Context: an optimization exercise on an open-source flow, tuned for small area. The choices shown serve that exercise and are no tape-out recipe. RTL that was checked went through simulation tests only; none was proved equivalent to the original. Not every run is shown, and edits may drop behaviour that the tests do not exercise. The RTL of run 2 was laid out without a check of its function. The flow treats the clock pin as an ideal source, which a real chip does not have. Power and IR-drop figures of this design are not reliable: the tool's default activity estimate is inflated in some of its runs.

Fig. 1: run 1, power grid
Pins as bars on the die edge.
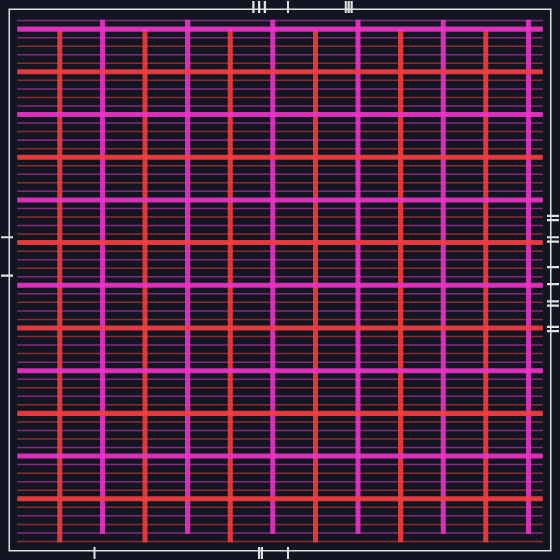
Fig. 2: run 1, cell classes on the final placement
Bar = 50 um.
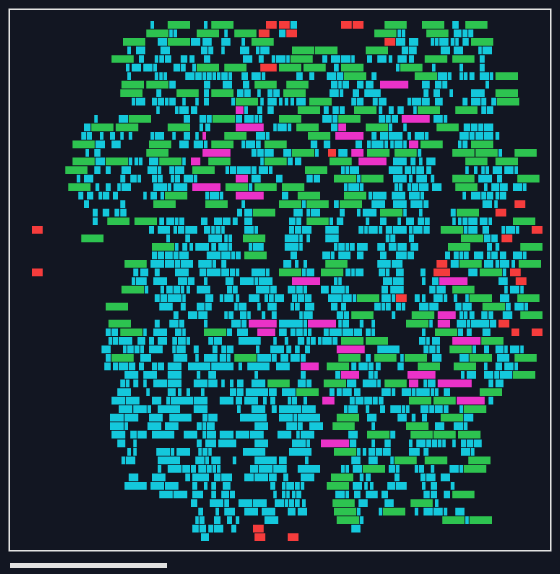
Fig. 3: run 1, clock wires, drivers and flops
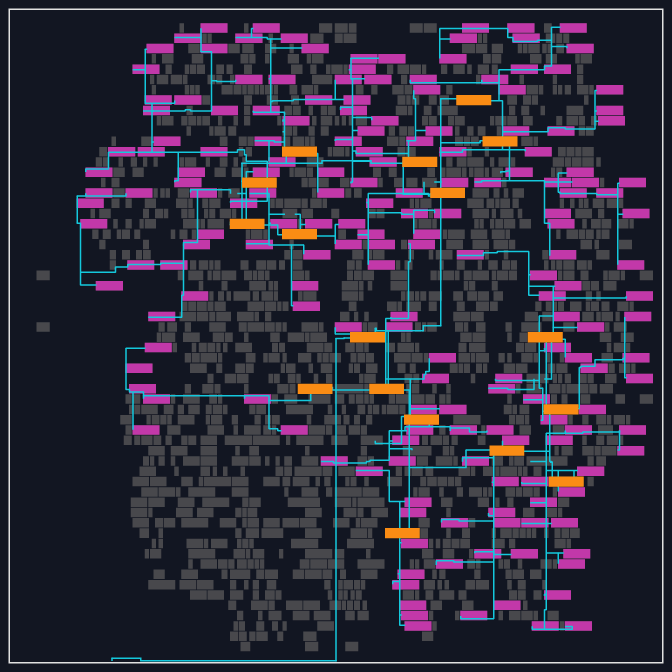
==> flow/design.v <==
`timescale 1ns / 1ps
module pb_pulse(
    input btn,
    input clk,
    input rst,
    output pbPulse);
 reg [1:0] btnState;
 assign pbPulse = btnState[0] & ~btnState[1];
 always @(posedge clk) begin
    if (rst)
       btnState <= 2'b00;
    else
       btnState <= {btnState[0], btn};
 end
endmodule
`timescale 1ns / 1ps
module signal_decoder(
    input [4:0]SW,
    input [3:0] BTN,
    input clk,
    input rst,
    output reg wu_jiao,
    output reg yi_yuan,
    output reg coin_out,
    output reg coca_cola,
    output reg oolong,
    output reg redtea,
    output reg inquire_coca_cola,
    output reg inquire_oolong,
    output reg inquire_redtea,
    output reg fill_up);
wire BTN0;
wire BTN1;
wire BTN2;
wire BTN3;
wire PBPULSE0;
wire PBPULSE1;
wire PBPULSE2;
wire PBPULSE3;
assign BTN0 = BTN[0];
assign BTN1 = BTN[1];
assign BTN2 = BTN[2];
assign BTN3 = BTN[3];
pb_pulse pp0(.btn(BTN0),
			 .clk(clk),
			 .rst(rst),
			 .pbPulse(PBPULSE0));
pb_pulse pp1(.btn(BTN1),
			 .clk(clk),
			 .rst(rst),
			 .pbPulse(PBPULSE1));
pb_pulse pp2(.btn(BTN2),
			 .clk(clk),
			 .rst(rst),
			 .pbPulse(PBPULSE2));
pb_pulse pp3(.btn(BTN3),
			 .clk(clk),
			 .rst(rst),
			 .pbPulse(PBPULSE3));
always@(*) begin	
	if(SW[0])
		wu_jiao = PBPULSE1;
	else
		wu_jiao = 1'b0;
end
always@(*) begin
	if(SW[0])
		yi_yuan = PBPULSE2;
	else
		yi_yuan = 1'b0;
end
always@(*) begin
	coin_out = PBPULSE3;
end
always@(*) begin
	if(SW[1])
		coca_cola = PBPULSE0;
	else
		coca_cola = 1'b0;
end
always@(*) begin
	if(SW[2])
		oolong = PBPULSE0;
	else
		oolong = 1'b0;
end
always@(*) begin
	if(SW[3])
		redtea = PBPULSE0;
	else
		redtea = 1'b0;
end
always@(*) begin
	if(SW[1])
		inquire_coca_cola = PBPULSE1;
	else
		inquire_coca_cola = 1'b0;
end
always@(*) begin
	if(SW[2])
		inquire_oolong = PBPULSE1;
	else
		inquire_oolong = 1'b0;
end
always@(*) begin
	if(SW[3])
		inquire_redtea = PBPULSE1;
	else
		inquire_redtea = 1'b0;
end
always@(*) begin
	if(SW[4])
		fill_up = PBPULSE0;
	else
		fill_up = 1'b0;
end
endmodule
`timescale 1ns / 1ps
module clk_div(
   input clk,
   input rst,
   input coin_out,
   output tick_50hz,
   output tick_1000hz);
reg [31:0] clk_50_cnt;
reg [14:0] clk_1000_cnt;
reg clk_50hz;
reg clk_1000hz;
assign tick_50hz = !coin_out && clk_50_cnt == 32'd799 && !clk_50hz;
assign tick_1000hz = !coin_out && clk_1000_cnt == 15'd4 && !clk_1000hz;
always@(posedge clk) begin
	if(rst || coin_out)
		clk_50_cnt <= 0;
	else if(clk_50_cnt == 32'd799)
		clk_50_cnt <= 0;
	else
		clk_50_cnt <= clk_50_cnt + 1; 
end
always@(posedge clk) begin
	if(rst || coin_out)
		clk_50hz <= 1'b0;
	else if(clk_50_cnt == 32'd799)
		clk_50hz <= ~clk_50hz;
	else
		clk_50hz <= clk_50hz;
end
always@(posedge clk) begin
	if(rst || coin_out)
		clk_1000_cnt <= 0;
	else if(clk_1000_cnt == 15'd4)
		clk_1000_cnt <= 0;
	else
		clk_1000_cnt <= clk_1000_cnt + 1;
end
always@(posedge clk) begin
	if(rst || coin_out)
		clk_1000hz <= 1'b0;
	else if(clk_1000_cnt == 15'd4)
		clk_1000hz <= ~clk_1000hz;
	else
		clk_1000hz <= clk_1000hz;
end
endmodule
`timescale 1ns / 1ps
module seg7_display(
	input [3:0] NUM,
    output reg[6:0] a_to_g);
always @(*) 
case(NUM)
0:a_to_g=7'b0000001;
1:a_to_g=7'b1001111;
2:a_to_g=7'b0010010;
3:a_to_g=7'b0000110;
4:a_to_g=7'b1001100;
5:a_to_g=7'b0100100;
6:a_to_g=7'b0100000;
7:a_to_g=7'b0001111;
8:a_to_g=7'b0000000;
9:a_to_g=7'b0000100;
'hA: a_to_g=7'b0001000;
'hB: a_to_g=7'b1100000;
'hC: a_to_g=7'b0110001;
'hD: a_to_g=7'b1000010;
'hE: a_to_g=7'b0110000;
'hF: a_to_g=7'b0111000;
default: a_to_g=7'b0000001; 
endcase 
endmodule
`timescale 1ns / 1ps
module control(
    input clk,
    input rst,
    input tick_50hz,
    input tick_1000hz,
    input coin_out,
    input fill_up,
    input wu_jiao,
    input yi_yuan,
    input coca_cola,
    input oolong,
    input redtea,
    input inquire_coca_cola,
    input inquire_oolong,
    input inquire_redtea,
    output reg[3:0] AN,
    output [6:0] a_to_g,
    output reg point);
reg [3:0] xiaoshu;
reg [3:0] ge;
reg [3:0] shi;
reg [3:0] bai;
wire [13:0]money;
reg dis_mode;
assign money = 14'd1000 * bai + 14'd100 * shi + 14'd10 * ge + 14'd1 * bai;
reg [2:0]coca_cola_cnt;
reg [2:0]oolong_cnt;
reg [2:0]redtea_cnt;
always@(posedge clk) begin
	if(rst || fill_up)
		coca_cola_cnt <= 3'd5;
	else if(coca_cola && money >= 14'd20 && coca_cola_cnt > 3'd0)
		coca_cola_cnt <= coca_cola_cnt - 1;
	else
		coca_cola_cnt <= coca_cola_cnt;
end
always@(posedge clk) begin
	if(rst || fill_up)
		oolong_cnt <= 3'd5;
	else if(oolong && money >= 14'd30 && oolong_cnt > 3'd0)
		oolong_cnt <= oolong_cnt - 1;
	else
		oolong_cnt <= oolong_cnt;
end
always@(posedge clk) begin
	if(rst || fill_up)
		redtea_cnt <= 3'd5;
	else if(redtea && money >= 14'd35 && redtea_cnt > 3'd0)
		redtea_cnt <= redtea_cnt - 1;
	else
		redtea_cnt <= redtea_cnt;
end
always@(posedge clk) begin
	if(rst || coin_out)
		xiaoshu <= 4'd0;
	else if(wu_jiao && xiaoshu == 4'd5)
		xiaoshu <= 4'd0;
	else if(wu_jiao && xiaoshu == 4'd0)
		xiaoshu <= 4'd5;
	else if(redtea) begin
		if(money >= 14'd35 && redtea_cnt > 3'd0) begin
			if(ge >= 4'd3 && xiaoshu == 4'd5)
				xiaoshu <= 4'd0;
			else if(xiaoshu != 4'd5)
				xiaoshu <= 4'd5;
		end
		else begin
		end
	end
	else
		xiaoshu <= xiaoshu;
end
always@(posedge clk) begin
	if(rst || coin_out)
		ge <= 4'd0;
	else if(ge == 4'd9 && yi_yuan)
		ge <= 4'd0;
	else if(ge == 4'd9 && xiaoshu == 4'd5 && wu_jiao)
		ge <= 4'd0;
	else if(xiaoshu == 4'd5 && wu_jiao)
		ge <= ge + 4'd1;
	else if(yi_yuan)
		ge <= ge + 4'd1;
	else if(coca_cola) begin
		if(money >= 14'd20 && coca_cola_cnt > 3'd0) begin
			if(ge >= 4'd2)
				ge <= ge - 4'd2;
			else 
				ge <= ge + 4'd8;
		end
		else begin
		end
	end
	else if(oolong) begin
		if(money >= 14'd30 && oolong_cnt > 3'd0) begin
			if(ge >= 4'd3)
				ge <= ge - 4'd3;
			else
				ge <= ge + 4'd7; 
		end
		else begin
		end
	end
	else if(redtea) begin
		if(money >= 14'd35) begin
			if(ge >= 4'd3 && xiaoshu == 4'd5)
				ge <= ge - 4'd3;
			else if(ge >= 4'd4 && xiaoshu == 4'd0)
				ge <= ge - 4'd4;
			else
				ge <= ge + 4'd6;
		end
		else begin
		end
	end
	else
		ge <= ge; 	
end
always@(posedge clk) begin
	if(rst || coin_out)
		shi <= 4'd0;
	else if(shi == 4'd9 && ge == 4'd9 && xiaoshu == 4'd5 && wu_jiao)
		shi <= 4'd0;
	else if(shi == 4'd9 && ge == 4'd9 && yi_yuan)
		shi <= 4'd0;
	else if(ge == 4'd9 && yi_yuan)
		shi <= shi + 4'd1;
	else if(ge == 4'd9 && xiaoshu == 4'd5 && wu_jiao)
		shi <= shi + 4'd1;
	else if(coca_cola) begin
		if(money >= 14'd20 && coca_cola_cnt > 3'd0) begin
			if(shi == 4'd0 && ge <= 4'd1)
				shi <= shi + 4'd9;
			else if(shi >= 4'd1 && ge <= 4'd1)
				shi <= shi - 4'd1;
			else
				shi <= shi;
		end
		else begin
		end
	end
	else if(oolong) begin
		if(money >= 14'd30 && oolong_cnt > 3'd0) begin
			if(shi == 4'd0 && ge <= 4'd2)
				shi <= shi + 4'd9;
			else if(shi >= 4'd1 && ge <= 4'd2)
				shi <= shi - 4'd1;
			else
				shi <= shi;
		end
		else begin
		end
	end
	else if(redtea)begin
		if(money >= 14'd35 && redtea_cnt > 3'd0) begin
			if(shi == 4'd0 && ge <= 4'd2)
				shi <= shi + 4'd9;
			else if(shi == 4'd0 && ge == 4'd3 && xiaoshu == 4'd0)
				shi <= shi + 4'd9;
			else if(shi >= 4'd1 && ge <= 4'd2)
				shi <= shi - 4'd1;
			else if(shi >= 4'd1 && ge == 4'd3 && xiaoshu == 4'd0)
				shi <= shi - 4'd1;
			else 
				shi <= shi;
		end
		else begin
		end
	end
	else
		shi <= shi;
end
always@(posedge clk) begin
	if(rst || coin_out)
		bai <= 4'd0;
	else if(shi == 4'd9 && ge == 4'd9 && xiaoshu == 4'd5 && wu_jiao)
		bai <= bai + 4'd1;
	else if(shi == 4'd9 && ge == 4'd9 && yi_yuan)
		bai <= bai + 4'd1;
	else if(bai == 4'd9 && shi == 4'd9 && ge == 4'd9 && xiaoshu == 4'd5 && wu_jiao)
		bai <= 4'd0;
	else if(bai == 4'd9 && shi == 4'd9 && ge == 4'd9 && yi_yuan)
		bai <= 4'd0;
	else if(coca_cola) begin
		if(money >= 14'd20 && coca_cola_cnt > 3'd0) begin
			if(shi == 4'd0 && ge <= 4'd1)
				bai <= bai - 4'd1;
			else
				bai <= bai;
		end
		else begin
		end
	end
	else if(oolong) begin
		if(money >= 14'd30 && oolong_cnt > 3'd0) begin
			if(shi == 4'd0 && ge <= 4'd2)
				bai <= bai - 4'd1;
			else
				bai <= bai; 
		end
		else begin
		end
	end
	else if(redtea) begin
		if(money >= 14'd35 && redtea_cnt > 3'd0) begin
			if(shi == 4'd0 && ge <= 4'd2)
				bai <= bai - 4'd1;
			else if(shi == 4'd0 && ge == 4'd3 && xiaoshu == 4'd0)
				bai <= bai - 4'd1;
			else
				bai <= bai;
		end
	end
	else
		bai <= bai;
end
reg [31:0]timer1;
always @(posedge clk)begin
	if(rst)
		dis_mode <= 1'b0;
	else if(redtea && redtea_cnt == 3'd0)
		dis_mode <= 1'b1;
	else if(oolong && oolong_cnt == 3'd0)
		dis_mode <= 1'b1;
	else if(coca_cola && coca_cola_cnt == 3'd0)
		dis_mode <= 1'b1;
	else if(dis_mode == 1'b1 && timer1 > 9'd0)
		dis_mode <= 1'b1;
	else
		dis_mode <= 1'b0;
end
always@(posedge clk) begin
	if(rst)
		timer1 <= 32'd0;
	else if(redtea && redtea_cnt == 3'd0)
		timer1 <= 32'd10000;
	else if(oolong && oolong_cnt == 3'd0)
		timer1 <= 32'd10000;
	else if(coca_cola && coca_cola_cnt == 3'd0)
		timer1 <= 32'd10000;
	else if(timer1 == 0)
		timer1 <= timer1;
	else
		timer1 <= timer1 - 1;
end
reg [31:0] timer2;
always@(posedge clk)begin
	if(rst)
		timer2 <= 32'd0;
	else if(coca_cola && money < 14'd20)
		timer2 <= 32'd10000;
	else if(oolong && money < 14'd30)
		timer2 <= 32'd10000;
	else if(redtea && money < 14'd35)
		timer2 <= 32'd10000;
	else if(timer2 == 0)
		timer2 <= timer2;
	else
		timer2 <= timer2 - 1;
end
reg [1:0] mode_flash;
always@(posedge clk)begin
	if(rst)
		mode_flash <= 2'd0;
	else if(coca_cola && money <= 14'd20)
		mode_flash <= 2'd1;
	else if(timer2 > 0 && mode_flash == 2'd1)
		mode_flash <= 2'd1;
	else if(oolong && money <= 14'd30)
		mode_flash <= 2'd2;
	else if(timer2 > 0 && mode_flash == 2'd2)
		mode_flash <= 2'd2;
	else if(redtea && money <= 14'd35)
		mode_flash <= 2'd3;
	else if(timer2 > 0 && mode_flash == 2'd3)
		mode_flash <= 2'd3;
	else
		mode_flash <= 2'd0; 
end
reg [31:0] timer3;
reg [1:0] mode_inquire;
always@(posedge clk)begin
	if(rst)
		timer3 <= 32'd0;
	else if(inquire_coca_cola)
		timer3 <= 32'd10000;
	else if(inquire_oolong)
		timer3 <= 32'd10000;
	else if(inquire_redtea)
		timer3 <= 32'd10000;
	else if(timer3 > 0)
		timer3 <= timer3 - 1;
	else
		timer3 <= 0;
end
always@(posedge clk)begin
	if(rst)
		mode_inquire <= 2'd0;
	else if(inquire_coca_cola)
		mode_inquire <= 2'd1;
	else if(timer3 > 0 && mode_inquire == 2'd1)
		mode_inquire <= 2'd1;
	else if(inquire_oolong)
		mode_inquire <= 2'd2;
	else if(timer3 > 0 && mode_inquire == 2'd2)
		mode_inquire <= 2'd2;
	else if(inquire_redtea)
		mode_inquire <= 2'd3;
	else if(timer3 >0 && mode_inquire == 2'd3)
		mode_inquire <= 2'd3;
	else
		mode_inquire <= 2'd0;
end
reg [1:0]select;
reg [3:0]NUM;
always @(posedge clk)
begin
	if(rst || coin_out)
		select <= 2'd0;
	else if(tick_1000hz)
		select <= select + 1;
end
reg [1:0] select_flash;
always @(posedge clk)
begin
	if(rst || coin_out)
		select_flash <= 2'd0;
	else if(tick_50hz)
		select_flash <= select_flash + 1;
end
always @(*) begin
	if(timer2 > 0) begin
		case(select_flash)
		2'b00:AN = 4'b1110;
		2'b01:AN = 4'b1101;
		2'b10:AN = 4'b1111;
		2'b11:AN = 4'b1111;
		endcase
	end
	else begin
		case(select)
		2'b00:AN = 4'b1110;
		2'b01:AN = 4'b1101;
		2'b10:AN = 4'b1011;
		2'b11:AN = 4'b0111;
		endcase
	end
end
always @(*)
case(select)
2'b01:point = 1'b0;
default:point = 1'b1;
endcase
always @(*) begin
	if(timer1 > 9'd0) begin
		case(select)
		4'b00:NUM = 4'hf;
		4'b01:NUM = 4'hf;
		4'b10:NUM = 4'hf;
		4'b11:NUM = 4'hf;
		endcase	
	end
	else if(timer2 > 9'd0 && mode_flash == 2'd1) begin
			case(select_flash)
			4'b00:NUM = 4'd0;
			4'b01:NUM = 4'd2;
			4'b10:NUM = 4'd0;
			4'b11:NUM = 4'd0;
			endcase
	end
	else if(timer2 > 9'd0 && mode_flash == 2'd2) begin
		case(select_flash)
		4'b00:NUM = 4'd0;
		4'b01:NUM = 4'd3;
		4'b10:NUM = 4'd0;
		4'b11:NUM = 4'd0;
		endcase
	end
	else if(timer2 > 9'd0 && mode_flash == 2'd3) begin
		case(select_flash)
		4'b00:NUM = 4'd5;
		4'b01:NUM = 4'd3;
		4'b10:NUM = 4'd0;
		4'b11:NUM = 4'd0;
		endcase
	end
	else if(timer3 > 9'd0 && mode_inquire == 2'd1) begin
		case(select)
		4'b00:NUM = 4'd0;
		4'b01:NUM = coca_cola_cnt;
		4'b10:NUM = 4'd0;
		4'b11:NUM = 4'd0;
		endcase
	end
	else if(timer3 > 9'd0 && mode_inquire == 2'd2) begin
		case(select)
		4'b00:NUM = 4'd0;
		4'b01:NUM = oolong_cnt;
		4'b10:NUM = 4'd0;
		4'b11:NUM = 4'd0;
		endcase
	end
	else if(timer3 > 9'd0 && mode_inquire == 2'd3) begin
		case(select)
		4'b00:NUM = 4'd0;
		4'b01:NUM = redtea_cnt;
		4'b10:NUM = 4'd0;
		4'b11:NUM = 4'd0;
		endcase
	end
	else begin
		case(select)
		4'b00:NUM = xiaoshu;
		4'b01:NUM = ge;
		4'b10:NUM = shi;
		4'b11:NUM = bai;
		endcase
	end
end
seg7_display seg_d(.NUM(NUM),
			.a_to_g(a_to_g));
endmodule
`timescale 1ns / 1ps
module VendingMachine_top(
    input [3:0] BTN,
    input [4:0]SW,
    input clk,
    input rst,
    output [3:0] AN,
    output [6:0] a_to_g,
    output point);
wire tick_50hz;
wire tick_1000hz;
wire wu_jiao;
wire yi_yuan;
wire coin_out;
wire coca_cola;
wire oolong;
wire redtea;
wire inquire_coca_cola;
wire inquire_oolong;
wire inquire_redtea;
wire fill_up;
signal_decoder s_d(.SW(SW),
				   .BTN(BTN),
				   .coin_out(coin_out),
				   .clk(clk),
				   .rst(rst),
				   .wu_jiao(wu_jiao),
				   .yi_yuan(yi_yuan),
				   .coca_cola(coca_cola),
				   .oolong(oolong),
				   .redtea(redtea),
				   .inquire_coca_cola(inquire_coca_cola),
				   .inquire_oolong(inquire_oolong),
				   .inquire_redtea(inquire_redtea),
				   .fill_up(fill_up));
clk_div c_d(.clk(clk),
			.rst(rst),
			.coin_out(coin_out),
			.tick_50hz(tick_50hz),
			.tick_1000hz(tick_1000hz));
control cl(.clk(clk),
		   .rst(rst),
		   .tick_50hz(tick_50hz),
		   .tick_1000hz(tick_1000hz),
		   .coin_out(coin_out),
		   .fill_up(fill_up),
		   .wu_jiao(wu_jiao),
		   .yi_yuan(yi_yuan),
		   .coca_cola(coca_cola),
		   .oolong(oolong),
		   .redtea(redtea),
		   .inquire_coca_cola(inquire_coca_cola),
		   .inquire_oolong(inquire_oolong),
		   .inquire_redtea(inquire_redtea),
		   .AN(AN),
		   .a_to_g(a_to_g),
		   .point(point));
endmodule
==> flow/run.sh <==
#!/bin/bash
# synth_recipe.tcl (not shown) runs the flow's synth.tcl, then flattens the netlist and writes it again
# the make line also repeats each setting of config.mk as NAME=value (left out here)
make -C /OpenROAD-flow-scripts/flow DESIGN_CONFIG=/design/flow/config.mk WORK_HOME=/design/flow/orfs CLKGATE_MAP_FILE= SYNTH_SCRIPT=/design/flow/synth_recipe.tcl finish
==> flow/config.mk <==
export PLATFORM = sky130hd
export DESIGN_NAME = VendingMachine_top
export DESIGN_NICKNAME = VendingMachine_top
export VERILOG_FILES = /design/flow/design.v
export SDC_FILE = /design/flow/constraint.sdc
export NUM_CORES = 4
export LEC_CHECK = 0
export CAP_MARGIN = 20
export CORE_MARGIN = 2
export CORE_UTILIZATION = 40
export SLEW_MARGIN = 20
==> flow/constraint.sdc <==
create_clock -name core_clock -period 10.0 [get_ports {clk}]
set_input_delay 2.0000 -clock core_clock [delete_from_list [all_inputs] [get_ports {clk}]]
set_output_delay 2.0000 -clock core_clock [all_outputs]
set_load 0.01 [all_outputs]
==> notes.md, run 1 <==
worst path required time=8.00 ns; P&R area growth vs syn=10.03%; Synth Flop Type=dfxtp_1; final wirelength=24.29 mm; Top delay family on crit path=simple AND/OR/NAND/NOR gates; Leading cell kind=multi-input combinational cells; busiest metal layer after global routing=met2; status=timing/DRC/antenna clean; DR WL/cell=14.05 um; DRT Pass-1 Iters=4; Buffers & Inverters on Critical Path=2; worst reg2reg setup slack=3.73 ns; fraction of layout cells with a size suffix above 1=0.05926; DP Worst Slack=3.727 ns; dominant cell type by area after synthesis=dfxtp_1; met2 routed wirelength=11.18 mm; Worst setup endpoint=a_to_g[3]; PortBufs=22; clock skew=0.01554 ns; met2 usage=0.2815; Num CTS Buffers=17; CTS Root Buffer Type=clkbuf_16; met3 wire len=686 um; crit path kind=reg2out; clk slew on worst S/H paths=0.08 ns; synthesized instance count=1,332; number of flops mapped to enable cells by yosys=0; DP HPWL=17.91 mm; Filler cells=2,761; global-route wire length before repair=41.08 mm; RSZ-0062 raised after global routing=no; post-layout instance area=12,420 um2; grt total ovfl=0; CP peak stage delay=0.57 ns; crit path time final=6.594 ns; Crit Reg-Reg Startpoint=cl.bai[1]$_SDFFE_PP0P_; Non-clk invs=67; f_max=0.1516 GHz; Worst Hold Path Cells=1; Hold Crit Class=reg2reg
-- Fig. 1 (at the start) --
legend:
  VSS:
    color: red
  VDD:
    color: magenta
signal pins: 23
met5 straps: 12
DIE HEIGHT: 172.0 um
Core Box Area: 27,780 um2

-- Fig. 2 (at the start) --
legend:
  sequential cells:
    color: green
    cells: 183
    share_of_their_area: 31%
  remaining buffers and delay cells:
    color: red
    cells: 26
    share_of_their_area: 2.2%
  combinational and other logic:
    color: cyan
    cells: 1,109
    share_of_their_area: 62%
  clock drivers and dummy loads:
    color: magenta
    cells: 32
    share_of_their_area: 5.1%

-- Fig. 3 (at the start) --
legend:
  clock wires:
    color: cyan
    length: 2,340 um
  clock drivers:
    color: orange
    count: 17
  flip-flops:
    color: magenta
    count: 183
flops lie: widely spread
routed clock nets: 18

Fig. 4: run 1, metal layers overlaid
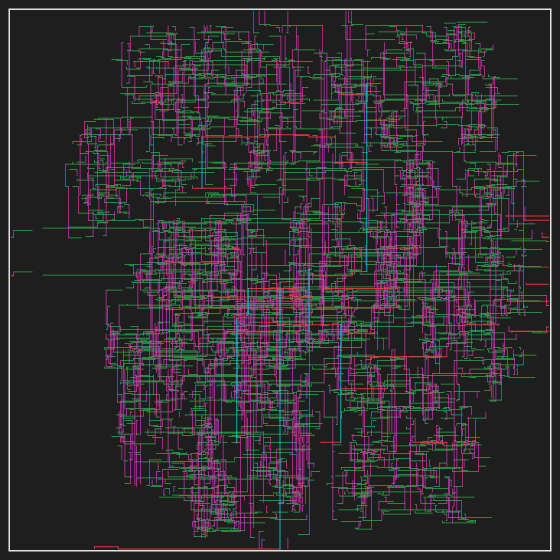

==> run 2: a larger rewrite; changed files in full <==
removed: flow/run.sh
==> flow/design.v <==
`timescale 1ns / 1ps
module VendingMachine_top(
    input [3:0] BTN,
    input [4:0] SW,
    input clk,
    input rst,
    output reg [3:0] AN,
    output reg [6:0] a_to_g,
    output point);
reg [3:0] s0, p;
always @(posedge clk) begin
	if (rst) begin
		s0 <= 4'd0;
		p  <= 4'd0;
	end else begin
		s0 <= BTN;
		p  <= BTN & ~s0;
	end
end
wire wj = p[1] & SW[0];
wire yy = p[2] & SW[0];
wire co = p[3];
wire cc = p[0] & SW[1];
wire ol = p[0] & SW[2];
wire rt = p[0] & SW[3];
wire fill = p[0] & SW[4];
wire iqc = p[1] & SW[1];
wire iqo = p[1] & SW[2];
wire iqr = p[1] & SW[3];
reg [2:0] c5;
reg c2;
reg [1:0] sel;
reg [5:0] u;
reg [1:0] sf;
wire e5 = (c5 == 3'd4);
always @(posedge clk) begin
	if (rst || co) begin
		c5 <= 3'd0;
		c2 <= 1'b0;
		sel <= 2'd0;
		u <= 6'd20;
		sf <= 2'd0;
	end else begin
		c5 <= e5 ? 3'd0 : c5 + 3'd1;
		if (e5) begin
			c2 <= ~c2;
			if (!c2)
				sel <= sel + 2'd1;
			if (c2 && sel == 2'd0) begin
				u <= (u == 6'd39) ? 6'd0 : u + 6'd1;
				if (u == 6'd39)
					sf <= sf + 2'd1;
			end
		end
	end
end
reg x;             
reg [3:0] ge, shi, bai;
reg [2:0] nc, no, nr;
wire hi   = (shi != 4'd0) || (bai != 4'd0);
wire ge2  = ge >= 4'd2;
wire ge3  = ge >= 4'd3;
wire ge4  = ge >= 4'd4;
wire m20  = hi || ge2;     
wire m30  = hi || ge3;     
wire m35  = hi || ge4;     
wire okc  = m20 && nc != 3'd0;
wire oko  = m30 && no != 3'd0;
wire okr  = m35 && nr != 3'd0;
wire ge9  = ge == 4'd9;
wire shi9 = shi == 4'd9;
wire inc  = yy || (x && wj);
wire dec_shi = cc ? (okc && ge <= 4'd1) :
               ol ? (oko && ge <= 4'd2) :
               rt ? (okr && (ge <= 4'd2 || (ge == 4'd3 && !x))) : 1'b0;
always @(posedge clk) begin
	if (rst || co)
		x <= 1'b0;
	else if (wj)
		x <= ~x;
	else if (rt && okr)
		x <= ~x || !ge3;
end
always @(posedge clk) begin
	if (rst || co)
		ge <= 4'd0;
	else if (inc)
		ge <= ge9 ? 4'd0 : ge + 4'd1;
	else if (cc) begin
		if (okc) ge <= ge2 ? ge - 4'd2 : ge + 4'd8;
	end else if (ol) begin
		if (oko) ge <= ge3 ? ge - 4'd3 : ge + 4'd7;
	end else if (rt) begin
		if (m35) begin
			if (ge3 && x) ge <= ge - 4'd3;
			else if (ge4 && !x) ge <= ge - 4'd4;
			else ge <= ge + 4'd6;
		end
	end
end
always @(posedge clk) begin
	if (rst || co)
		shi <= 4'd0;
	else if (inc && ge9)
		shi <= shi9 ? 4'd0 : shi + 4'd1;
	else if (dec_shi)
		shi <= (shi == 4'd0) ? 4'd9 : shi - 4'd1;
end
always @(posedge clk) begin
	if (rst || co)
		bai <= 4'd0;
	else if (inc && ge9 && shi9)
		bai <= bai + 4'd1;
	else if (dec_shi && shi == 4'd0)
		bai <= bai - 4'd1;
end
always @(posedge clk) begin
	if (rst || fill) begin
		nc <= 3'd5;
		no <= 3'd5;
		nr <= 3'd5;
	end else begin
		if (cc && okc) nc <= nc - 3'd1;
		if (ol && oko) no <= no - 3'd1;
		if (rt && okr) nr <= nr - 3'd1;
	end
end
localparam [13:0] TSTART = 14'h1d8a;
reg [13:0] t1, t2, t3;
wire z1 = t1[12:0] == 13'd0;
wire z2 = t2[12:0] == 13'd0;
wire z3 = t3[12:0] == 13'd0;
wire a1 = !z1 || t1[13];
wire a2 = !z2 || t2[13];
wire a3 = !z3 || t3[13];
wire ld1 = (cc && nc == 3'd0) || (ol && no == 3'd0) || (rt && nr == 3'd0);
wire ld2 = (cc && !m20) || (ol && !m30) || (rt && !m35);
wire ld3 = iqc || iqo || iqr;
always @(posedge clk) begin
	if (rst) t1 <= 14'd0;
	else if (ld1) t1 <= TSTART;
	else t1 <= {t1[12:0], (t1[13] ^ t1[0]) & !z1};
end
always @(posedge clk) begin
	if (rst) t2 <= 14'd0;
	else if (ld2) t2 <= TSTART;
	else t2 <= {t2[12:0], (t2[13] ^ t2[0]) & !z2};
end
always @(posedge clk) begin
	if (rst) t3 <= 14'd0;
	else if (ld3) t3 <= TSTART;
	else t3 <= {t3[12:0], (t3[13] ^ t3[0]) & !z3};
end
wire le20 = !hi && ge <= 4'd2;
wire le30 = !hi && ge <= 4'd3;
reg [1:0] mf, mi;
always @(posedge clk) begin
	if (rst) mf <= 2'd0;
	else if (cc && le20) mf <= 2'd1;
	else if (a2 && mf == 2'd1) mf <= 2'd1;
	else if (ol && le30) mf <= 2'd2;
	else if (a2 && mf == 2'd2) mf <= 2'd2;
	else if (rt && le30) mf <= 2'd3;
	else if (a2 && mf == 2'd3) mf <= 2'd3;
	else mf <= 2'd0;
end
always @(posedge clk) begin
	if (rst) mi <= 2'd0;
	else if (iqc) mi <= 2'd1;
	else if (a3 && mi == 2'd1) mi <= 2'd1;
	else if (iqo) mi <= 2'd2;
	else if (a3 && mi == 2'd2) mi <= 2'd2;
	else if (iqr) mi <= 2'd3;
	else if (a3 && mi == 2'd3) mi <= 2'd3;
	else mi <= 2'd0;
end
assign point = ~(sel == 2'd1);
always @(*) begin
	if (a2)
		case (sf)
		2'd0: AN = 4'b1110;
		2'd1: AN = 4'b1101;
		default: AN = 4'b1111;
		endcase
	else
		case (sel)
		2'd0: AN = 4'b1110;
		2'd1: AN = 4'b1101;
		2'd2: AN = 4'b1011;
		default: AN = 4'b0111;
		endcase
end
reg [3:0] num;
always @(*) begin
	if (a1)
		num = 4'hf;
	else if (a2) begin
		if (sf == 2'd1) num = (mf == 2'd1) ? 4'd2 : 4'd3;
		else if (sf == 2'd0 && mf == 2'd3) num = 4'd5;
		else num = 4'd0;
	end else if (a3) begin
		if (sel == 2'd1) num = (mi == 2'd1) ? {1'b0, nc} : (mi == 2'd2) ? {1'b0, no} : {1'b0, nr};
		else num = 4'd0;
	end else
		case (sel)
		2'd0: num = x ? 4'd5 : 4'd0;
		2'd1: num = ge;
		2'd2: num = shi;
		default: num = bai;
		endcase
end
always @(*)
	case (num)
	4'h0: a_to_g = 7'b0000001;
	4'h1: a_to_g = 7'b1001111;
	4'h2: a_to_g = 7'b0010010;
	4'h3: a_to_g = 7'b0000110;
	4'h4: a_to_g = 7'b1001100;
	4'h5: a_to_g = 7'b0100100;
	4'h6: a_to_g = 7'b0100000;
	4'h7: a_to_g = 7'b0001111;
	4'h8: a_to_g = 7'b0000000;
	4'h9: a_to_g = 7'b0000100;
	4'hA: a_to_g = 7'b0001000;
	4'hB: a_to_g = 7'b1100000;
	4'hC: a_to_g = 7'b0110001;
	4'hD: a_to_g = 7'b1000010;
	4'hE: a_to_g = 7'b0110000;
	default: a_to_g = 7'b0111000;
	endcase
endmodule
==> flow/flow/run.sh <==
#!/bin/bash
# Own layout flow: standard ORFS steps, with an area-oriented synthesis
# (no adder extraction, ABC deepsyn + area mapping), minimum-size port
# buffers and a small clock tree without dummy loads.
set -euo pipefail
HERE=$(pwd)
export MY_ABC_SCRIPT=$HERE/flow/abc_area.script

# Synthesis: the standard script, with extract_fa and the ABC script swapped.
bash standard.sh SYNTH_SCRIPT=$HERE/flow/my_synth.tcl synth > synth.log 2>&1

# Rest of the flow.
bash standard.sh \
  BUFFER_PORTS_ARGS="-buffer_cell sky130_fd_sc_hd__buf_1" \
  CTS_ARGS="-buf_list sky130_fd_sc_hd__clkbuf_8 -root_buf sky130_fd_sc_hd__clkbuf_8 -sink_clustering_enable -sink_clustering_size 30 -sink_clustering_max_diameter 60 -dont_use_dummy_load -repair_clock_nets" \
  finish > layout.log 2>&1
==> flow/flow/abc_area.script <==
strash
&get -n
&st
&deepsyn -T 60
&nf -a
&put
topo
stime -c
==> flow/flow/my_synth.tcl <==
proc synth {args} { yosys synth -nofsm -noshare {*}$args }
proc extract_fa {args} { puts "own synthesis: extract_fa skipped" }
proc abc {args} {
  set i [lsearch -exact $args -script]
  if { $i >= 0 } { lset args [expr {$i + 1}] $::env(MY_ABC_SCRIPT) }
  puts "own synthesis: abc $args"
  yosys abc {*}$args
}
source $::env(SCRIPTS_DIR)/synth.tcl
# left out here: clear keep_hierarchy, flatten, clean up, hide names made inside functions, write 1_2_yosys.v
==> flow/standard.sh <==
#!/bin/bash
# synth_recipe.tcl (not shown) runs the flow's synth.tcl, then flattens the netlist and writes it again
# the make line also repeats each setting of config.mk as NAME=value (left out here)
make -C /OpenROAD-flow-scripts/flow DESIGN_CONFIG=/design/flow/config.mk WORK_HOME=/design/flow/orfs CLKGATE_MAP_FILE= SYNTH_SCRIPT=/design/flow/synth_recipe.tcl "${@:-finish}"
Fig. 5: run 2, metal layers overlaid
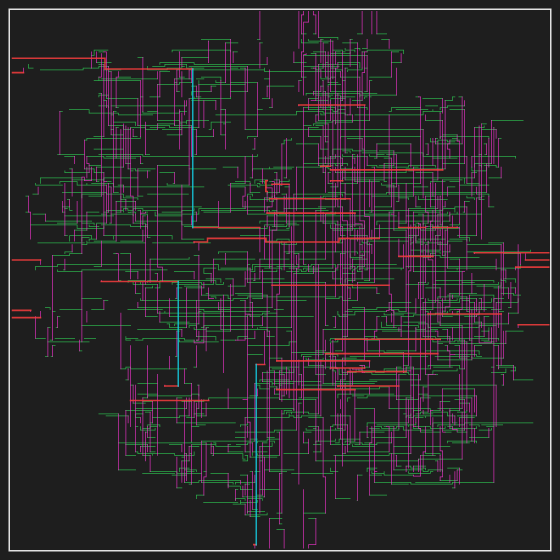
legend:
  metal 4:
    color: cyan
    wire_length: 83.6 um
  metal 1:
    color: green
    wire_length: 4,260 um
  metal 2:
    color: magenta
    wire_length: 3,860 um
  metal 3:
    color: red
    wire_length: 395 um
final wirelength: 8.599 mm
total number of vias: 3,306
Total GRT Usage: 0.1746

Fig. 6: run 2, cell classes on the final placement
Bar = 20 um.
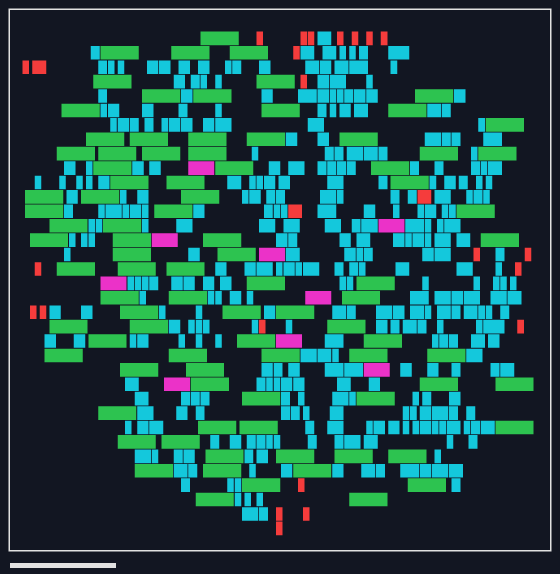
legend:
  sequential cells:
    color: green
    cells: 90
    share_of_their_area: 44%
  combinational and other logic:
    color: cyan
    cells: 359
    share_of_their_area: 50%
  remaining buffers and delay cells:
    color: red
    cells: 25
    share_of_their_area: 2.6%
  clock drivers:
    color: magenta
    cells: 9
    share_of_their_area: 3.0%
Seq area share: 0.4264
post-layout instance area: 4225 um2
Rows: 35
fin util: 0.4551
Core Box Area: 9284 um2

Fig. 7: run 2, power grid
Pins as bars on the die edge.
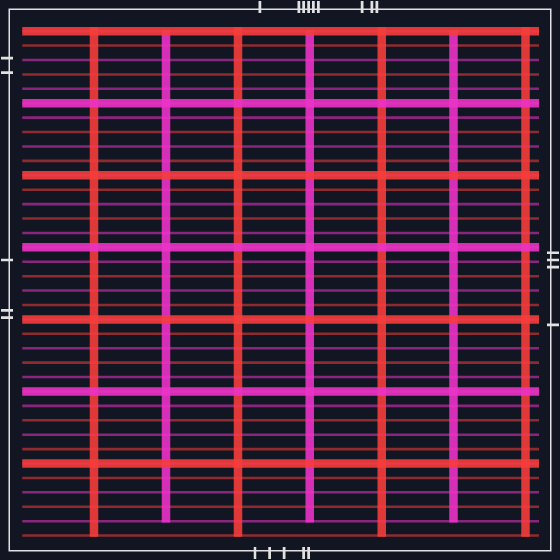
legend:
  VSS:
    color: red
  VDD:
    color: magenta
signal pins: 23
met1 rails: 36
rows: 35
met5 straps: 7
met4 straps: 7
DIE HEIGHT: 101.9 um
die extent in x: 101.9 um

==> run 2 against run 1 <==
Compared with the run above: via count fell by 64%; routed wire length is 65% lower; die area down 65%; critical path depth is 3 lower; sequential cell count is 93 lower; global-route usage grew 0.41 points; register-to-register slack improved by 3.0 ns; non-clock buffer count is 1 lower.
==> notes.md, run 2 <==
P&R area growth vs syn=10.18%; clk cell area share=0.02932; crit path kind=reg2out; deepest clock path buffer count=2; fraction of layout cells with a size suffix above 1=0.02484; CP peak stage delay=0.53 ns; CP Capture Type=output port; main combinational cell family by area after synthesis=simple AND/OR/NAND/NOR gates; Hold Crit Class=reg2reg; clock skew=0.03485 ns; number of global-route vias before repair=3,009; clk slew on worst S/H paths=0.09 ns; dominant cell type by area after synthesis=dfxtp_1; Final GP Congestion=0.8889; grt total ovfl=0; Num CTS Buffers=9; Non-CTS buffers=25; DRT Pass-1 Iters=7; Buffers & Inverters on Critical Path=1; DR WL/cell=14.05 um; f_max=0.1797 GHz; global-route wire length before repair=14.41 mm; worst reg2reg setup slack=6.72 ns; Non-clk invs=18; met2 usage=0.2718; Worst Hold Path Cells=1; DP HPWL=6.297 mm; Crit. Startpoint=t3[1]$_SDFF_PP0_; Worst setup endpoint=a_to_g[2]; number of flops mapped to enable cells by yosys=0; RSZ-0062 raised after global routing=no; synthesized instance count=449; status=timing/DRC/antenna clean; worst path required time=8.00 ns; Crit Reg-Reg Startpoint=shi[3]$_SDFFE_PP0P_; busiest metal layer after global routing=met2; met2 routed wirelength=3.864 mm; Synth Flop Type=dfxtp_1; clock sink count=90; CTS Root Buffer Type=clkbuf_8; PortBufs=22; crit path time final=5.564 ns; Leading cell kind=multi-input combinational cells; most common cell after layout, fill and taps aside=dfxtp_1; Top delay family on crit path=simple AND/OR/NAND/NOR gates; Filler cells=957; DP Worst Slack=4.846 ns
Fig. 8: run 2, clock wires, drivers and flops
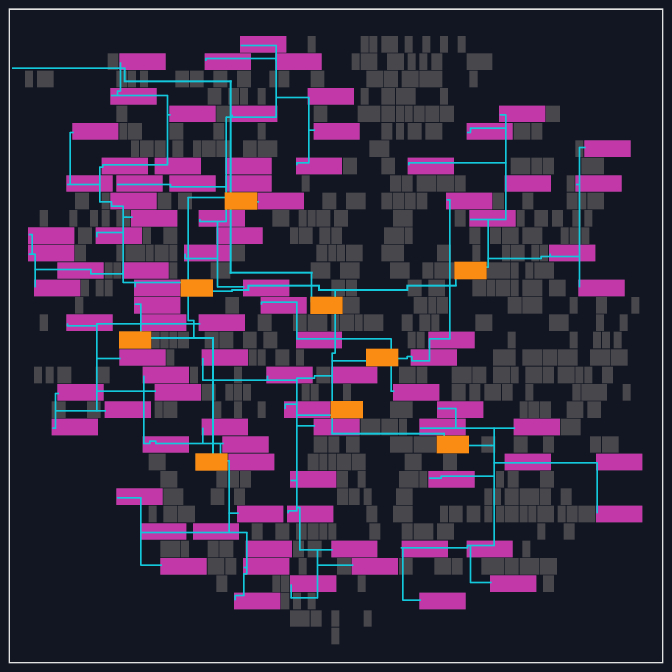

==> inputs of run 3 (changes only) <==
--- a/flow/design.v
+++ b/flow/design.v
@@ -125,31 +125,27 @@
 		if (rt && okr) nr <= nr - 3'd1;
 	end
 end
-localparam [13:0] TSTART = 14'h1d8a;
 reg [13:0] t1, t2, t3;
-wire z1 = t1[12:0] == 13'd0;
-wire z2 = t2[12:0] == 13'd0;
-wire z3 = t3[12:0] == 13'd0;
-wire a1 = !z1 || t1[13];
-wire a2 = !z2 || t2[13];
-wire a3 = !z3 || t3[13];
+wire a1 = t1 != 14'd0;
+wire a2 = t2 != 14'd0;
+wire a3 = t3 != 14'd0;
 wire ld1 = (cc && nc == 3'd0) || (ol && no == 3'd0) || (rt && nr == 3'd0);
 wire ld2 = (cc && !m20) || (ol && !m30) || (rt && !m35);
 wire ld3 = iqc || iqo || iqr;
 always @(posedge clk) begin
 	if (rst) t1 <= 14'd0;
-	else if (ld1) t1 <= TSTART;
-	else t1 <= {t1[12:0], (t1[13] ^ t1[0]) & !z1};
+	else if (ld1) t1 <= 14'd10000;
+	else if (a1) t1 <= t1 - 14'd1;
 end
 always @(posedge clk) begin
 	if (rst) t2 <= 14'd0;
-	else if (ld2) t2 <= TSTART;
-	else t2 <= {t2[12:0], (t2[13] ^ t2[0]) & !z2};
+	else if (ld2) t2 <= 14'd10000;
+	else if (a2) t2 <= t2 - 14'd1;
 end
 always @(posedge clk) begin
 	if (rst) t3 <= 14'd0;
-	else if (ld3) t3 <= TSTART;
-	else t3 <= {t3[12:0], (t3[13] ^ t3[0]) & !z3};
+	else if (ld3) t3 <= 14'd10000;
+	else if (a3) t3 <= t3 - 14'd1;
 end
 wire le20 = !hi && ge <= 4'd2;
 wire le30 = !hi && ge <= 4'd3;
==> flow/run.sh (new file) <==
#!/bin/bash
# synth_recipe.tcl (not shown) runs the flow's synth.tcl, then flattens the netlist and writes it again
# the make line also repeats each setting of config.mk as NAME=value (left out here)
make -C /OpenROAD-flow-scripts/flow DESIGN_CONFIG=/design/flow/config.mk WORK_HOME=/design/flow/orfs CLKGATE_MAP_FILE= SYNTH_SCRIPT=/design/flow/synth_recipe.tcl finish
removed: flow/flow/run.sh
removed: flow/flow/abc_area.script
removed: flow/flow/my_synth.tcl
removed: flow/standard.sh
Fig. 9: run 3, clock wires, drivers and flops
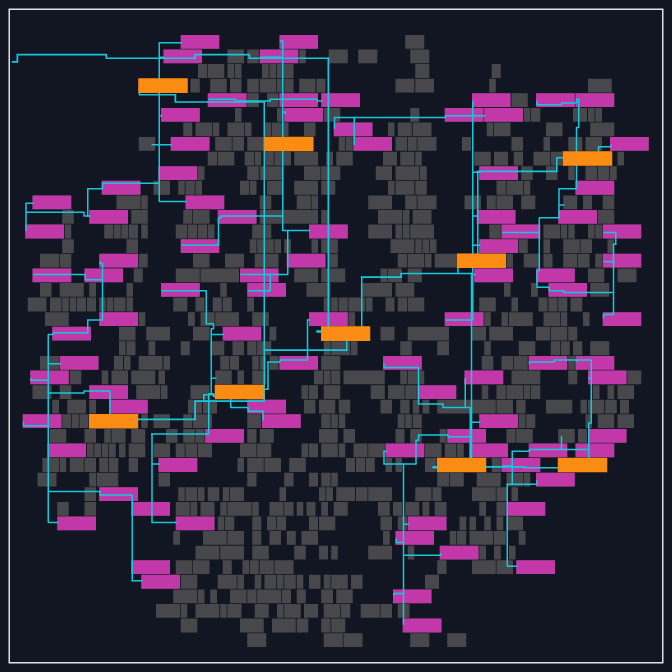
legend:
  clock wires:
    color: cyan
    length: 1,240 um
  flip-flops:
    color: magenta
    count: 90
  clock drivers:
    color: orange
    count: 9
routed clock nets: 10

Fig. 10: run 3, metal layers overlaid
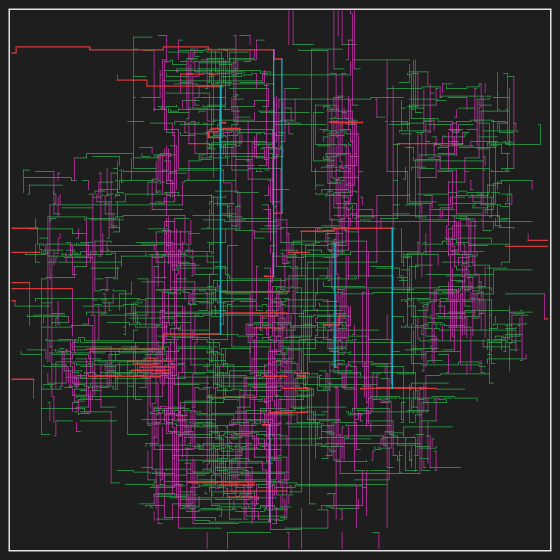
legend:
  metal 4:
    color: cyan
    wire_length: 227 um
  metal 1:
    color: green
    wire_length: 6,230 um
  metal 2:
    color: magenta
    wire_length: 6,250 um
  metal 3:
    color: red
    wire_length: 452 um

==> run 3 against run 2 <==
Compared with the run above: register-to-register slack about the same; clock skew down 0.028 ns; sequential cell count stayed put; cell area is 46% higher; fmax down 9.9%; core utilization up 0.73 points; global-route usage grew 1.3 points; worst hold slack better by 0.0044 ns; critical path depth is 2 higher; cell count rose by 41%; critical endpoint is now a_to_g[5]; largest cell class unchanged.
==> notes.md, run 3 <==
status=timing/DRC/antenna clean; Leading cell kind=multi-input combinational cells; Core Box Area=13,350 um2; P&R area growth vs syn=11.71%; Non-clk invs=39; DIE HEIGHT=121.5 um; worst path required time=8.00 ns; Num CTS Buffers=9; fin util=0.4624; number of global-route vias before repair=4,635; Seq area share=0.2919; clock sink count=90; CTS Root Buffer Type=clkbuf_16; total number of vias=4,773; DP HPWL=9.722 mm; grt total ovfl=0; PortBufs=22; DR WL/cell=15.23 um; Total GRT Usage=0.1872; RSZ-0062 raised after global routing=no; Rows=42; DP Worst Slack=4.195 ns; Non-CTS buffers=23; CP Capture Type=output port; Worst Hold Path Cells=1; Hold Crit Class=reg2reg; Filler cells=1,284; DRT Pass-1 Iters=5; worst reg2reg setup slack=6.72 ns; synthesized instance count=678; CP peak stage delay=0.70 ns; fraction of layout cells with a size suffix above 1=0.04506; Worst setup endpoint=a_to_g[5]; Synth Flop Type=dfxtp_1; clk cell area share=0.05311; dominant cell type by area after synthesis=dfxtp_1; Buffers & Inverters on Critical Path=2; post-layout instance area=6172 um2; Syn Nets=731; clock skew=0.006729 ns; Crit Reg-Reg Startpoint=ge[2]$_SDFFE_PP0P_; met2 routed wirelength=6.254 mm; deepest clock path buffer count=2; most common cell after layout, fill and taps aside=dfxtp_1; crit path kind=reg2out; Crit. Startpoint=t3[4]$_SDFFE_PP0P_
Fig. 11: run 3, IR drop map
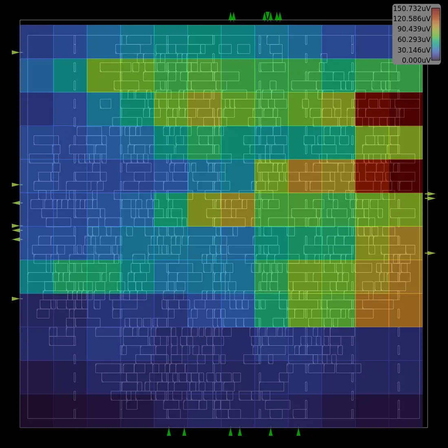

Fig. 12: run 3, cell classes on the final placement
Bar = 20 um.
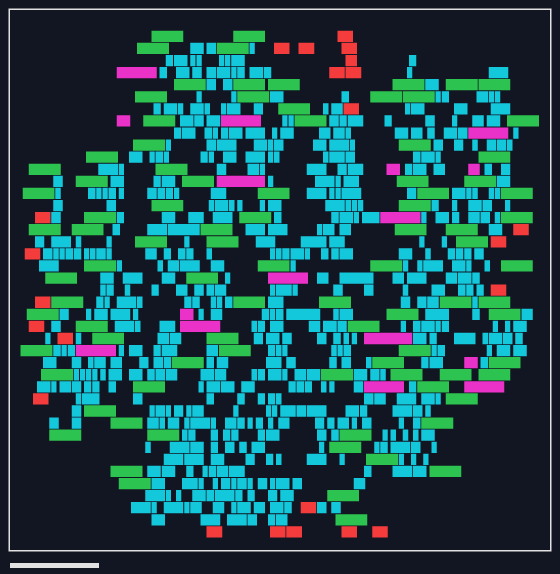

## Run 4: files that changed since run 3, shown whole
removed: flow/run.sh
==> flow/design.v <==
`timescale 1ns / 1ps
module VendingMachine_top(
    input [3:0] BTN,
    input [4:0] SW,
    input clk,
    input rst,
    output [3:0] AN,
    output [6:0] a_to_g,
    output point);
reg [3:0] s0, p;
always @(posedge clk) begin
	if (rst) begin
		s0 <= 4'd0;
		p  <= 4'd0;
	end else begin
		s0 <= BTN;
		p  <= BTN & ~s0;
	end
end
wire wj = p[1] & SW[0];
wire yy = p[2] & SW[0];
wire co = p[3];
wire cc = p[0] & SW[1];
wire ol = p[0] & SW[2];
wire rt = p[0] & SW[3];
wire fill = p[0] & SW[4];
wire iqc = p[1] & SW[1];
wire iqo = p[1] & SW[2];
wire iqr = p[1] & SW[3];
wire rc = rst | co;
reg [2:0] c5;
reg c2;
reg [1:0] sel;
reg [5:0] u;
reg [1:0] sf;
wire e5 = c5[2];                        
wire eu = e5 & c2 & (sel == 2'd0);      
wire [6:0] u1 = {1'b0, u} + 7'd1;
wire uw = u1[6];                        
always @(posedge clk) begin
	if (rc) begin
		c5 <= 3'd0;
		c2 <= 1'b0;
		sel <= 2'd0;
		u <= 6'd44;
		sf <= 2'd0;
	end else begin
		c5 <= {c5[1] & c5[0], c5[1] ^ c5[0], ~c5[0] & ~c5[2]};
		if (e5) begin
			c2 <= ~c2;
			if (!c2)
				sel <= sel + 2'd1;
		end
		if (eu) begin
			u <= {u1[5], u1[4] | uw, u1[3] | uw, u1[2:0]};
			if (uw)
				sf <= sf + 2'd1;
		end
	end
end
reg x;             
reg [3:0] ge, shi, bai;
reg [2:0] nc, no, nr;
wire shi0 = shi == 4'd0;
wire hi   = !shi0 || (bai != 4'd0);
wire ge2  = ge[3] | ge[2] | ge[1];
wire ge3  = ge[3] | ge[2] | (ge[1] & ge[0]);
wire ge4  = ge[3] | ge[2];
wire ge9  = ge[3] & ge[0];
wire shi9 = shi[3] & shi[0];
wire eq3  = !ge[3] & !ge[2] & ge[1] & ge[0];
wire m20  = hi || ge2;     
wire m30  = hi || ge3;     
wire m35  = hi || ge4;     
wire hc   = nc != 3'd0;
wire ho   = no != 3'd0;
wire hr   = nr != 3'd0;
wire okc  = m20 && hc;
wire oko  = m30 && ho;
wire okr  = m35 && hr;
wire inc  = yy || (x && wj);
wire dec_shi = cc ? (hi && hc && !ge2) :
               ol ? (hi && ho && !ge3) :
               rt ? (hi && hr && (!ge3 || (eq3 && !x))) : 1'b0;
always @(posedge clk) begin
	if (rc)
		x <= 1'b0;
	else if (wj)
		x <= ~x;
	else if (rt && okr)
		x <= ~x || !ge3;
end
wire [1:0] dsel = cc ? 2'd0 : ol ? 2'd1 : (x && ge3) ? 2'd1 : 2'd2;
wire [3:0] damt = {1'b0, dsel == 2'd2, dsel != 2'd2, dsel == 2'd1};
wire [4:0] gsub = {1'b0, ge} - {1'b0, damt};
wire [3:0] gdec = gsub[4] ? gsub[3:0] + 4'd10 : gsub[3:0];
wire gdo = cc ? okc : ol ? oko : rt ? m35 : 1'b0;
always @(posedge clk) begin
	if (rc)
		ge <= 4'd0;
	else if (inc)
		ge <= ge9 ? 4'd0 : ge + 4'd1;
	else if (gdo)
		ge <= gdec;
end
always @(posedge clk) begin
	if (rc)
		shi <= 4'd0;
	else if (inc && ge9)
		shi <= shi9 ? 4'd0 : shi + 4'd1;
	else if (dec_shi)
		shi <= shi0 ? 4'd9 : shi - 4'd1;
end
always @(posedge clk) begin
	if (rc)
		bai <= 4'd0;
	else if (inc && ge9 && shi9)
		bai <= bai + 4'd1;
	else if (dec_shi && shi0)
		bai <= bai - 4'd1;
end
always @(posedge clk) begin
	if (rst || fill) begin
		nc <= 3'd5;
		no <= 3'd5;
		nr <= 3'd5;
	end else begin
		if (cc && okc) nc <= nc - 3'd1;
		if (ol && oko) no <= no - 3'd1;
		if (rt && okr) nr <= nr - 3'd1;
	end
end
localparam [13:0] TSTART = 14'h1d8a;
reg [13:0] t1, t2, t3;
wire z1 = t1[12:0] == 13'd0;
wire z2 = t2[12:0] == 13'd0;
wire z3 = t3[12:0] == 13'd0;
wire a1 = !z1 || t1[13];
wire a2 = !z2 || t2[13];
wire a3 = !z3 || t3[13];
wire ld1 = (cc && !hc) || (ol && !ho) || (rt && !hr);
wire ld2 = (cc && !m20) || (ol && !m30) || (rt && !m35);
wire ld3 = iqc || iqo || iqr;
always @(posedge clk) begin
	if (rst) t1 <= 14'd0;
	else if (ld1) t1 <= TSTART;
	else t1 <= {t1[12:0], (t1[13] ^ t1[0]) & !z1};
end
always @(posedge clk) begin
	if (rst) t2 <= 14'd0;
	else if (ld2) t2 <= TSTART;
	else t2 <= {t2[12:0], (t2[13] ^ t2[0]) & !z2};
end
always @(posedge clk) begin
	if (rst) t3 <= 14'd0;
	else if (ld3) t3 <= TSTART;
	else t3 <= {t3[12:0], (t3[13] ^ t3[0]) & !z3};
end
wire le20 = !hi && !ge3;                 
wire le30 = !hi && !ge4;                 
reg [1:0] mf, mi;
always @(posedge clk) begin
	if (cc && le20) mf <= 2'd1;
	else if (a2 && mf == 2'd1) mf <= 2'd1;
	else if (ol && le30) mf <= 2'd2;
	else if (a2 && mf == 2'd2) mf <= 2'd2;
	else if (rt && le30) mf <= 2'd3;
	else if (a2) mf <= mf;
	else mf <= 2'd3;
end
always @(posedge clk) begin
	if (iqc) mi <= 2'd1;
	else if (a3 && mi == 2'd1) mi <= 2'd1;
	else if (iqo) mi <= 2'd2;
	else if (a3 && mi == 2'd2) mi <= 2'd2;
	else if (iqr) mi <= 2'd3;
	else if (a3) mi <= mi;
	else mi <= 2'd3;
end
assign point = ~(sel == 2'd1);
assign AN = a2 ? {2'b11, sf != 2'd1, sf != 2'd0} : ~(4'd1 << sel);
reg [3:0] num;
always @(*) begin
	if (a1)
		num = 4'hf;
	else if (a2) begin
		if (sf == 2'd1) num = (mf == 2'd1) ? 4'd2 : 4'd3;
		else if (sf == 2'd0 && mf == 2'd3) num = 4'd5;
		else num = 4'd0;
	end else if (a3) begin
		if (sel == 2'd1) num = {1'b0, mi[1] ? (mi[0] ? nr : no) : nc};
		else num = 4'd0;
	end else
		case (sel)
		2'd0: num = {1'b0, x, 1'b0, x};
		2'd1: num = ge;
		2'd2: num = shi;
		default: num = bai;
		endcase
end
reg [6:0] seg;
always @(*)
	case (num)
	4'h0: seg = 7'b0000001;
	4'h1: seg = 7'b1001111;
	4'h2: seg = 7'b0010010;
	4'h3: seg = 7'b0000110;
	4'h4: seg = 7'b1001100;
	4'h5: seg = 7'b0100100;
	4'h6: seg = 7'b0100000;
	4'h7: seg = 7'b0001111;
	4'h8: seg = 7'b0000000;
	4'h9: seg = 7'b0000100;
	4'hA: seg = 7'b0001000;
	4'hB: seg = 7'b1100000;
	4'hC: seg = 7'b0110001;
	4'hD: seg = 7'b1000010;
	4'hE: seg = 7'b0110000;
	default: seg = 7'b0111000;
	endcase
assign a_to_g = seg;
endmodule
==> flow/flow/run.sh <==
#!/bin/bash
# Own layout flow: standard ORFS steps, with an area-oriented synthesis
# (no adder extraction, ABC deepsyn + area mapping), minimum-size port
# buffers and a small clock tree without dummy loads.
set -euo pipefail
HERE=$(pwd)
export MY_ABC_SCRIPT=$HERE/flow/abc_area.script

# Synthesis: the standard script, with extract_fa and the ABC script swapped.
bash standard.sh SYNTH_SCRIPT=$HERE/flow/my_synth.tcl synth > synth.log 2>&1

# Rest of the flow.
bash standard.sh \
  BUFFER_PORTS_ARGS="-buffer_cell sky130_fd_sc_hd__buf_1" \
  CTS_ARGS="-buf_list sky130_fd_sc_hd__clkbuf_8 -root_buf sky130_fd_sc_hd__clkbuf_8 -sink_clustering_enable -sink_clustering_size 30 -sink_clustering_max_diameter 60 -dont_use_dummy_load -repair_clock_nets" \
  finish > layout.log 2>&1
==> flow/flow/abc_area.script <==
strash
&get -n
&st
&deepsyn -T 60
&nf -a
&put
topo
stime -c
==> flow/flow/my_synth.tcl <==
proc synth {args} { yosys synth -nofsm -noshare {*}$args }
proc extract_fa {args} { puts "own synthesis: extract_fa skipped" }
proc abc {args} {
  set i [lsearch -exact $args -script]
  if { $i >= 0 } { lset args [expr {$i + 1}] $::env(MY_ABC_SCRIPT) }
  puts "own synthesis: abc $args"
  yosys abc {*}$args
}
source $::env(SCRIPTS_DIR)/synth.tcl
# left out here: clear keep_hierarchy, flatten, clean up, hide names made inside functions, write 1_2_yosys.v
==> flow/standard.sh <==
#!/bin/bash
# synth_recipe.tcl (not shown) runs the flow's synth.tcl, then flattens the netlist and writes it again
# the make line also repeats each setting of config.mk as NAME=value (left out here)
make -C /OpenROAD-flow-scripts/flow DESIGN_CONFIG=/design/flow/config.mk WORK_HOME=/design/flow/orfs CLKGATE_MAP_FILE= SYNTH_SCRIPT=/design/flow/synth_recipe.tcl "${@:-finish}"
Fig. 13: run 4, cell classes on the final placement
Bar = 20 um.
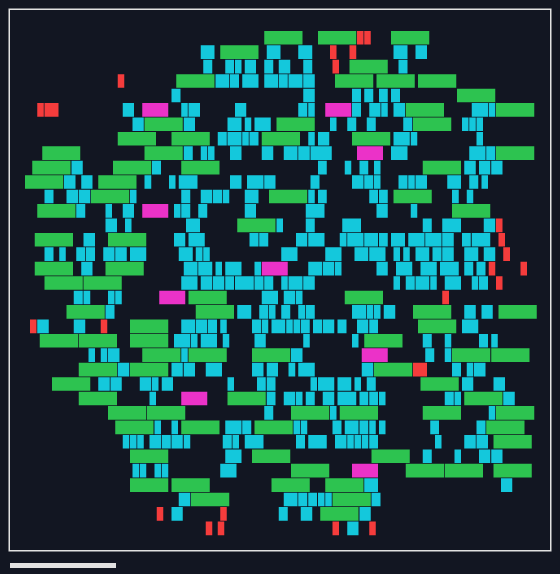
legend:
  combinational and other logic:
    color: cyan
    cells: 357
    share_of_their_area: 50%
  sequential cells:
    color: green
    cells: 90
    share_of_their_area: 45%
  clock drivers:
    color: magenta
    cells: 9
    share_of_their_area: 3.1%
  remaining buffers and delay cells:
    color: red
    cells: 24
    share_of_their_area: 2.4%
post-layout instance area: 4208 um2
Core Box Area: 9240 um2
fin util: 0.4554
Seq area share: 0.4282

Fig. 14: run 4, metal layers overlaid
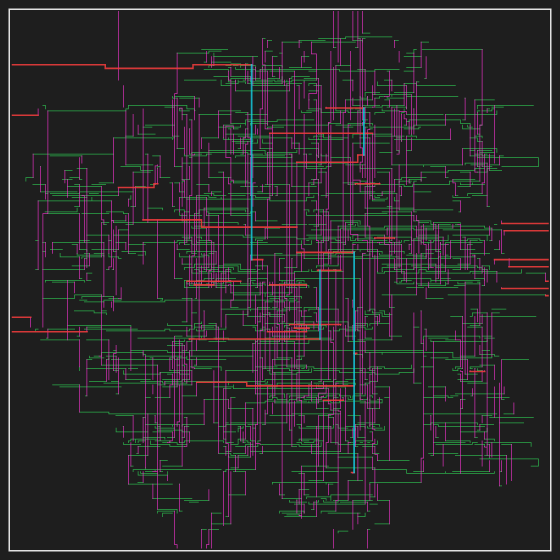
legend:
  metal 4:
    color: cyan
    wire_length: 100 um
  metal 3:
    color: red
    wire_length: 319 um
  metal 1:
    color: green
    wire_length: 4,150 um
  metal 2:
    color: magenta
    wire_length: 3,890 um
DR WL/cell: 13.89 um
Total GRT Usage: 0.1750
total number of vias: 3,266
final wirelength: 8.459 mm

==> run 4 against run 3 <==
Compared with the run above: still clean on timing, DRC and antenna; via count down 32%; die area down 30%; first-iteration DRC count down 54%; synthesized cell count down 34%; count of clock-buffer cells in the layout unchanged; routed wire length down 36%; critical endpoint is now a_to_g[4].
==> notes.md, run 4 <==
fraction of layout cells with a size suffix above 1=0.02292; P&R area growth vs syn=10.01%; clk slew on worst S/H paths=0.08 ns; clock sink count=90; met2 routed wirelength=3.886 mm; worst path required time=8.00 ns; met2 usage=0.2844; Leading cell kind=multi-input combinational cells; Syn Nets=458; crit path time final=6.044 ns; Filler cells=956; number of global-route vias before repair=3,123; 1st-iter DRT viols=172; DIE HEIGHT=101.8 um; Final GP Congestion=0.8555; worst reg2reg setup slack=6.93 ns; RSZ-0062 raised after global routing=no; DRT Pass-1 Iters=4; Post-Syn Area=3825 um2; status=timing/DRC/antenna clean; Num CTS Buffers=9; Crit. Startpoint=t3[3]$_SDFF_PP0_; most common cell after layout, fill and taps aside=dfxtp_1; main combinational cell family by area after synthesis=simple AND/OR/NAND/NOR gates; Synth Flop Type=dfxtp_1; CP peak stage delay=0.73 ns; synthesized instance count=447; CP Capture Type=output port; Tap Count=129; dominant cell type by area after synthesis=dfxtp_1; global-route wire length before repair=14.22 mm; grt total ovfl=0; Hold Crit Class=reg2reg; Crit Reg-Reg Startpoint=shi[1]$_SDFFE_PP0P_; deepest clock path buffer count=2; number of flops mapped to enable cells by yosys=0; Worst setup endpoint=a_to_g[4]; Worst Hold Path Cells=1; f_max=0.1654 GHz; die extent in x=101.8 um; clock skew=0.02567 ns; crit path kind=reg2out; Non-clk invs=27; Non-CTS buffers=24; met3 wire len=319 um; Top delay family on crit path=compound AO/OA/AOI/OAI gates; CTS Root Buffer Type=clkbuf_8
Fig. 15: run 4, power grid
Pins as bars on the die edge.
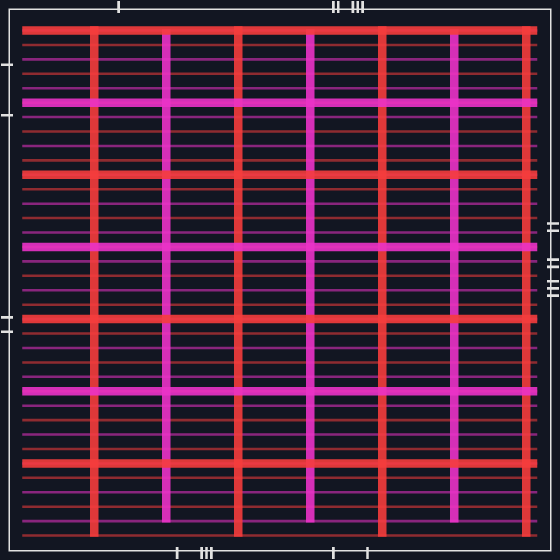
legend:
  VDD:
    color: magenta
  VSS:
    color: red
met5 straps: 7
rows: 35
met1 rails: 36

Fig. 16: run 4, IR drop map
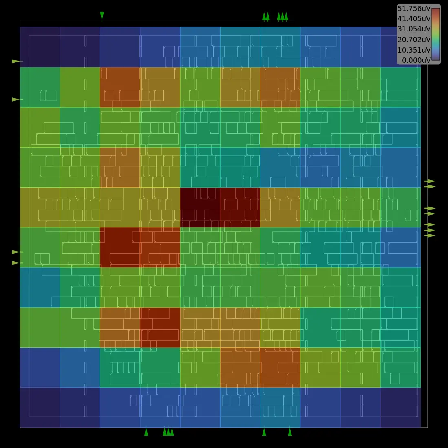

==> inputs of run 5 (changes only) <==
==> flow/flow/run.sh (replaced) <==
#!/bin/bash
# Own layout flow: the standard ORFS steps (standard.sh), with
#  - an area-oriented synthesis: the standard synthesis script with Yosys's
#    extract_fa skipped and ABC run as &deepsyn + area-oriented &nf for
#    several seeds, keeping the smallest netlist (flow/my_synth.tcl);
#    registers come out as in the standard synthesis;
#  - minimum-size port buffers (buf_1) instead of clkdlybuf4s50_1;
#  - a clock tree of clkbuf_8 cells without dummy loads (the denser
#    placement of config.mk keeps its wires short).
# Each step's full output goes to a log file in this folder.
set -euo pipefail
HERE=$(pwd)
export MY_ABC_DIR=$HERE/abc
export MY_ABC_SEEDS="1 2 3 4 5 6 7 8"
export MY_ABC_TIME=20
mkdir -p "$MY_ABC_DIR"

bash standard.sh SYNTH_SCRIPT=$HERE/flow/my_synth.tcl synth > synth.log 2>&1

bash standard.sh \
  BUFFER_PORTS_ARGS="-buffer_cell sky130_fd_sc_hd__buf_1" \
  CTS_ARGS="-buf_list sky130_fd_sc_hd__clkbuf_8 -root_buf sky130_fd_sc_hd__clkbuf_8 -sink_clustering_enable -dont_use_dummy_load -repair_clock_nets" \
  finish > layout.log 2>&1
==> flow/flow/my_synth.tcl (replaced) <==
# Standard synthesis script (synth_recipe.tcl), with two changes for area:
# Yosys's extract_fa is skipped, and ABC maps with an area script
# (&deepsyn, then area-oriented &nf) run for several random seeds, keeping
# the smallest result. Registers are untouched (ABC only maps logic).
proc synth {args} { yosys synth -nofsm -noshare {*}$args }
proc extract_fa {args} { puts "own synthesis: extract_fa skipped" }
proc abc {args} {
  set i [lsearch -exact $args -script]
  set lib [lindex $args [expr {[lsearch -exact $args -liberty] + 1}]]
  yosys design -save pre_abc
  set best 1e18
  set bestseed -1
  foreach seed $::env(MY_ABC_SEEDS) {
    yosys design -load pre_abc
    set path $::env(MY_ABC_DIR)/abc_seed$seed.script
    set f [open $path w]
    puts $f "strash\n&get -n\n&st\n&deepsyn -T $::env(MY_ABC_TIME) -S $seed\n&nf -a\n&put\ntopo\nstime -c"
    close $f
    lset args [expr {$i + 1}] $path
    yosys abc {*}$args
    set s [tee -q -s result.string stat -liberty $lib]
    regexp {Chip area for module[^:]*: ([0-9.]+)} $s -> area
    puts "own synthesis: seed $seed area $area"
    if { $area < $best } {
      set best $area
      set bestseed $seed
      yosys design -save best_abc
    }
  }
  yosys design -load best_abc
  puts "own synthesis: kept seed $bestseed area $best"
}
source $::env(SCRIPTS_DIR)/synth.tcl
# left out here: clear keep_hierarchy, flatten, clean up, hide names made inside functions, write 1_2_yosys.v
--- a/flow/config.mk
+++ b/flow/config.mk
@@ -7,5 +7,6 @@
 export LEC_CHECK = 0
 export CAP_MARGIN = 20
 export CORE_MARGIN = 2
-export CORE_UTILIZATION = 40
+export CORE_UTILIZATION = 70
+export PLACE_DENSITY = 0.8
 export SLEW_MARGIN = 20
removed: flow/flow/abc_area.script
Fig. 17: run 5, IR drop map
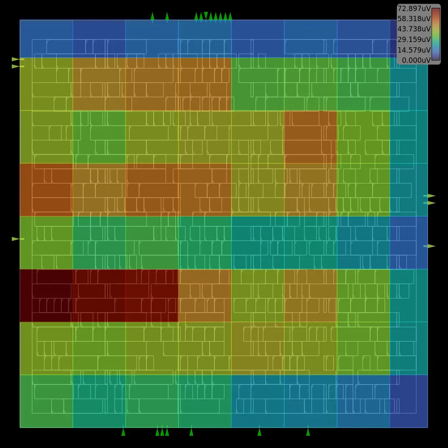

Fig. 18: run 5, cell classes on the final placement
Bar = 20 um.
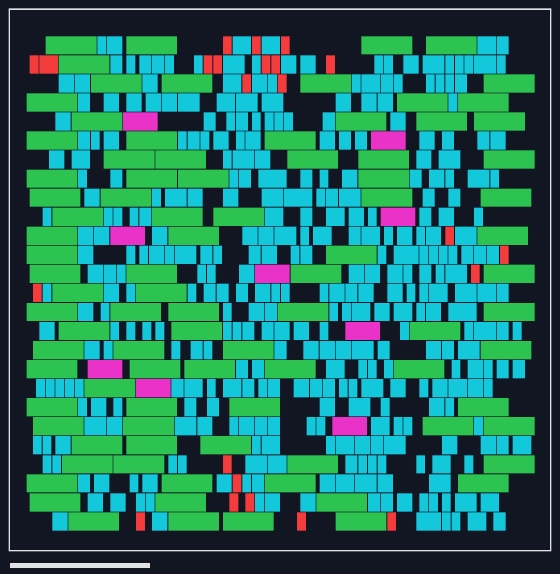
legend:
  sequential cells:
    color: green
    cells: 90
    share_of_their_area: 46%
  clock drivers:
    color: magenta
    cells: 9
    share_of_their_area: 3.1%
  combinational and other logic:
    color: cyan
    cells: 357
    share_of_their_area: 49%
  remaining buffers and delay cells:
    color: red
    cells: 23
    share_of_their_area: 2.3%
post-layout instance area: 4045 um2
Rows: 26

==> run 5 against run 4 <==
Compared with the run above: cell count shrank 9.9%; core utilization is 33 points higher; worst setup slack gained 0.35 ns; sequential cell count stayed put; register-to-register slack improved by 0.31 ns; clock skew is 0.0077 ns lower; critical path depth did not move; highest routed layer unchanged; still clean on timing, DRC and antenna; routed wire length fell by 5.0%; fmax is 6.1% higher.
==> notes.md, run 5 <==
Worst setup endpoint=a_to_g[2]; deepest clock path buffer count=2; PortBufs=22; CTS tree=built; most common cell after layout, fill and taps aside=dfxtp_1; NonClk Buf Share=0.02227; Buffers & Inverters on Critical Path=2; fraction of layout cells with a size suffix above 1=0.02088; status=timing/DRC/antenna clean; Leading cell kind=multi-input combinational cells; clock sink count=90; M1 GR Usage=0.3391; total number of vias=3,298; 1st-iter DRT viols=223; final wirelength=8.039 mm; met2 routed wirelength=3.958 mm; crit path kind=reg2out; largest net degree at the start of global routing=35; Non-clk invs=22; global-route wire length before repair=14.01 mm; Post CTS Setup Buffer Count=0; Synth Flop Type=dfxtp_1; slowest stage cell, crit path=nor3_1; clk slew on worst S/H paths=0.08 ns; post-synthesis xor/xnor area fraction=0.02807; met3 wire len=437 um; cells on worst reg2reg path=9; crit path time final=5.699 ns; Non-CTS buffers=23; clk cell area share=0.03062; DP Worst Slack=4.755 ns; Filler cells=377; DRT Pass-1 Iters=7; Worst Hold Path Cells=1; Top delay family on crit path=simple AND/OR/NAND/NOR gates; Hold Crit Class=reg2reg; worst reg2reg setup slack=7.24 ns; DR WL/cell=14.64 um; Tap Count=70; CP Capture Type=output port; CTS Root Buffer Type=clkbuf_8; Final GP Congestion=0.9197; final period utilization=0.5699; RSZ-0062 raised after global routing=no; cts hold-fix bufs=0; number of flops mapped to enable cells by yosys=0; grt total ovfl=0; dominant cell type by area after synthesis=dfxtp_1; Post-Syn Area=3744 um2; worst path required time=8.00 ns; Syn Nets=458; synthesized instance count=447; clk_buf instances=9; P&R area growth vs syn=8.055%; busiest metal layer after global routing=met2; DP HPWL=5.871 mm; CP peak stage delay=0.65 ns; Slew headroom=0.4615; clock skew=0.01800 ns; number of global-route vias before repair=3,191; main combinational cell family by area after synthesis=simple AND/OR/NAND/NOR gates; met2 usage=0.5052; Reg area=1802 um2; fin util=0.7870; f_max=0.1755 GHz; Crit. Startpoint=sel[0]$_SDFFE_PP0P_; Synth warnings=1; Crit Reg-Reg Startpoint=ge[1]$_SDFFE_PP0P_; Num CTS Buffers=9
Fig. 19: run 5, power grid
Pins as bars on the die edge.
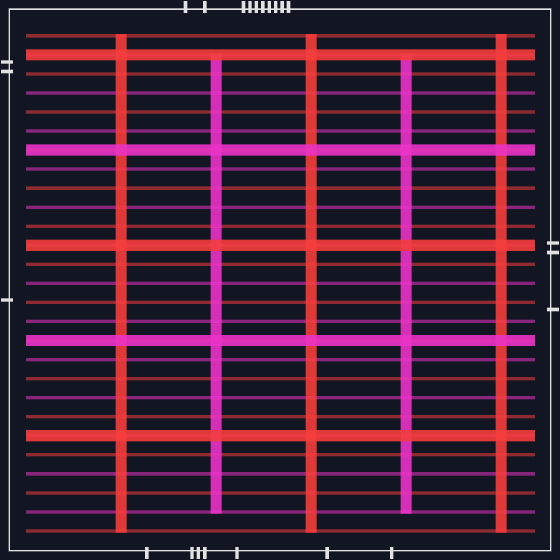
legend:
  VSS:
    color: red
  VDD:
    color: magenta
met4 straps: 5
met5 straps: 5
signal pins: 23
met1 rails: 27
Core Box Area: 5140 um2
die extent in x: 77.13 um

Fig. 20: run 5, clock wires, drivers and flops
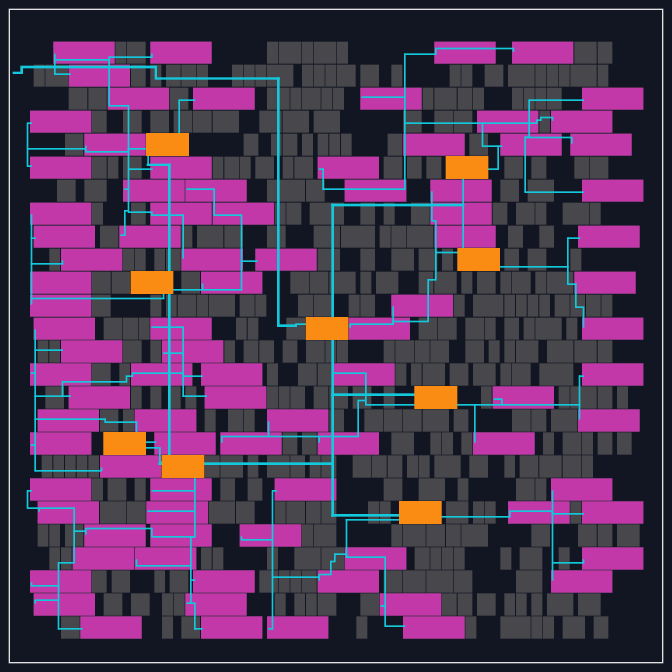

==> inputs of run 6 (changes only) <==
==> flow/flow/run.sh (replaced) <==
#!/bin/bash
# Own layout flow: the standard ORFS steps (standard.sh), with
#  - an area-oriented synthesis: the standard synthesis script with Yosys's
#    extract_fa skipped and ABC run as &deepsyn + the area mapper amap for
#    several seeds, keeping the smallest netlist (flow/my_synth.tcl);
#    registers come out as in the standard synthesis;
#  - minimum-size port buffers (buf_1) instead of clkdlybuf4s50_1;
#  - CTS's clock tree without dummy loads, its leaf buffers then sized
#    down to what keeps the register clock slew at most 105 ps
#    (flow/post_cts.tcl).
# Each step's full output goes to a log file in this folder.
set -euo pipefail
HERE=$(pwd)
export MY_ABC_DIR=$HERE/abc
export MY_ABC_SEEDS="1 2 3 4 5 6 7 8"
export MY_ABC_TIME=20
mkdir -p "$MY_ABC_DIR"

bash standard.sh SYNTH_SCRIPT=$HERE/flow/my_synth.tcl synth > synth.log 2>&1

export MY_CLK_PORT=clk
export MY_CLK_ROOT_CELL=sky130_fd_sc_hd__clkbuf_8
export MY_CLK_LEAF_CELLS="sky130_fd_sc_hd__clkbuf_2 sky130_fd_sc_hd__clkbuf_4 sky130_fd_sc_hd__clkbuf_8 sky130_fd_sc_hd__clkbuf_16"
export MY_CLK_SLEW_NS=0.105
bash standard.sh \
  BUFFER_PORTS_ARGS="-buffer_cell sky130_fd_sc_hd__buf_1" \
  CTS_ARGS="-buf_list sky130_fd_sc_hd__clkbuf_8 -root_buf sky130_fd_sc_hd__clkbuf_8 -sink_clustering_enable -dont_use_dummy_load" \
  POST_CTS_TCL=$HERE/flow/post_cts.tcl \
  finish > layout.log 2>&1
--- a/flow/flow/my_synth.tcl
+++ b/flow/flow/my_synth.tcl
@@ -1,6 +1,6 @@
 # Standard synthesis script (synth_recipe.tcl), with two changes for area:
 # Yosys's extract_fa is skipped, and ABC maps with an area script
-# (&deepsyn, then area-oriented &nf) run for several random seeds, keeping
+# (&deepsyn, then the area mapper amap) run for several random seeds, keeping
 # the smallest result. Registers are untouched (ABC only maps logic).
 proc synth {args} { yosys synth -nofsm -noshare {*}$args }
 proc extract_fa {args} { puts "own synthesis: extract_fa skipped" }
@@ -14,7 +14,7 @@
     yosys design -load pre_abc
     set path $::env(MY_ABC_DIR)/abc_seed$seed.script
     set f [open $path w]
-    puts $f "strash\n&get -n\n&st\n&deepsyn -T $::env(MY_ABC_TIME) -S $seed\n&nf -a\n&put\ntopo\nstime -c"
+    puts $f "strash\n&get -n\n&st\n&deepsyn -T $::env(MY_ABC_TIME) -S $seed\n&dch -f\n&put\namap\ntopo\nstime -c"
     close $f
     lset args [expr {$i + 1}] $path
     yosys abc {*}$args
==> flow/flow/post_cts.tcl (new file) <==
# Resize the clock buffers that CTS built (a root buffer and leaf buffers
# of at most 15 registers each). Every leaf starts at the smallest size in
# MY_CLK_LEAF_CELLS and is stepped up until the estimated slew at each of
# its register clock pins is at most MY_CLK_SLEW_NS. The tree's shape and
# every register's path (two buffers) are unchanged.
set block [ord::get_db_block]
set db [ord::get_db]
set sizes $::env(MY_CLK_LEAF_CELLS)
set target $::env(MY_CLK_SLEW_NS)
proc out_net { inst } {
  foreach it [$inst getITerms] {
    if { [$it getIoType] == "OUTPUT" } { return [$it getNet] }
  }
  return ""
}
set root [$block findInst "clkbuf_0_$::env(MY_CLK_PORT)"]
$root swapMaster [$db findMaster $::env(MY_CLK_ROOT_CELL)]
set leaves {}
foreach it [[out_net $root] getITerms] {
  set inst [$it getInst]
  if { $inst == $root } { continue }
  if { [string match "sky130_fd_sc_hd__clkbuf_*" [[$inst getMaster] getName]] } {
    lappend leaves $inst
    set level([$inst getName]) 0
    $inst swapMaster [$db findMaster [lindex $sizes 0]]
  }
}
set_propagated_clock [all_clocks]
for { set iter 0 } { $iter < [llength $sizes] } { incr iter } {
  estimate_parasitics -placement
  set changed 0
  foreach inst $leaves {
    set name [$inst getName]
    set mx 0
    foreach p [get_pins -of_objects [get_nets [[out_net $inst] getName]] -filter "direction==input"] {
      set s [get_property $p slew_max]
      if { $s > $mx } { set mx $s }
    }
    puts "post_cts: iter $iter leaf $name [[$inst getMaster] getName] max slew $mx"
    if { $mx > $target && $level($name) < [llength $sizes] - 1 } {
      incr level($name)
      $inst swapMaster [$db findMaster [lindex $sizes $level($name)]]
      set changed 1
    }
  }
  if { !$changed } { break }
}
set_placement_padding -global -left 0 -right 0
detailed_placement
estimate_parasitics -placement
repair_timing -hold
detailed_placement
check_placement -verbose
report_clock_skew
Fig. 21: run 6, clock wires, drivers and flops
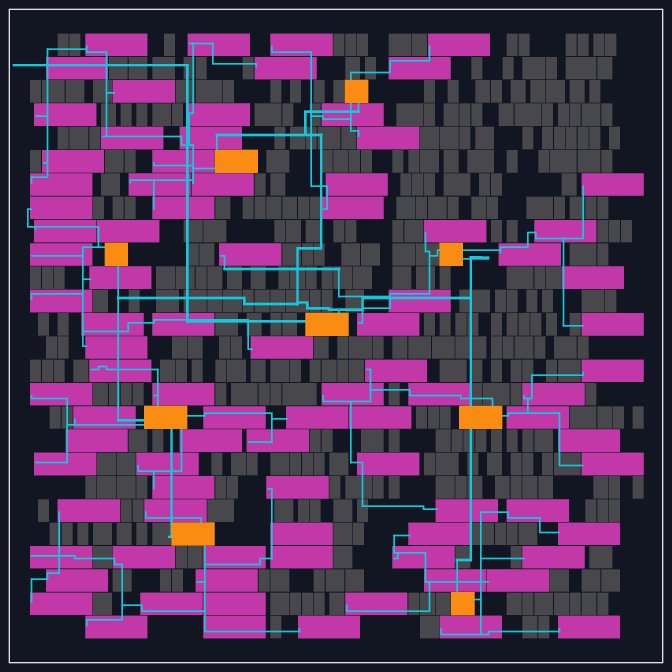
legend:
  clock wires:
    color: cyan
    length: 894 um
  flip-flops:
    color: magenta
    count: 90
  clock drivers:
    color: orange
    count: 9
flops lie: widely spread

Fig. 22: run 6, metal layers overlaid
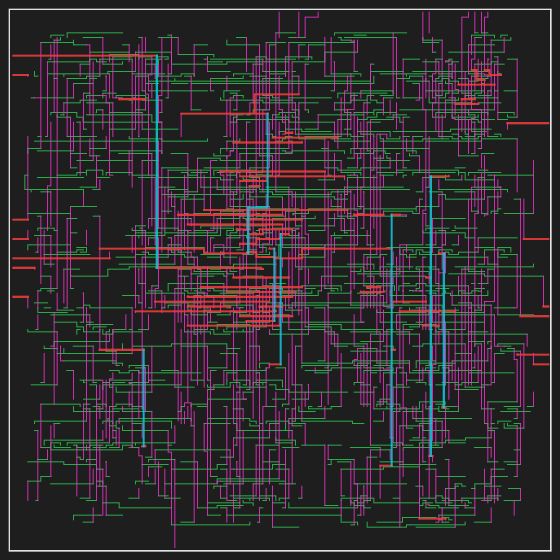
legend:
  metal 4:
    color: cyan
    wire_length: 191 um
  metal 1:
    color: green
    wire_length: 3,440 um
  metal 2:
    color: magenta
    wire_length: 3,600 um
  metal 3:
    color: red
    wire_length: 451 um
Total GRT Usage: 0.2772
total number of vias: 3,313
DR WL/cell: 13.51 um
final wirelength: 7.685 mm

Fig. 23: run 6, IR drop map
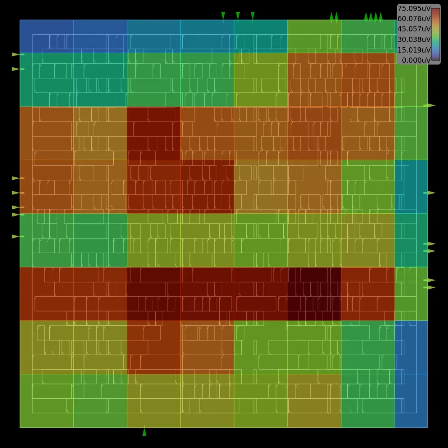

==> run 6 against run 5 <==
Compared with the run above: synthesized cell count grew 4.5%; first-iteration DRC count increased by 8.1%; largest cell class is now sequential cells; critical endpoint unchanged; still clean.
==> notes.md, run 6 <==
dominant cell type by area after synthesis=dfxtp_1; Non-CTS buffers=23; Worst Hold Path Cells=1; NonClk Buf Share=0.02298; cells on worst reg2reg path=14; Max Used Layer=met4; fraction of layout cells with a size suffix above 1=0.02004; DIE HEIGHT=76.15 um; Critical Path Stages=16; PortBufs=22; die extent in x=76.15 um; Crit. Startpoint=t2[8]$_SDFF_PP0_; Die ar.=5798 um2; met2 usage=0.4688; Filler cells=374; RR Endpoint=bai[3]$_SDFFE_PP0P_; number of flops mapped to enable cells by yosys=0; met3 wire len=451 um; Synth Area in Simple Gates=0.2850; non-filler cells, final=569; clock skew=0.03115 ns; Buffers & Inverters on Critical Path=3; ranking of synthesized cells by area=dfxtp_1 (49%), nor2_1 (13%), clkinv_1 (5.6%), nor2b_1 (3.9%), o21ai_0 (3.7%); Leading cell kind=sequential cells; met2 routed wirelength=3.603 mm; most common cell after layout, fill and taps aside=nor2_1; crit path time final=6.685 ns; clk slew on worst S/H paths=0.10 ns; multiplexer share of the synthesized area=0; Non-clk invs=54; Reg area=1802 um2; number of global-route vias before repair=3,010; post-synthesis xor/xnor area fraction=0; Core Box Area=5075 um2; status=timing/DRC/antenna clean; RSZ-0062 raised after global routing=no; final period utilization=0.6685; IO Pins=23; fraction of registers with async set/reset=0; 1st-iter DRT viols=241; M1 WL=3.439 mm; Tap Count=70; post-synthesis sequential area ratio=0.4945; worst skew pair latency=0.36 ns; Synth Flop Type=dfxtp_1; P&R area growth vs syn=7.589%; Final GP Congestion=0.8659; clock sink count=90; CTS tree=built; Hold Crit Start=s0[2]$_SDFF_PP0_; post-synth cell types=34; placed inst area=3821 um2; Synth warnings=1; multi-input gates=323; DP Worst Slack=3.825 ns; FF+latch count=90; grt total ovfl=0; worst reg2reg setup slack=6.66 ns; CP max FO=7; Post-Syn Area=3643 um2; Worst setup endpoint=a_to_g[2]; busiest metal layer after global routing=met2; Seq area share=0.4596; CP Capture Type=output port; synthesized instance count=467; fin util=0.7724; Rows=26; crit path cell chain=nor4_1 -> nand4_1 -> nor2_1 -> clkinv_1 -> nand2_1 -> nor2_1 -> a2111oi_0 -> clkinv_1 -> nor2_1 -> nor2_1 -> or3_1 -> o21ai_0 -> o32ai_1 -> a32o_1 -> nor2_1 -> buf_1; clk cell area share=0.02522; Synth top area share=0.4945; Hold Crit Class=reg2reg; M1 GR Usage=0.3500; Syn Nets=478; clk_buf instances=9; final setup fails=0; TNS Setup=0 ns; largest net degree at the start of global routing=35; global-route wire length before repair=12.98 mm; DRT Pass-1 Iters=5; CP arrival=4.69 ns; layout net count=512; crit path kind=reg2out; Top delay family on crit path=simple AND/OR/NAND/NOR gates; main combinational cell family by area after synthesis=simple AND/OR/NAND/NOR gates; DP HPWL=5.757 mm; slowest stage cell, crit path=a2111oi_0; worst path required time=8.00 ns; Crit Reg-Reg Startpoint=shi[2]$_SDFFE_PP0P_; post-layout instance area=3920 um2; max cap viols=0; f_max=0.1496 GHz; Slew headroom=0.2540; CP peak stage delay=0.95 ns; Final Hold Viols=0; Setup WS post-layout=3.315 ns
Fig. 24: run 6, power grid
Pins as bars on the die edge.
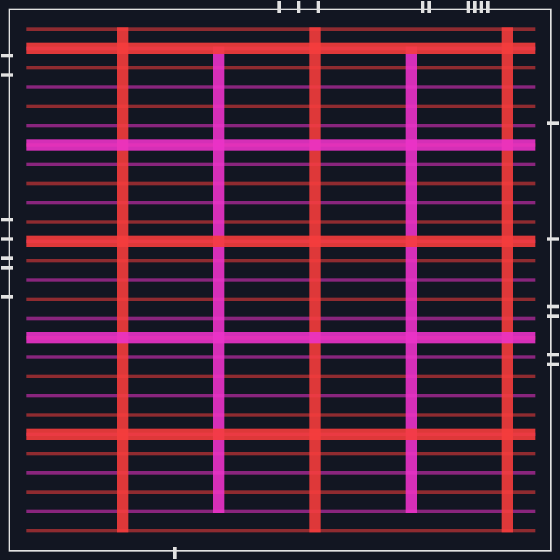

==> inputs of run 7 (changes only) <==
--- a/flow/flow/run.sh
+++ b/flow/flow/run.sh
@@ -13,7 +13,7 @@
 HERE=$(pwd)
 export MY_ABC_DIR=$HERE/abc
 export MY_ABC_SEEDS="1 2 3 4 5 6 7 8"
-export MY_ABC_TIME=20
+export MY_ABC_TIME=30
 mkdir -p "$MY_ABC_DIR"
 
 bash standard.sh SYNTH_SCRIPT=$HERE/flow/my_synth.tcl synth > synth.log 2>&1
--- a/flow/flow/my_synth.tcl
+++ b/flow/flow/my_synth.tcl
@@ -14,7 +14,7 @@
     yosys design -load pre_abc
     set path $::env(MY_ABC_DIR)/abc_seed$seed.script
     set f [open $path w]
-    puts $f "strash\n&get -n\n&st\n&deepsyn -T $::env(MY_ABC_TIME) -S $seed\n&dch -f\n&put\namap\ntopo\nstime -c"
+    puts $f "strash\n&get -n\n&st\n&deepsyn -T $::env(MY_ABC_TIME) -S $seed\n&dch -f\n&put\namap -F 4\ntopo\nstime -c"
     close $f
     lset args [expr {$i + 1}] $path
     yosys abc {*}$args
Fig. 25: run 7, power grid
Pins as bars on the die edge.
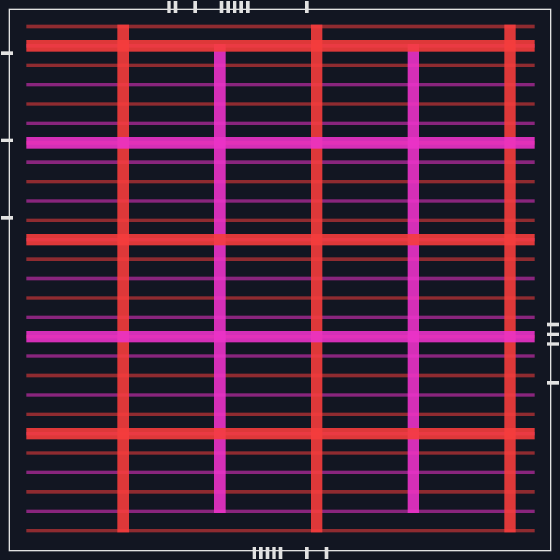
legend:
  VDD:
    color: magenta
  VSS:
    color: red
signal pins: 23
rows: 26
Core Box Area: 5042 um2
DIE HEIGHT: 75.75 um

Fig. 26: run 7, metal layers overlaid
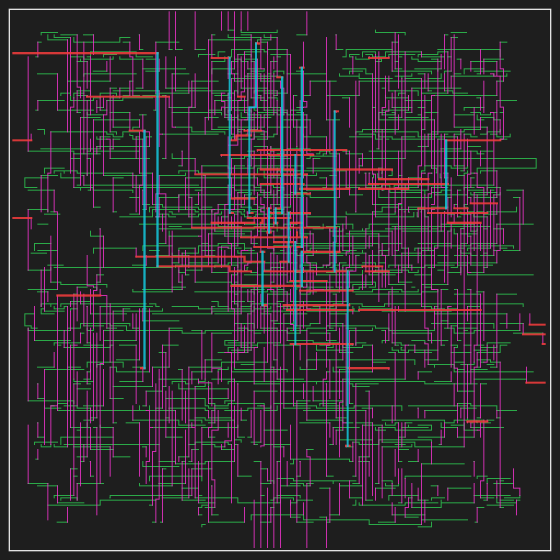
legend:
  metal 3:
    color: red
    wire_length: 384 um
  metal 4:
    color: cyan
    wire_length: 255 um
  metal 2:
    color: magenta
    wire_length: 3,680 um
  metal 1:
    color: green
    wire_length: 3,430 um

Fig. 27: run 7, clock wires, drivers and flops
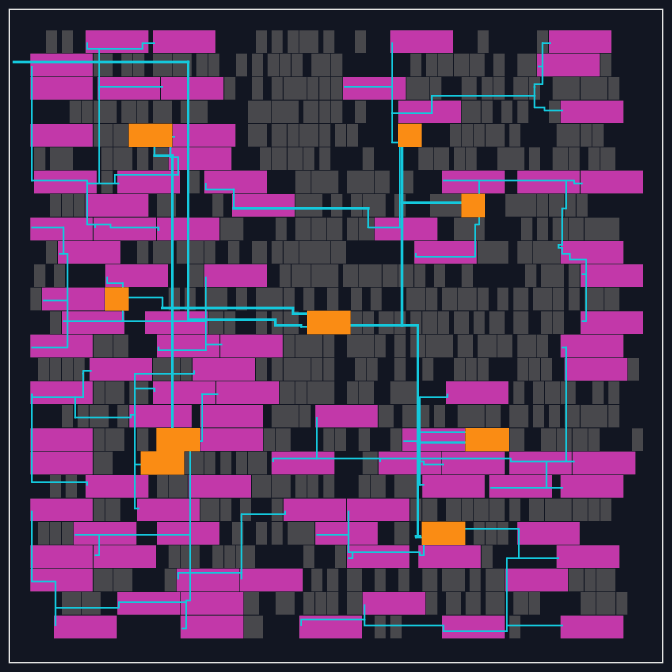
legend:
  clock drivers:
    color: orange
    count: 9
  clock wires:
    color: cyan
    length: 866 um
  flip-flops:
    color: magenta
    count: 90
flops lie: widely spread

==> run 7 against run 6 <==
Compared with the run above: synthesized cell count decreased by 1.9%; clock skew is 0.0024 ns higher; worst setup slack gained 0.54 ns; highest routed layer unchanged; worst hold slack improved by 0.033 ns.
==> notes.md, run 7 <==
worst skew pair latency=0.36 ns; DRT Pass-1 Iters=5; post-synth cell types=35; worst path required time=8.00 ns; Slew Viols, Final=0; DR WL/cell=13.85 um; f_max=0.1627 GHz; Synth top area share=0.5000; DP HPWL=5.754 mm; Synth warnings=1; worst reg2reg setup slack=7.00 ns; global-route wire length before repair=12.24 mm; Worst Hold Path Cells=1; fin util=0.7707; M1 GR Usage=0.3483; placed inst area=3781 um2; Critical Path Stages=15; clock skew=0.03355 ns; Post-Syn Area=3603 um2; Rows=26; fraction of registers with async set/reset=0; final setup fails=0; main combinational cell family by area after synthesis=simple AND/OR/NAND/NOR gates; Syn Nets=469; multi-input gates=314; IO Pins=23; Top delay family on crit path=simple AND/OR/NAND/NOR gates; multiplexer share of the synthesized area=0; Non-clk invs=54; clk cell area share=0.02704; Hold Crit Start=s0[3]$_SDFF_PP0_; busiest metal layer after global routing=met2; final period utilization=0.6147; Crit Reg-Reg Startpoint=shi[3]$_SDFFE_PP0P_; Synth Flop Type=dfxtp_1; M1 WL=3.432 mm; Leading cell kind=sequential cells; Slew headroom=0.4394; CP max FO=7; commonest cells after routing, fill and taps aside=nor2_1 (124), dfxtp_1 (90), clkinv_1 (54), o21ai_0 (27), nor3_1 (25); Setup WS post-layout=3.853 ns; number of flops mapped to enable cells by yosys=0; non-filler cells, final=560; Buffers & Inverters on Critical Path=3; post-synthesis xor/xnor area fraction=0; PortBufs=22; Tap Count=70; clock sink count=90; ranking of synthesized cells by area=dfxtp_1 (50%), nor2_1 (13%), clkinv_1 (5.6%), o21ai_0 (3.8%), nor2b_1 (3.6%); CP peak stage delay=0.40 ns; Total GRT Usage=0.2803; Crit. Startpoint=t2[12]$_SDFF_PP0_; Final GP Congestion=0.9126; met3 wire len=384 um; DP Worst Slack=4.374 ns; cells on worst reg2reg path=16; fraction of layout cells with a size suffix above 1=0.02041; synthesized instance count=458; status=timing/DRC/antenna clean; Filler cells=394; number of global-route vias before repair=2,882; crit path time final=6.147 ns; total number of vias=3,321; TNS Setup=0 ns; grt total ovfl=0; Die ar.=5738 um2; P&R area growth vs syn=7.847%; largest net degree at the start of global routing=35; Reg area=1802 um2; 1st-iter DRT viols=253; clk slew on worst S/H paths=0.08 ns; CTS tree=built; crit path kind=reg2out; Worst setup endpoint=a_to_g[2]; crit path cell chain=nor4_1 -> nand4_1 -> nor2_1 -> clkinv_1 -> nor2_1 -> nand3_1 -> o221ai_1 -> clkinv_1 -> nor2_1 -> nor2_1 -> o31ai_1 -> o22ai_1 -> a32o_1 -> nor2_1 -> buf_1; post-synthesis sequential area ratio=0.5000; Seq area share=0.4636; CP Capture Type=output port; fraction of area in multi-input gates=0.4115; Non-CTS buffers=23; die extent in x=75.75 um; worst-margin pin slew=0.8322 ns; dominant cell type by area after synthesis=dfxtp_1; FF+latch count=90; clk_buf instances=9; slowest stage cell, crit path=nor2_1; Final Hold Viols=0; CP arrival=4.15 ns; layout net count=503; met2 usage=0.4636; max cap viols=0; met2 routed wirelength=3.683 mm; RSZ-0062 raised after global routing=no; post-layout instance area=3886 um2; most common cell after layout, fill and taps aside=nor2_1; Max Used Layer=met4; NonClk Buf Share=0.02318
Fig. 28: run 7, IR drop map
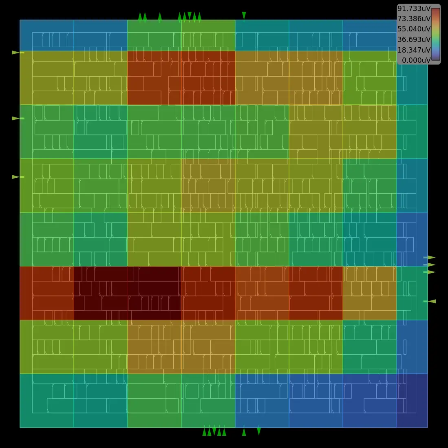

==> inputs of run 8 (changes only) <==
--- a/flow/flow/run.sh
+++ b/flow/flow/run.sh
@@ -2,8 +2,8 @@
 # Own layout flow: the standard ORFS steps (standard.sh), with
 #  - an area-oriented synthesis: the standard synthesis script with Yosys's
 #    extract_fa skipped and ABC run as &deepsyn + the area mapper amap for
-#    several seeds, keeping the smallest netlist (flow/my_synth.tcl);
-#    registers come out as in the standard synthesis;
+#    12 seeds (4 at a time), keeping the smallest netlist
+#    (flow/my_synth.tcl); registers come out as in the standard synthesis;
 #  - minimum-size port buffers (buf_1) instead of clkdlybuf4s50_1;
 #  - CTS's clock tree without dummy loads, its leaf buffers then sized
 #    down to what keeps the register clock slew at most 105 ps
@@ -12,8 +12,9 @@
 set -euo pipefail
 HERE=$(pwd)
 export MY_ABC_DIR=$HERE/abc
-export MY_ABC_SEEDS="1 2 3 4 5 6 7 8"
-export MY_ABC_TIME=30
+export MY_ABC_SEEDS="1 2 3 4 5 6 7 8 9 10 11 12"
+export MY_ABC_TIME=40
+export MY_ABC_PAR=4
 mkdir -p "$MY_ABC_DIR"
 
 bash standard.sh SYNTH_SCRIPT=$HERE/flow/my_synth.tcl synth > synth.log 2>&1
==> flow/flow/my_synth.tcl (replaced) <==
# Standard synthesis script (synth_recipe.tcl), with two changes for area:
# Yosys's extract_fa is skipped, and ABC maps with an area script
# (&deepsyn, then the area mapper amap). The ABC runs for several random
# seeds go in parallel on the same extracted logic; the smallest mapped
# netlist is then read back through Yosys's abc pass. Registers are
# untouched (ABC only maps the logic between them).
proc synth {args} { yosys synth -nofsm -noshare {*}$args }
proc extract_fa {args} { puts "own synthesis: extract_fa skipped" }
proc abc {args} {
  set dir $::env(MY_ABC_DIR)
  set i [lsearch -exact $args -script]
  set abcbin [file join [file dirname [info nameofexecutable]] yosys-abc]
  if { ![file executable $abcbin] } { set abcbin yosys-abc }
  yosys design -save pre_abc
  # 1. Let the abc pass write out the logic (input.blif) and its script.
  set f [open $dir/dump.script w]
  puts $f "strash"
  close $f
  lset args [expr {$i + 1}] $dir/dump.script
  file mkdir $dir/dump
  set old [pwd]
  cd $dir/dump
  yosys abc -nocleanup {*}$args
  cd $old
  set tmp [lindex [glob -directory $dir/dump -type d _tmp_yosys-abc-*] 0]
  set hdr {}
  set f [open $tmp/abc.script r]
  foreach line [split [read $f] "\n"] {
    if { [regexp {^(read_lib|read_constr) } $line] } { lappend hdr $line }
  }
  close $f
  yosys design -load pre_abc
  # 2. Map with each seed, in parallel batches.
  set jobs {}
  foreach seed $::env(MY_ABC_SEEDS) {
    set f [open $dir/seed$seed.script w]
    puts $f "read_blif $tmp/input.blif"
    foreach line $hdr { puts $f $line }
    puts $f "strash\n&get -n\n&st\n&deepsyn -T $::env(MY_ABC_TIME) -S $seed\n&dch -f\n&put\namap -F 4\ntopo\nwrite_blif $dir/seed$seed.blif\nstime"
    close $f
    lappend jobs "$abcbin -f $dir/seed$seed.script > $dir/seed$seed.log 2>&1"
  }
  set par $::env(MY_ABC_PAR)
  for { set k 0 } { $k < [llength $jobs] } { incr k $par } {
    set batch [lrange $jobs $k [expr {$k + $par - 1}]]
    exec sh -c "[join $batch { & }] & wait"
  }
  # 3. Keep the smallest.
  set best 1e18
  set bestseed -1
  foreach seed $::env(MY_ABC_SEEDS) {
    set f [open $dir/seed$seed.log r]
    set log [read $f]
    close $f
    if { [regexp {Area =\s*([0-9.]+)} [regsub -all {\x1b\[[0-9;]*m} $log ""] -> area] && [file exists $dir/seed$seed.blif] } {
      puts "own synthesis: seed $seed area $area"
      if { $area < $best } {
        set best $area
        set bestseed $seed
      }
    }
  }
  if { $bestseed < 0 } { error "own synthesis: no ABC run finished" }
  puts "own synthesis: kept seed $bestseed (logic area $best)"
  # 4. Read the chosen netlist back through the abc pass.
  set f [open $dir/final.script w]
  puts $f "read_blif $dir/seed$bestseed.blif"
  close $f
  lset args [expr {$i + 1}] $dir/final.script
  yosys abc {*}$args
}
source $::env(SCRIPTS_DIR)/synth.tcl
# left out here: clear keep_hierarchy, flatten, clean up, hide names made inside functions, write 1_2_yosys.v
--- a/flow/config.mk
+++ b/flow/config.mk
@@ -7,6 +7,6 @@
 export LEC_CHECK = 0
 export CAP_MARGIN = 20
 export CORE_MARGIN = 2
-export CORE_UTILIZATION = 70
-export PLACE_DENSITY = 0.8
+export CORE_UTILIZATION = 60
+export PLACE_DENSITY = 0.7
 export SLEW_MARGIN = 20
Fig. 29: run 8, IR drop map
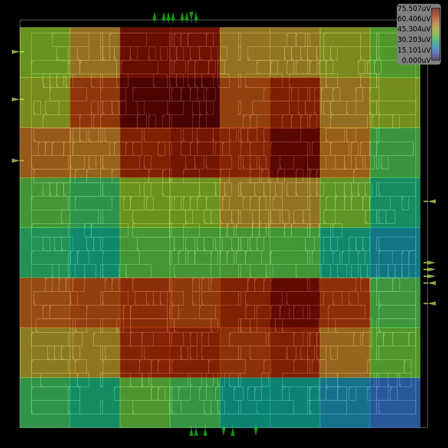

Fig. 30: run 8, cell classes on the final placement
Bar = 20 um.
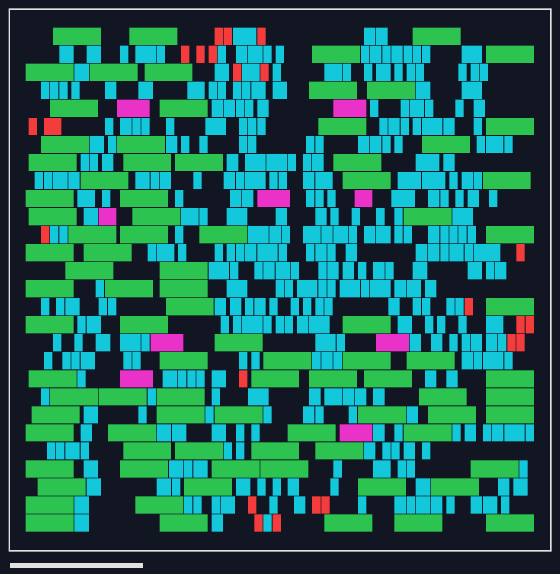
legend:
  sequential cells:
    color: green
    cells: 90
    share_of_their_area: 47%
  combinational and other logic:
    color: cyan
    cells: 368
    share_of_their_area: 47%
  clock drivers:
    color: magenta
    cells: 9
    share_of_their_area: 2.9%
  remaining buffers and delay cells:
    color: red
    cells: 23
    share_of_their_area: 2.4%

==> run 8 against run 7 <==
Compared with the run above: still clean; core utilization down 10 points; sequential cell count did not move; synthesized cell count is the same; non-clock buffer count unchanged; critical path type unchanged.
==> notes.md, run 8 <==
crit path cell chain=nor4_1 -> nand4_1 -> nor2_1 -> clkinv_1 -> nor2_1 -> nand3_1 -> o221ai_1 -> clkinv_1 -> nor2_1 -> nor2_1 -> o31ai_1 -> o22ai_1 -> a32o_1 -> nor2_1 -> buf_1; Syn Nets=469; DP Worst Slack=4.462 ns; Synth warnings=1; Final Hold Viols=0; cells on worst reg2reg path=16; Tap Count=75; post-layout instance area=3899 um2; NonClk Buf Share=0.02311; fraction of area in multi-input gates=0.4101; CP arrival=4.02 ns; Max Used Layer=met4; RR Endpoint=bai[3]$_SDFFE_PP0P_; 1st-iter DRT viols=183; Die ar.=6641 um2; Worst Hold Path Cells=1; M1 GR Usage=0.2930; non-filler cells, final=565; Critical Path Stages=15; multi-input gates=314; Worst setup endpoint=a_to_g[2]; PortBufs=22; Core Box Area=5851 um2; M1 WL=3.466 mm; Reg area=1802 um2; busiest metal layer after global routing=met2; Final GP Congestion=0.8989; post-synthesis xor/xnor area fraction=0; worst-margin pin slew=0.8820 ns; dominant cell type by area after synthesis=dfxtp_1; Non-CTS buffers=23; met3 wire len=415 um; FF+latch count=90; final period utilization=0.6015; TNS Setup=0 ns; P&R area growth vs syn=8.194%; final setup fails=0; Top delay family on crit path=simple AND/OR/NAND/NOR gates; Total GRT Usage=0.2443; placed inst area=3787 um2; grt total ovfl=0; post-synthesis sequential area ratio=0.5000; slowest stage cell, crit path=o221ai_1; Post-Syn Area=3603 um2; Non-clk invs=54; status=timing/DRC/antenna clean; DRT Pass-1 Iters=8; Setup WS post-layout=3.985 ns; CP max FO=7; DR WL/cell=13.49 um; global-route wire length before repair=12.51 mm; clk_buf instances=9; DIE HEIGHT=81.50 um; Hold Crit Class=reg2reg; crit path time final=6.015 ns
Fig. 31: run 8, clock wires, drivers and flops
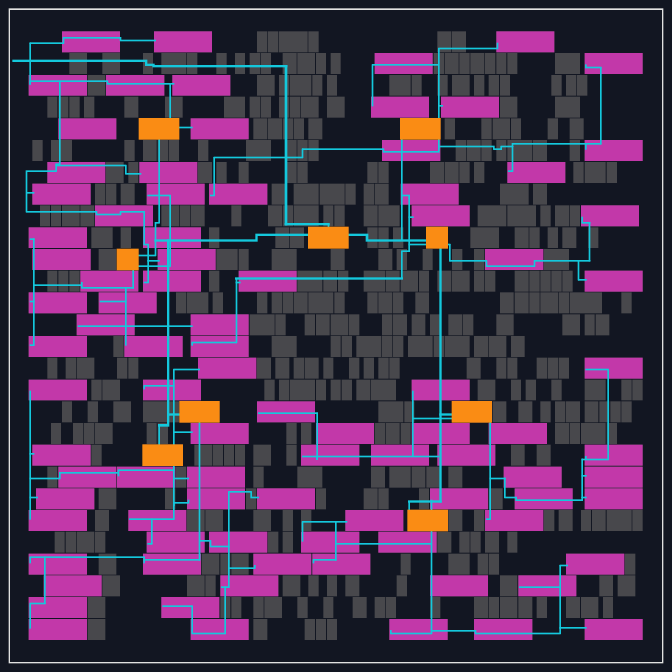
legend:
  flip-flops:
    color: magenta
    count: 90
  clock wires:
    color: cyan
    length: 941 um
  clock drivers:
    color: orange
    count: 9
routed clock nets: 10
worst skew pair latency: 0.35 ns
clock skew: 0.02818 ns

Fig. 32: run 8, metal layers overlaid
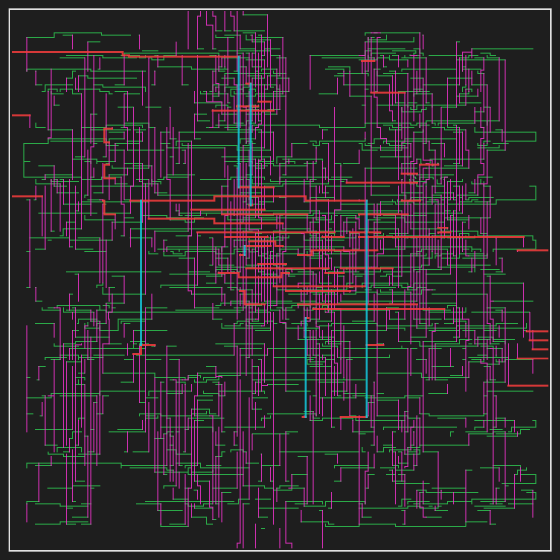

==> inputs of run 9 (changes only) <==
--- a/flow/config.mk
+++ b/flow/config.mk
@@ -7,6 +7,6 @@
 export LEC_CHECK = 0
 export CAP_MARGIN = 20
 export CORE_MARGIN = 2
-export CORE_UTILIZATION = 60
-export PLACE_DENSITY = 0.7
+export CORE_UTILIZATION = 78
+export PLACE_DENSITY = 0.86
 export SLEW_MARGIN = 20
Fig. 33: run 9, metal layers overlaid
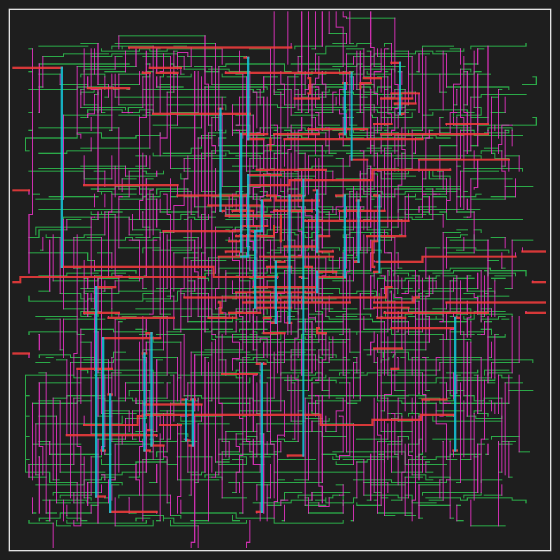
legend:
  metal 3:
    color: red
    wire_length: 715 um
  metal 1:
    color: green
    wire_length: 3,580 um
  metal 4:
    color: cyan
    wire_length: 356 um
  metal 2:
    color: magenta
    wire_length: 4,130 um
final wirelength: 8.787 mm
total number of vias: 3,491

Fig. 34: run 9, clock wires, drivers and flops
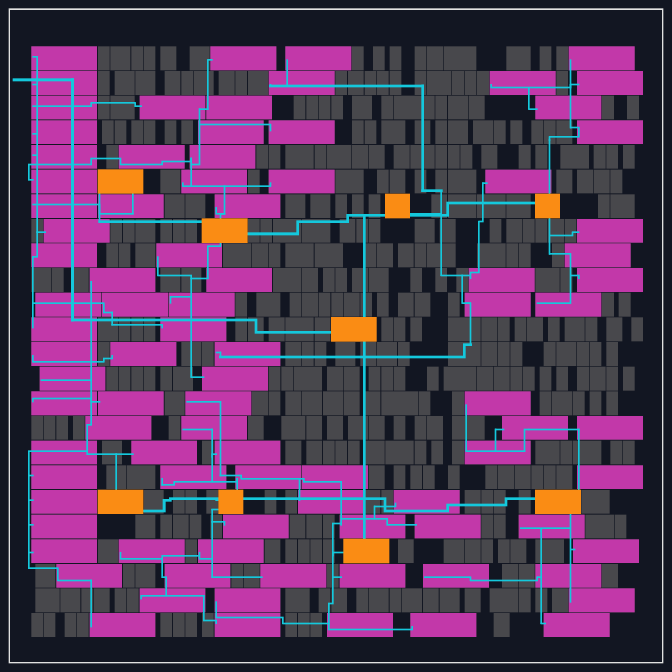
legend:
  clock drivers:
    color: orange
    count: 9
  flip-flops:
    color: magenta
    count: 90
  clock wires:
    color: cyan
    length: 872 um
flops lie: widely spread
clock skew: 0.03245 ns
worst skew pair latency: 0.36 ns

Fig. 35: run 9, cell classes on the final placement
Bar = 20 um.
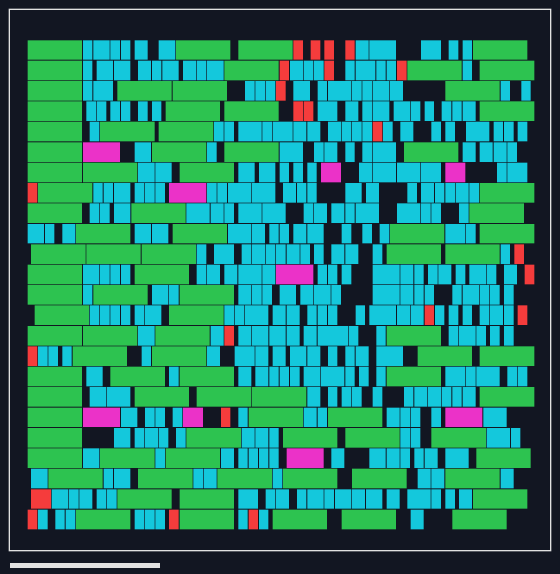
legend:
  sequential cells:
    color: green
    cells: 90
    share_of_their_area: 47%
  combinational and other logic:
    color: cyan
    cells: 368
    share_of_their_area: 47%
  clock drivers:
    color: magenta
    cells: 9
    share_of_their_area: 2.8%
  remaining buffers and delay cells:
    color: red
    cells: 23
    share_of_their_area: 2.4%
fin util: 0.8753
Core Box Area: 4414 um2
Seq area share: 0.4663
post-layout instance area: 3864 um2

==> run 9 against run 8 <==
Compared with the run above: critical path depth is the same; highest routed layer unchanged.
==> notes.md, run 9 <==
Synth Flop Type=dfxtp_1; clk cell area share=0.02720; Die ar.=5180 um2; Top delay family on crit path=simple AND/OR/NAND/NOR gates; Critical Path Stages=15; worst-margin pin slew=0.8413 ns; clk_buf instances=9; ranking of synthesized cells by area=dfxtp_1 (50%), nor2_1 (13%), clkinv_1 (5.6%), o21ai_0 (3.8%), nor2b_1 (3.6%); most common cell after layout, fill and taps aside=nor2_1; cells on worst reg2reg path=16; Setup WS post-layout=3.754 ns; Rows=24; Buffers & Inverters on Critical Path=3; Non-CTS buffers=23; 1st-iter DRT viols=425; CP max FO=7; M1 GR Usage=0.4397; status=timing/DRC/antenna clean; max cap viols=0; DP Worst Slack=4.313 ns; met2 routed wirelength=4.134 mm; Hold Crit Class=reg2reg; post-synthesis xor/xnor area fraction=0; Worst Hold Path Cells=1; layout net count=503; final period utilization=0.6246; Final Hold Viols=0; fraction of layout cells with a size suffix above 1=0.02041; Total GRT Usage=0.3670; Filler cells=235; worst path required time=8.00 ns; RSZ-0062 raised after global routing=no; Post-Syn Area=3603 um2; Tap Count=52; FF+latch count=90; die extent in x=71.97 um; main combinational cell family by area after synthesis=simple AND/OR/NAND/NOR gates; final setup fails=0; multiplexer share of the synthesized area=0; Synth Area in Simple Gates=0.2736; number of flops mapped to enable cells by yosys=0; post-synthesis sequential area ratio=0.5000; Max Used Layer=met4; grt total ovfl=0; area of the multi-input gates=1599 um2; non-filler cells, final=542; crit path time final=6.246 ns; met3 wire len=714 um; DP HPWL=6.060 mm; Crit. Startpoint=t2[10]$_SDFF_PP0_; clock sink count=90; DR WL/cell=16.21 um; Worst setup endpoint=a_to_g[2]; CP peak stage delay=0.46 ns; M1 WL=3.582 mm; NonClk Buf Share=0.02332; placed inst area=3759 um2; Crit Reg-Reg Startpoint=shi[0]$_SDFFE_PP0P_; largest net degree at the start of global routing=35; global-route wire length before repair=14.77 mm; slowest stage cell, crit path=nor2_1; Non-clk invs=54; busiest metal layer after global routing=met2; worst reg2reg setup slack=6.84 ns; Synth top area share=0.5000; f_max=0.1601 GHz; DIE HEIGHT=71.97 um; Slew headroom=0.4332; Syn Nets=469; RR Endpoint=bai[3]$_SDFFE_PP0P_; met2 usage=0.6132; TNS Setup=0 ns; CP Capture Type=output port; Reg area=1802 um2; Hold Crit Start=s0[1]$_SDFF_PP0_; multi-input gates=314; PortBufs=22; Final GP Congestion=0.9655; fraction of area in multi-input gates=0.4139; clk slew on worst S/H paths=0.10 ns; synthesized instance count=458
==> inputs of run 10 (changes only) <==
--- a/flow/config.mk
+++ b/flow/config.mk
@@ -7,6 +7,6 @@
 export LEC_CHECK = 0
 export CAP_MARGIN = 20
 export CORE_MARGIN = 2
-export CORE_UTILIZATION = 78
-export PLACE_DENSITY = 0.86
+export CORE_UTILIZATION = 70
+export PLACE_DENSITY = 0.8
 export SLEW_MARGIN = 20
Fig. 36: run 10, cell classes on the final placement
Bar = 20 um.
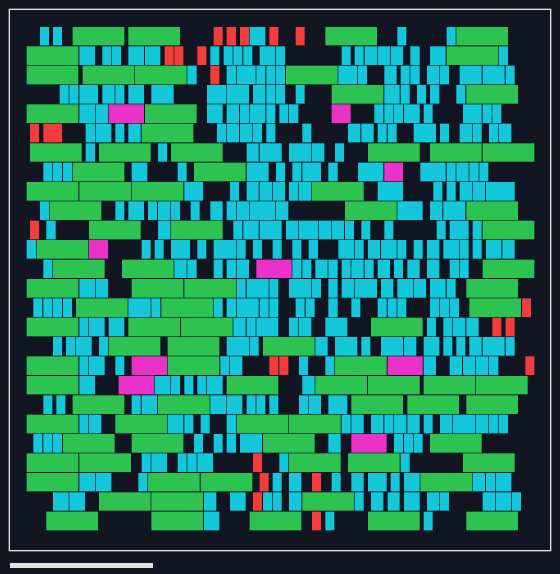
legend:
  sequential cells:
    color: green
    cells: 90
    share_of_their_area: 47%
  clock drivers:
    color: magenta
    cells: 9
    share_of_their_area: 2.8%
  combinational and other logic:
    color: cyan
    cells: 368
    share_of_their_area: 47%
  remaining buffers and delay cells:
    color: red
    cells: 23
    share_of_their_area: 2.4%
Seq area share: 0.4636
Core Box Area: 5042 um2
post-layout instance area: 3886 um2
fin util: 0.7707

==> run 10 against run 9 <==
Compared with the run above: routed wire length fell by 12%; largest cell class unchanged; critical path depth did not move; fmax rose by 1.6%; cell area rose by 0.58%; synthesized cell count did not move; worst setup slack improved by 0.099 ns.
==> notes.md, run 10 <==
status=timing/DRC/antenna clean; Hold Crit Class=reg2reg; slowest stage cell, crit path=nor2_1; layout net count=503; most common cell after layout, fill and taps aside=nor2_1; DIE HEIGHT=75.75 um; DP Worst Slack=4.374 ns; Tap Count=70; Buffers & Inverters on Critical Path=3; Max Used Layer=met4; CP max FO=7; Slew headroom=0.4394; NonClk Buf Share=0.02318; f_max=0.1627 GHz; Non-CTS buffers=23; worst reg2reg setup slack=7.00 ns; DRT Pass-1 Iters=5; Hold Crit Start=s0[3]$_SDFF_PP0_; met3 wire len=384 um; largest net degree at the start of global routing=35; 1st-iter DRT viols=253; M1 GR Usage=0.3483; number of global-route vias before repair=2,882; final wirelength=7.754 mm; clk_buf instances=9; Syn Nets=469; Setup WS post-layout=3.853 ns; post-synth cell types=35; Worst Hold Path Cells=1; Total GRT Usage=0.2803; fraction of registers with async set/reset=0; post-synthesis xor/xnor area fraction=0; max cap viols=0; ranking of synthesized cells by area=dfxtp_1 (50%), nor2_1 (13%), clkinv_1 (5.6%), o21ai_0 (3.8%), nor2b_1 (3.6%); Final Hold Viols=0

==> notes/layouts.md <==
Pictures saved along the way, in no particular order.

IR drop map.
image #1
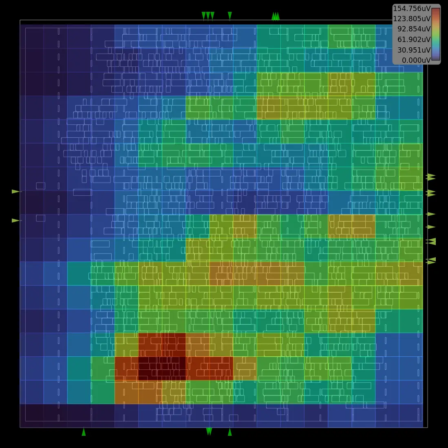
image #2
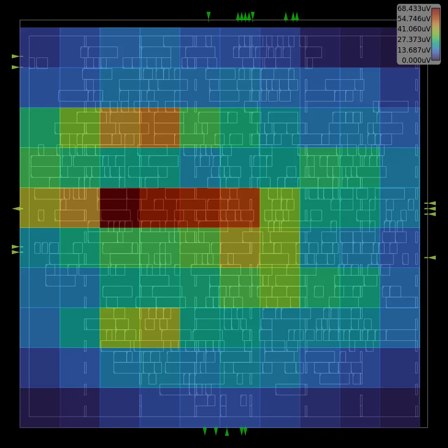
image #3
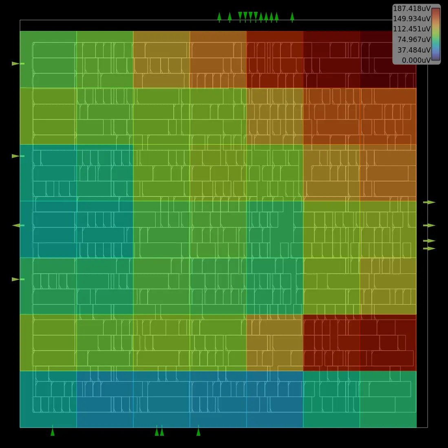
Run 2 is image #2.
Run 9 is image #3.
Run 1 is image #1.


==> notes/layouts.md <==
Pictures saved along the way, in no particular order.

Power grid.
Pins as bars on the die edge.
Plate I
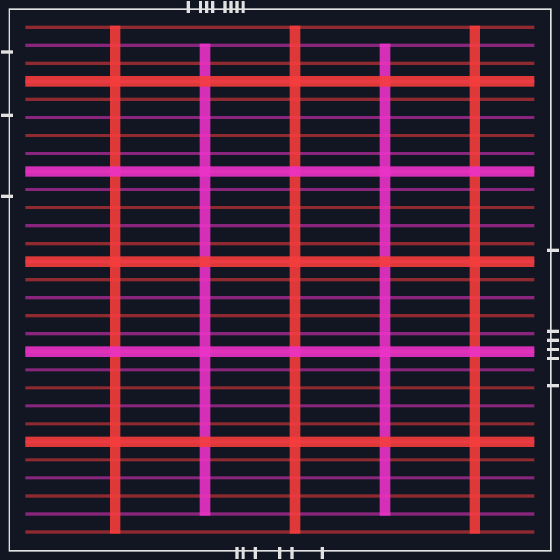
Plate II
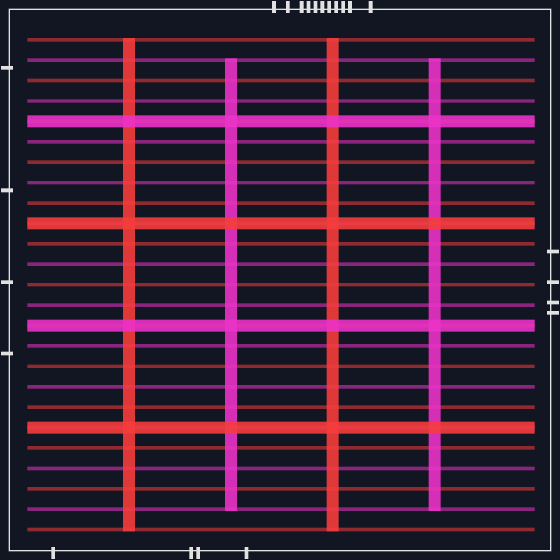
- Plate I = run 8
- Plate II = run 9

Key to Plate II:
legend:
  VDD:
    color: magenta
  VSS:
    color: red
met5 straps: 4
met4 straps: 4
rows: 24
signal pins: 23
met1 rails: 25

-- re-timing with driven ports --
The results above use ideal ports. As a check the final layouts listed here were re-extracted and re-timed, cells and wires unchanged.
Step 1, drivers: a clkbuf_16 drives clk and a buf_2 each remaining input, both assumed.
Step 2 adds t to the input delays and takes it off the output delays; t is the mean of the earliest and latest rising clock arrival at the registers after step 1. Input paths then give back, and output paths get back, about the clock's delay inside the block.
Slacks: ideal ports / drivers / drivers and shift; pairs: ideal ports / drivers.
run	t (ns)	setup WS [ns]	worst setup path at the end
run 1	0.478	3.406 / 3.360 / 3.728	register to register
run 2	0.365	4.436 / 4.405 / 4.771	register to output
run 3	0.394	3.827 / 3.785 / 4.179	register to output
run 4	0.386	3.956 / 3.924 / 4.310	register to output
run 5	0.370	4.301 / 4.271 / 4.641	register to output
run 6	0.379	3.315 / 3.284 / 3.663	register to output
run 7	0.374	3.853 / 3.824 / 4.198	register to output
run 8	0.363	3.985 / 3.956 / 4.319	register to output
run 9	0.376	3.754 / 3.726 / 4.101	register to output
run 10	0.374	3.853 / 3.824 / 4.198	register to output
After both steps every run listed still meets setup and hold.
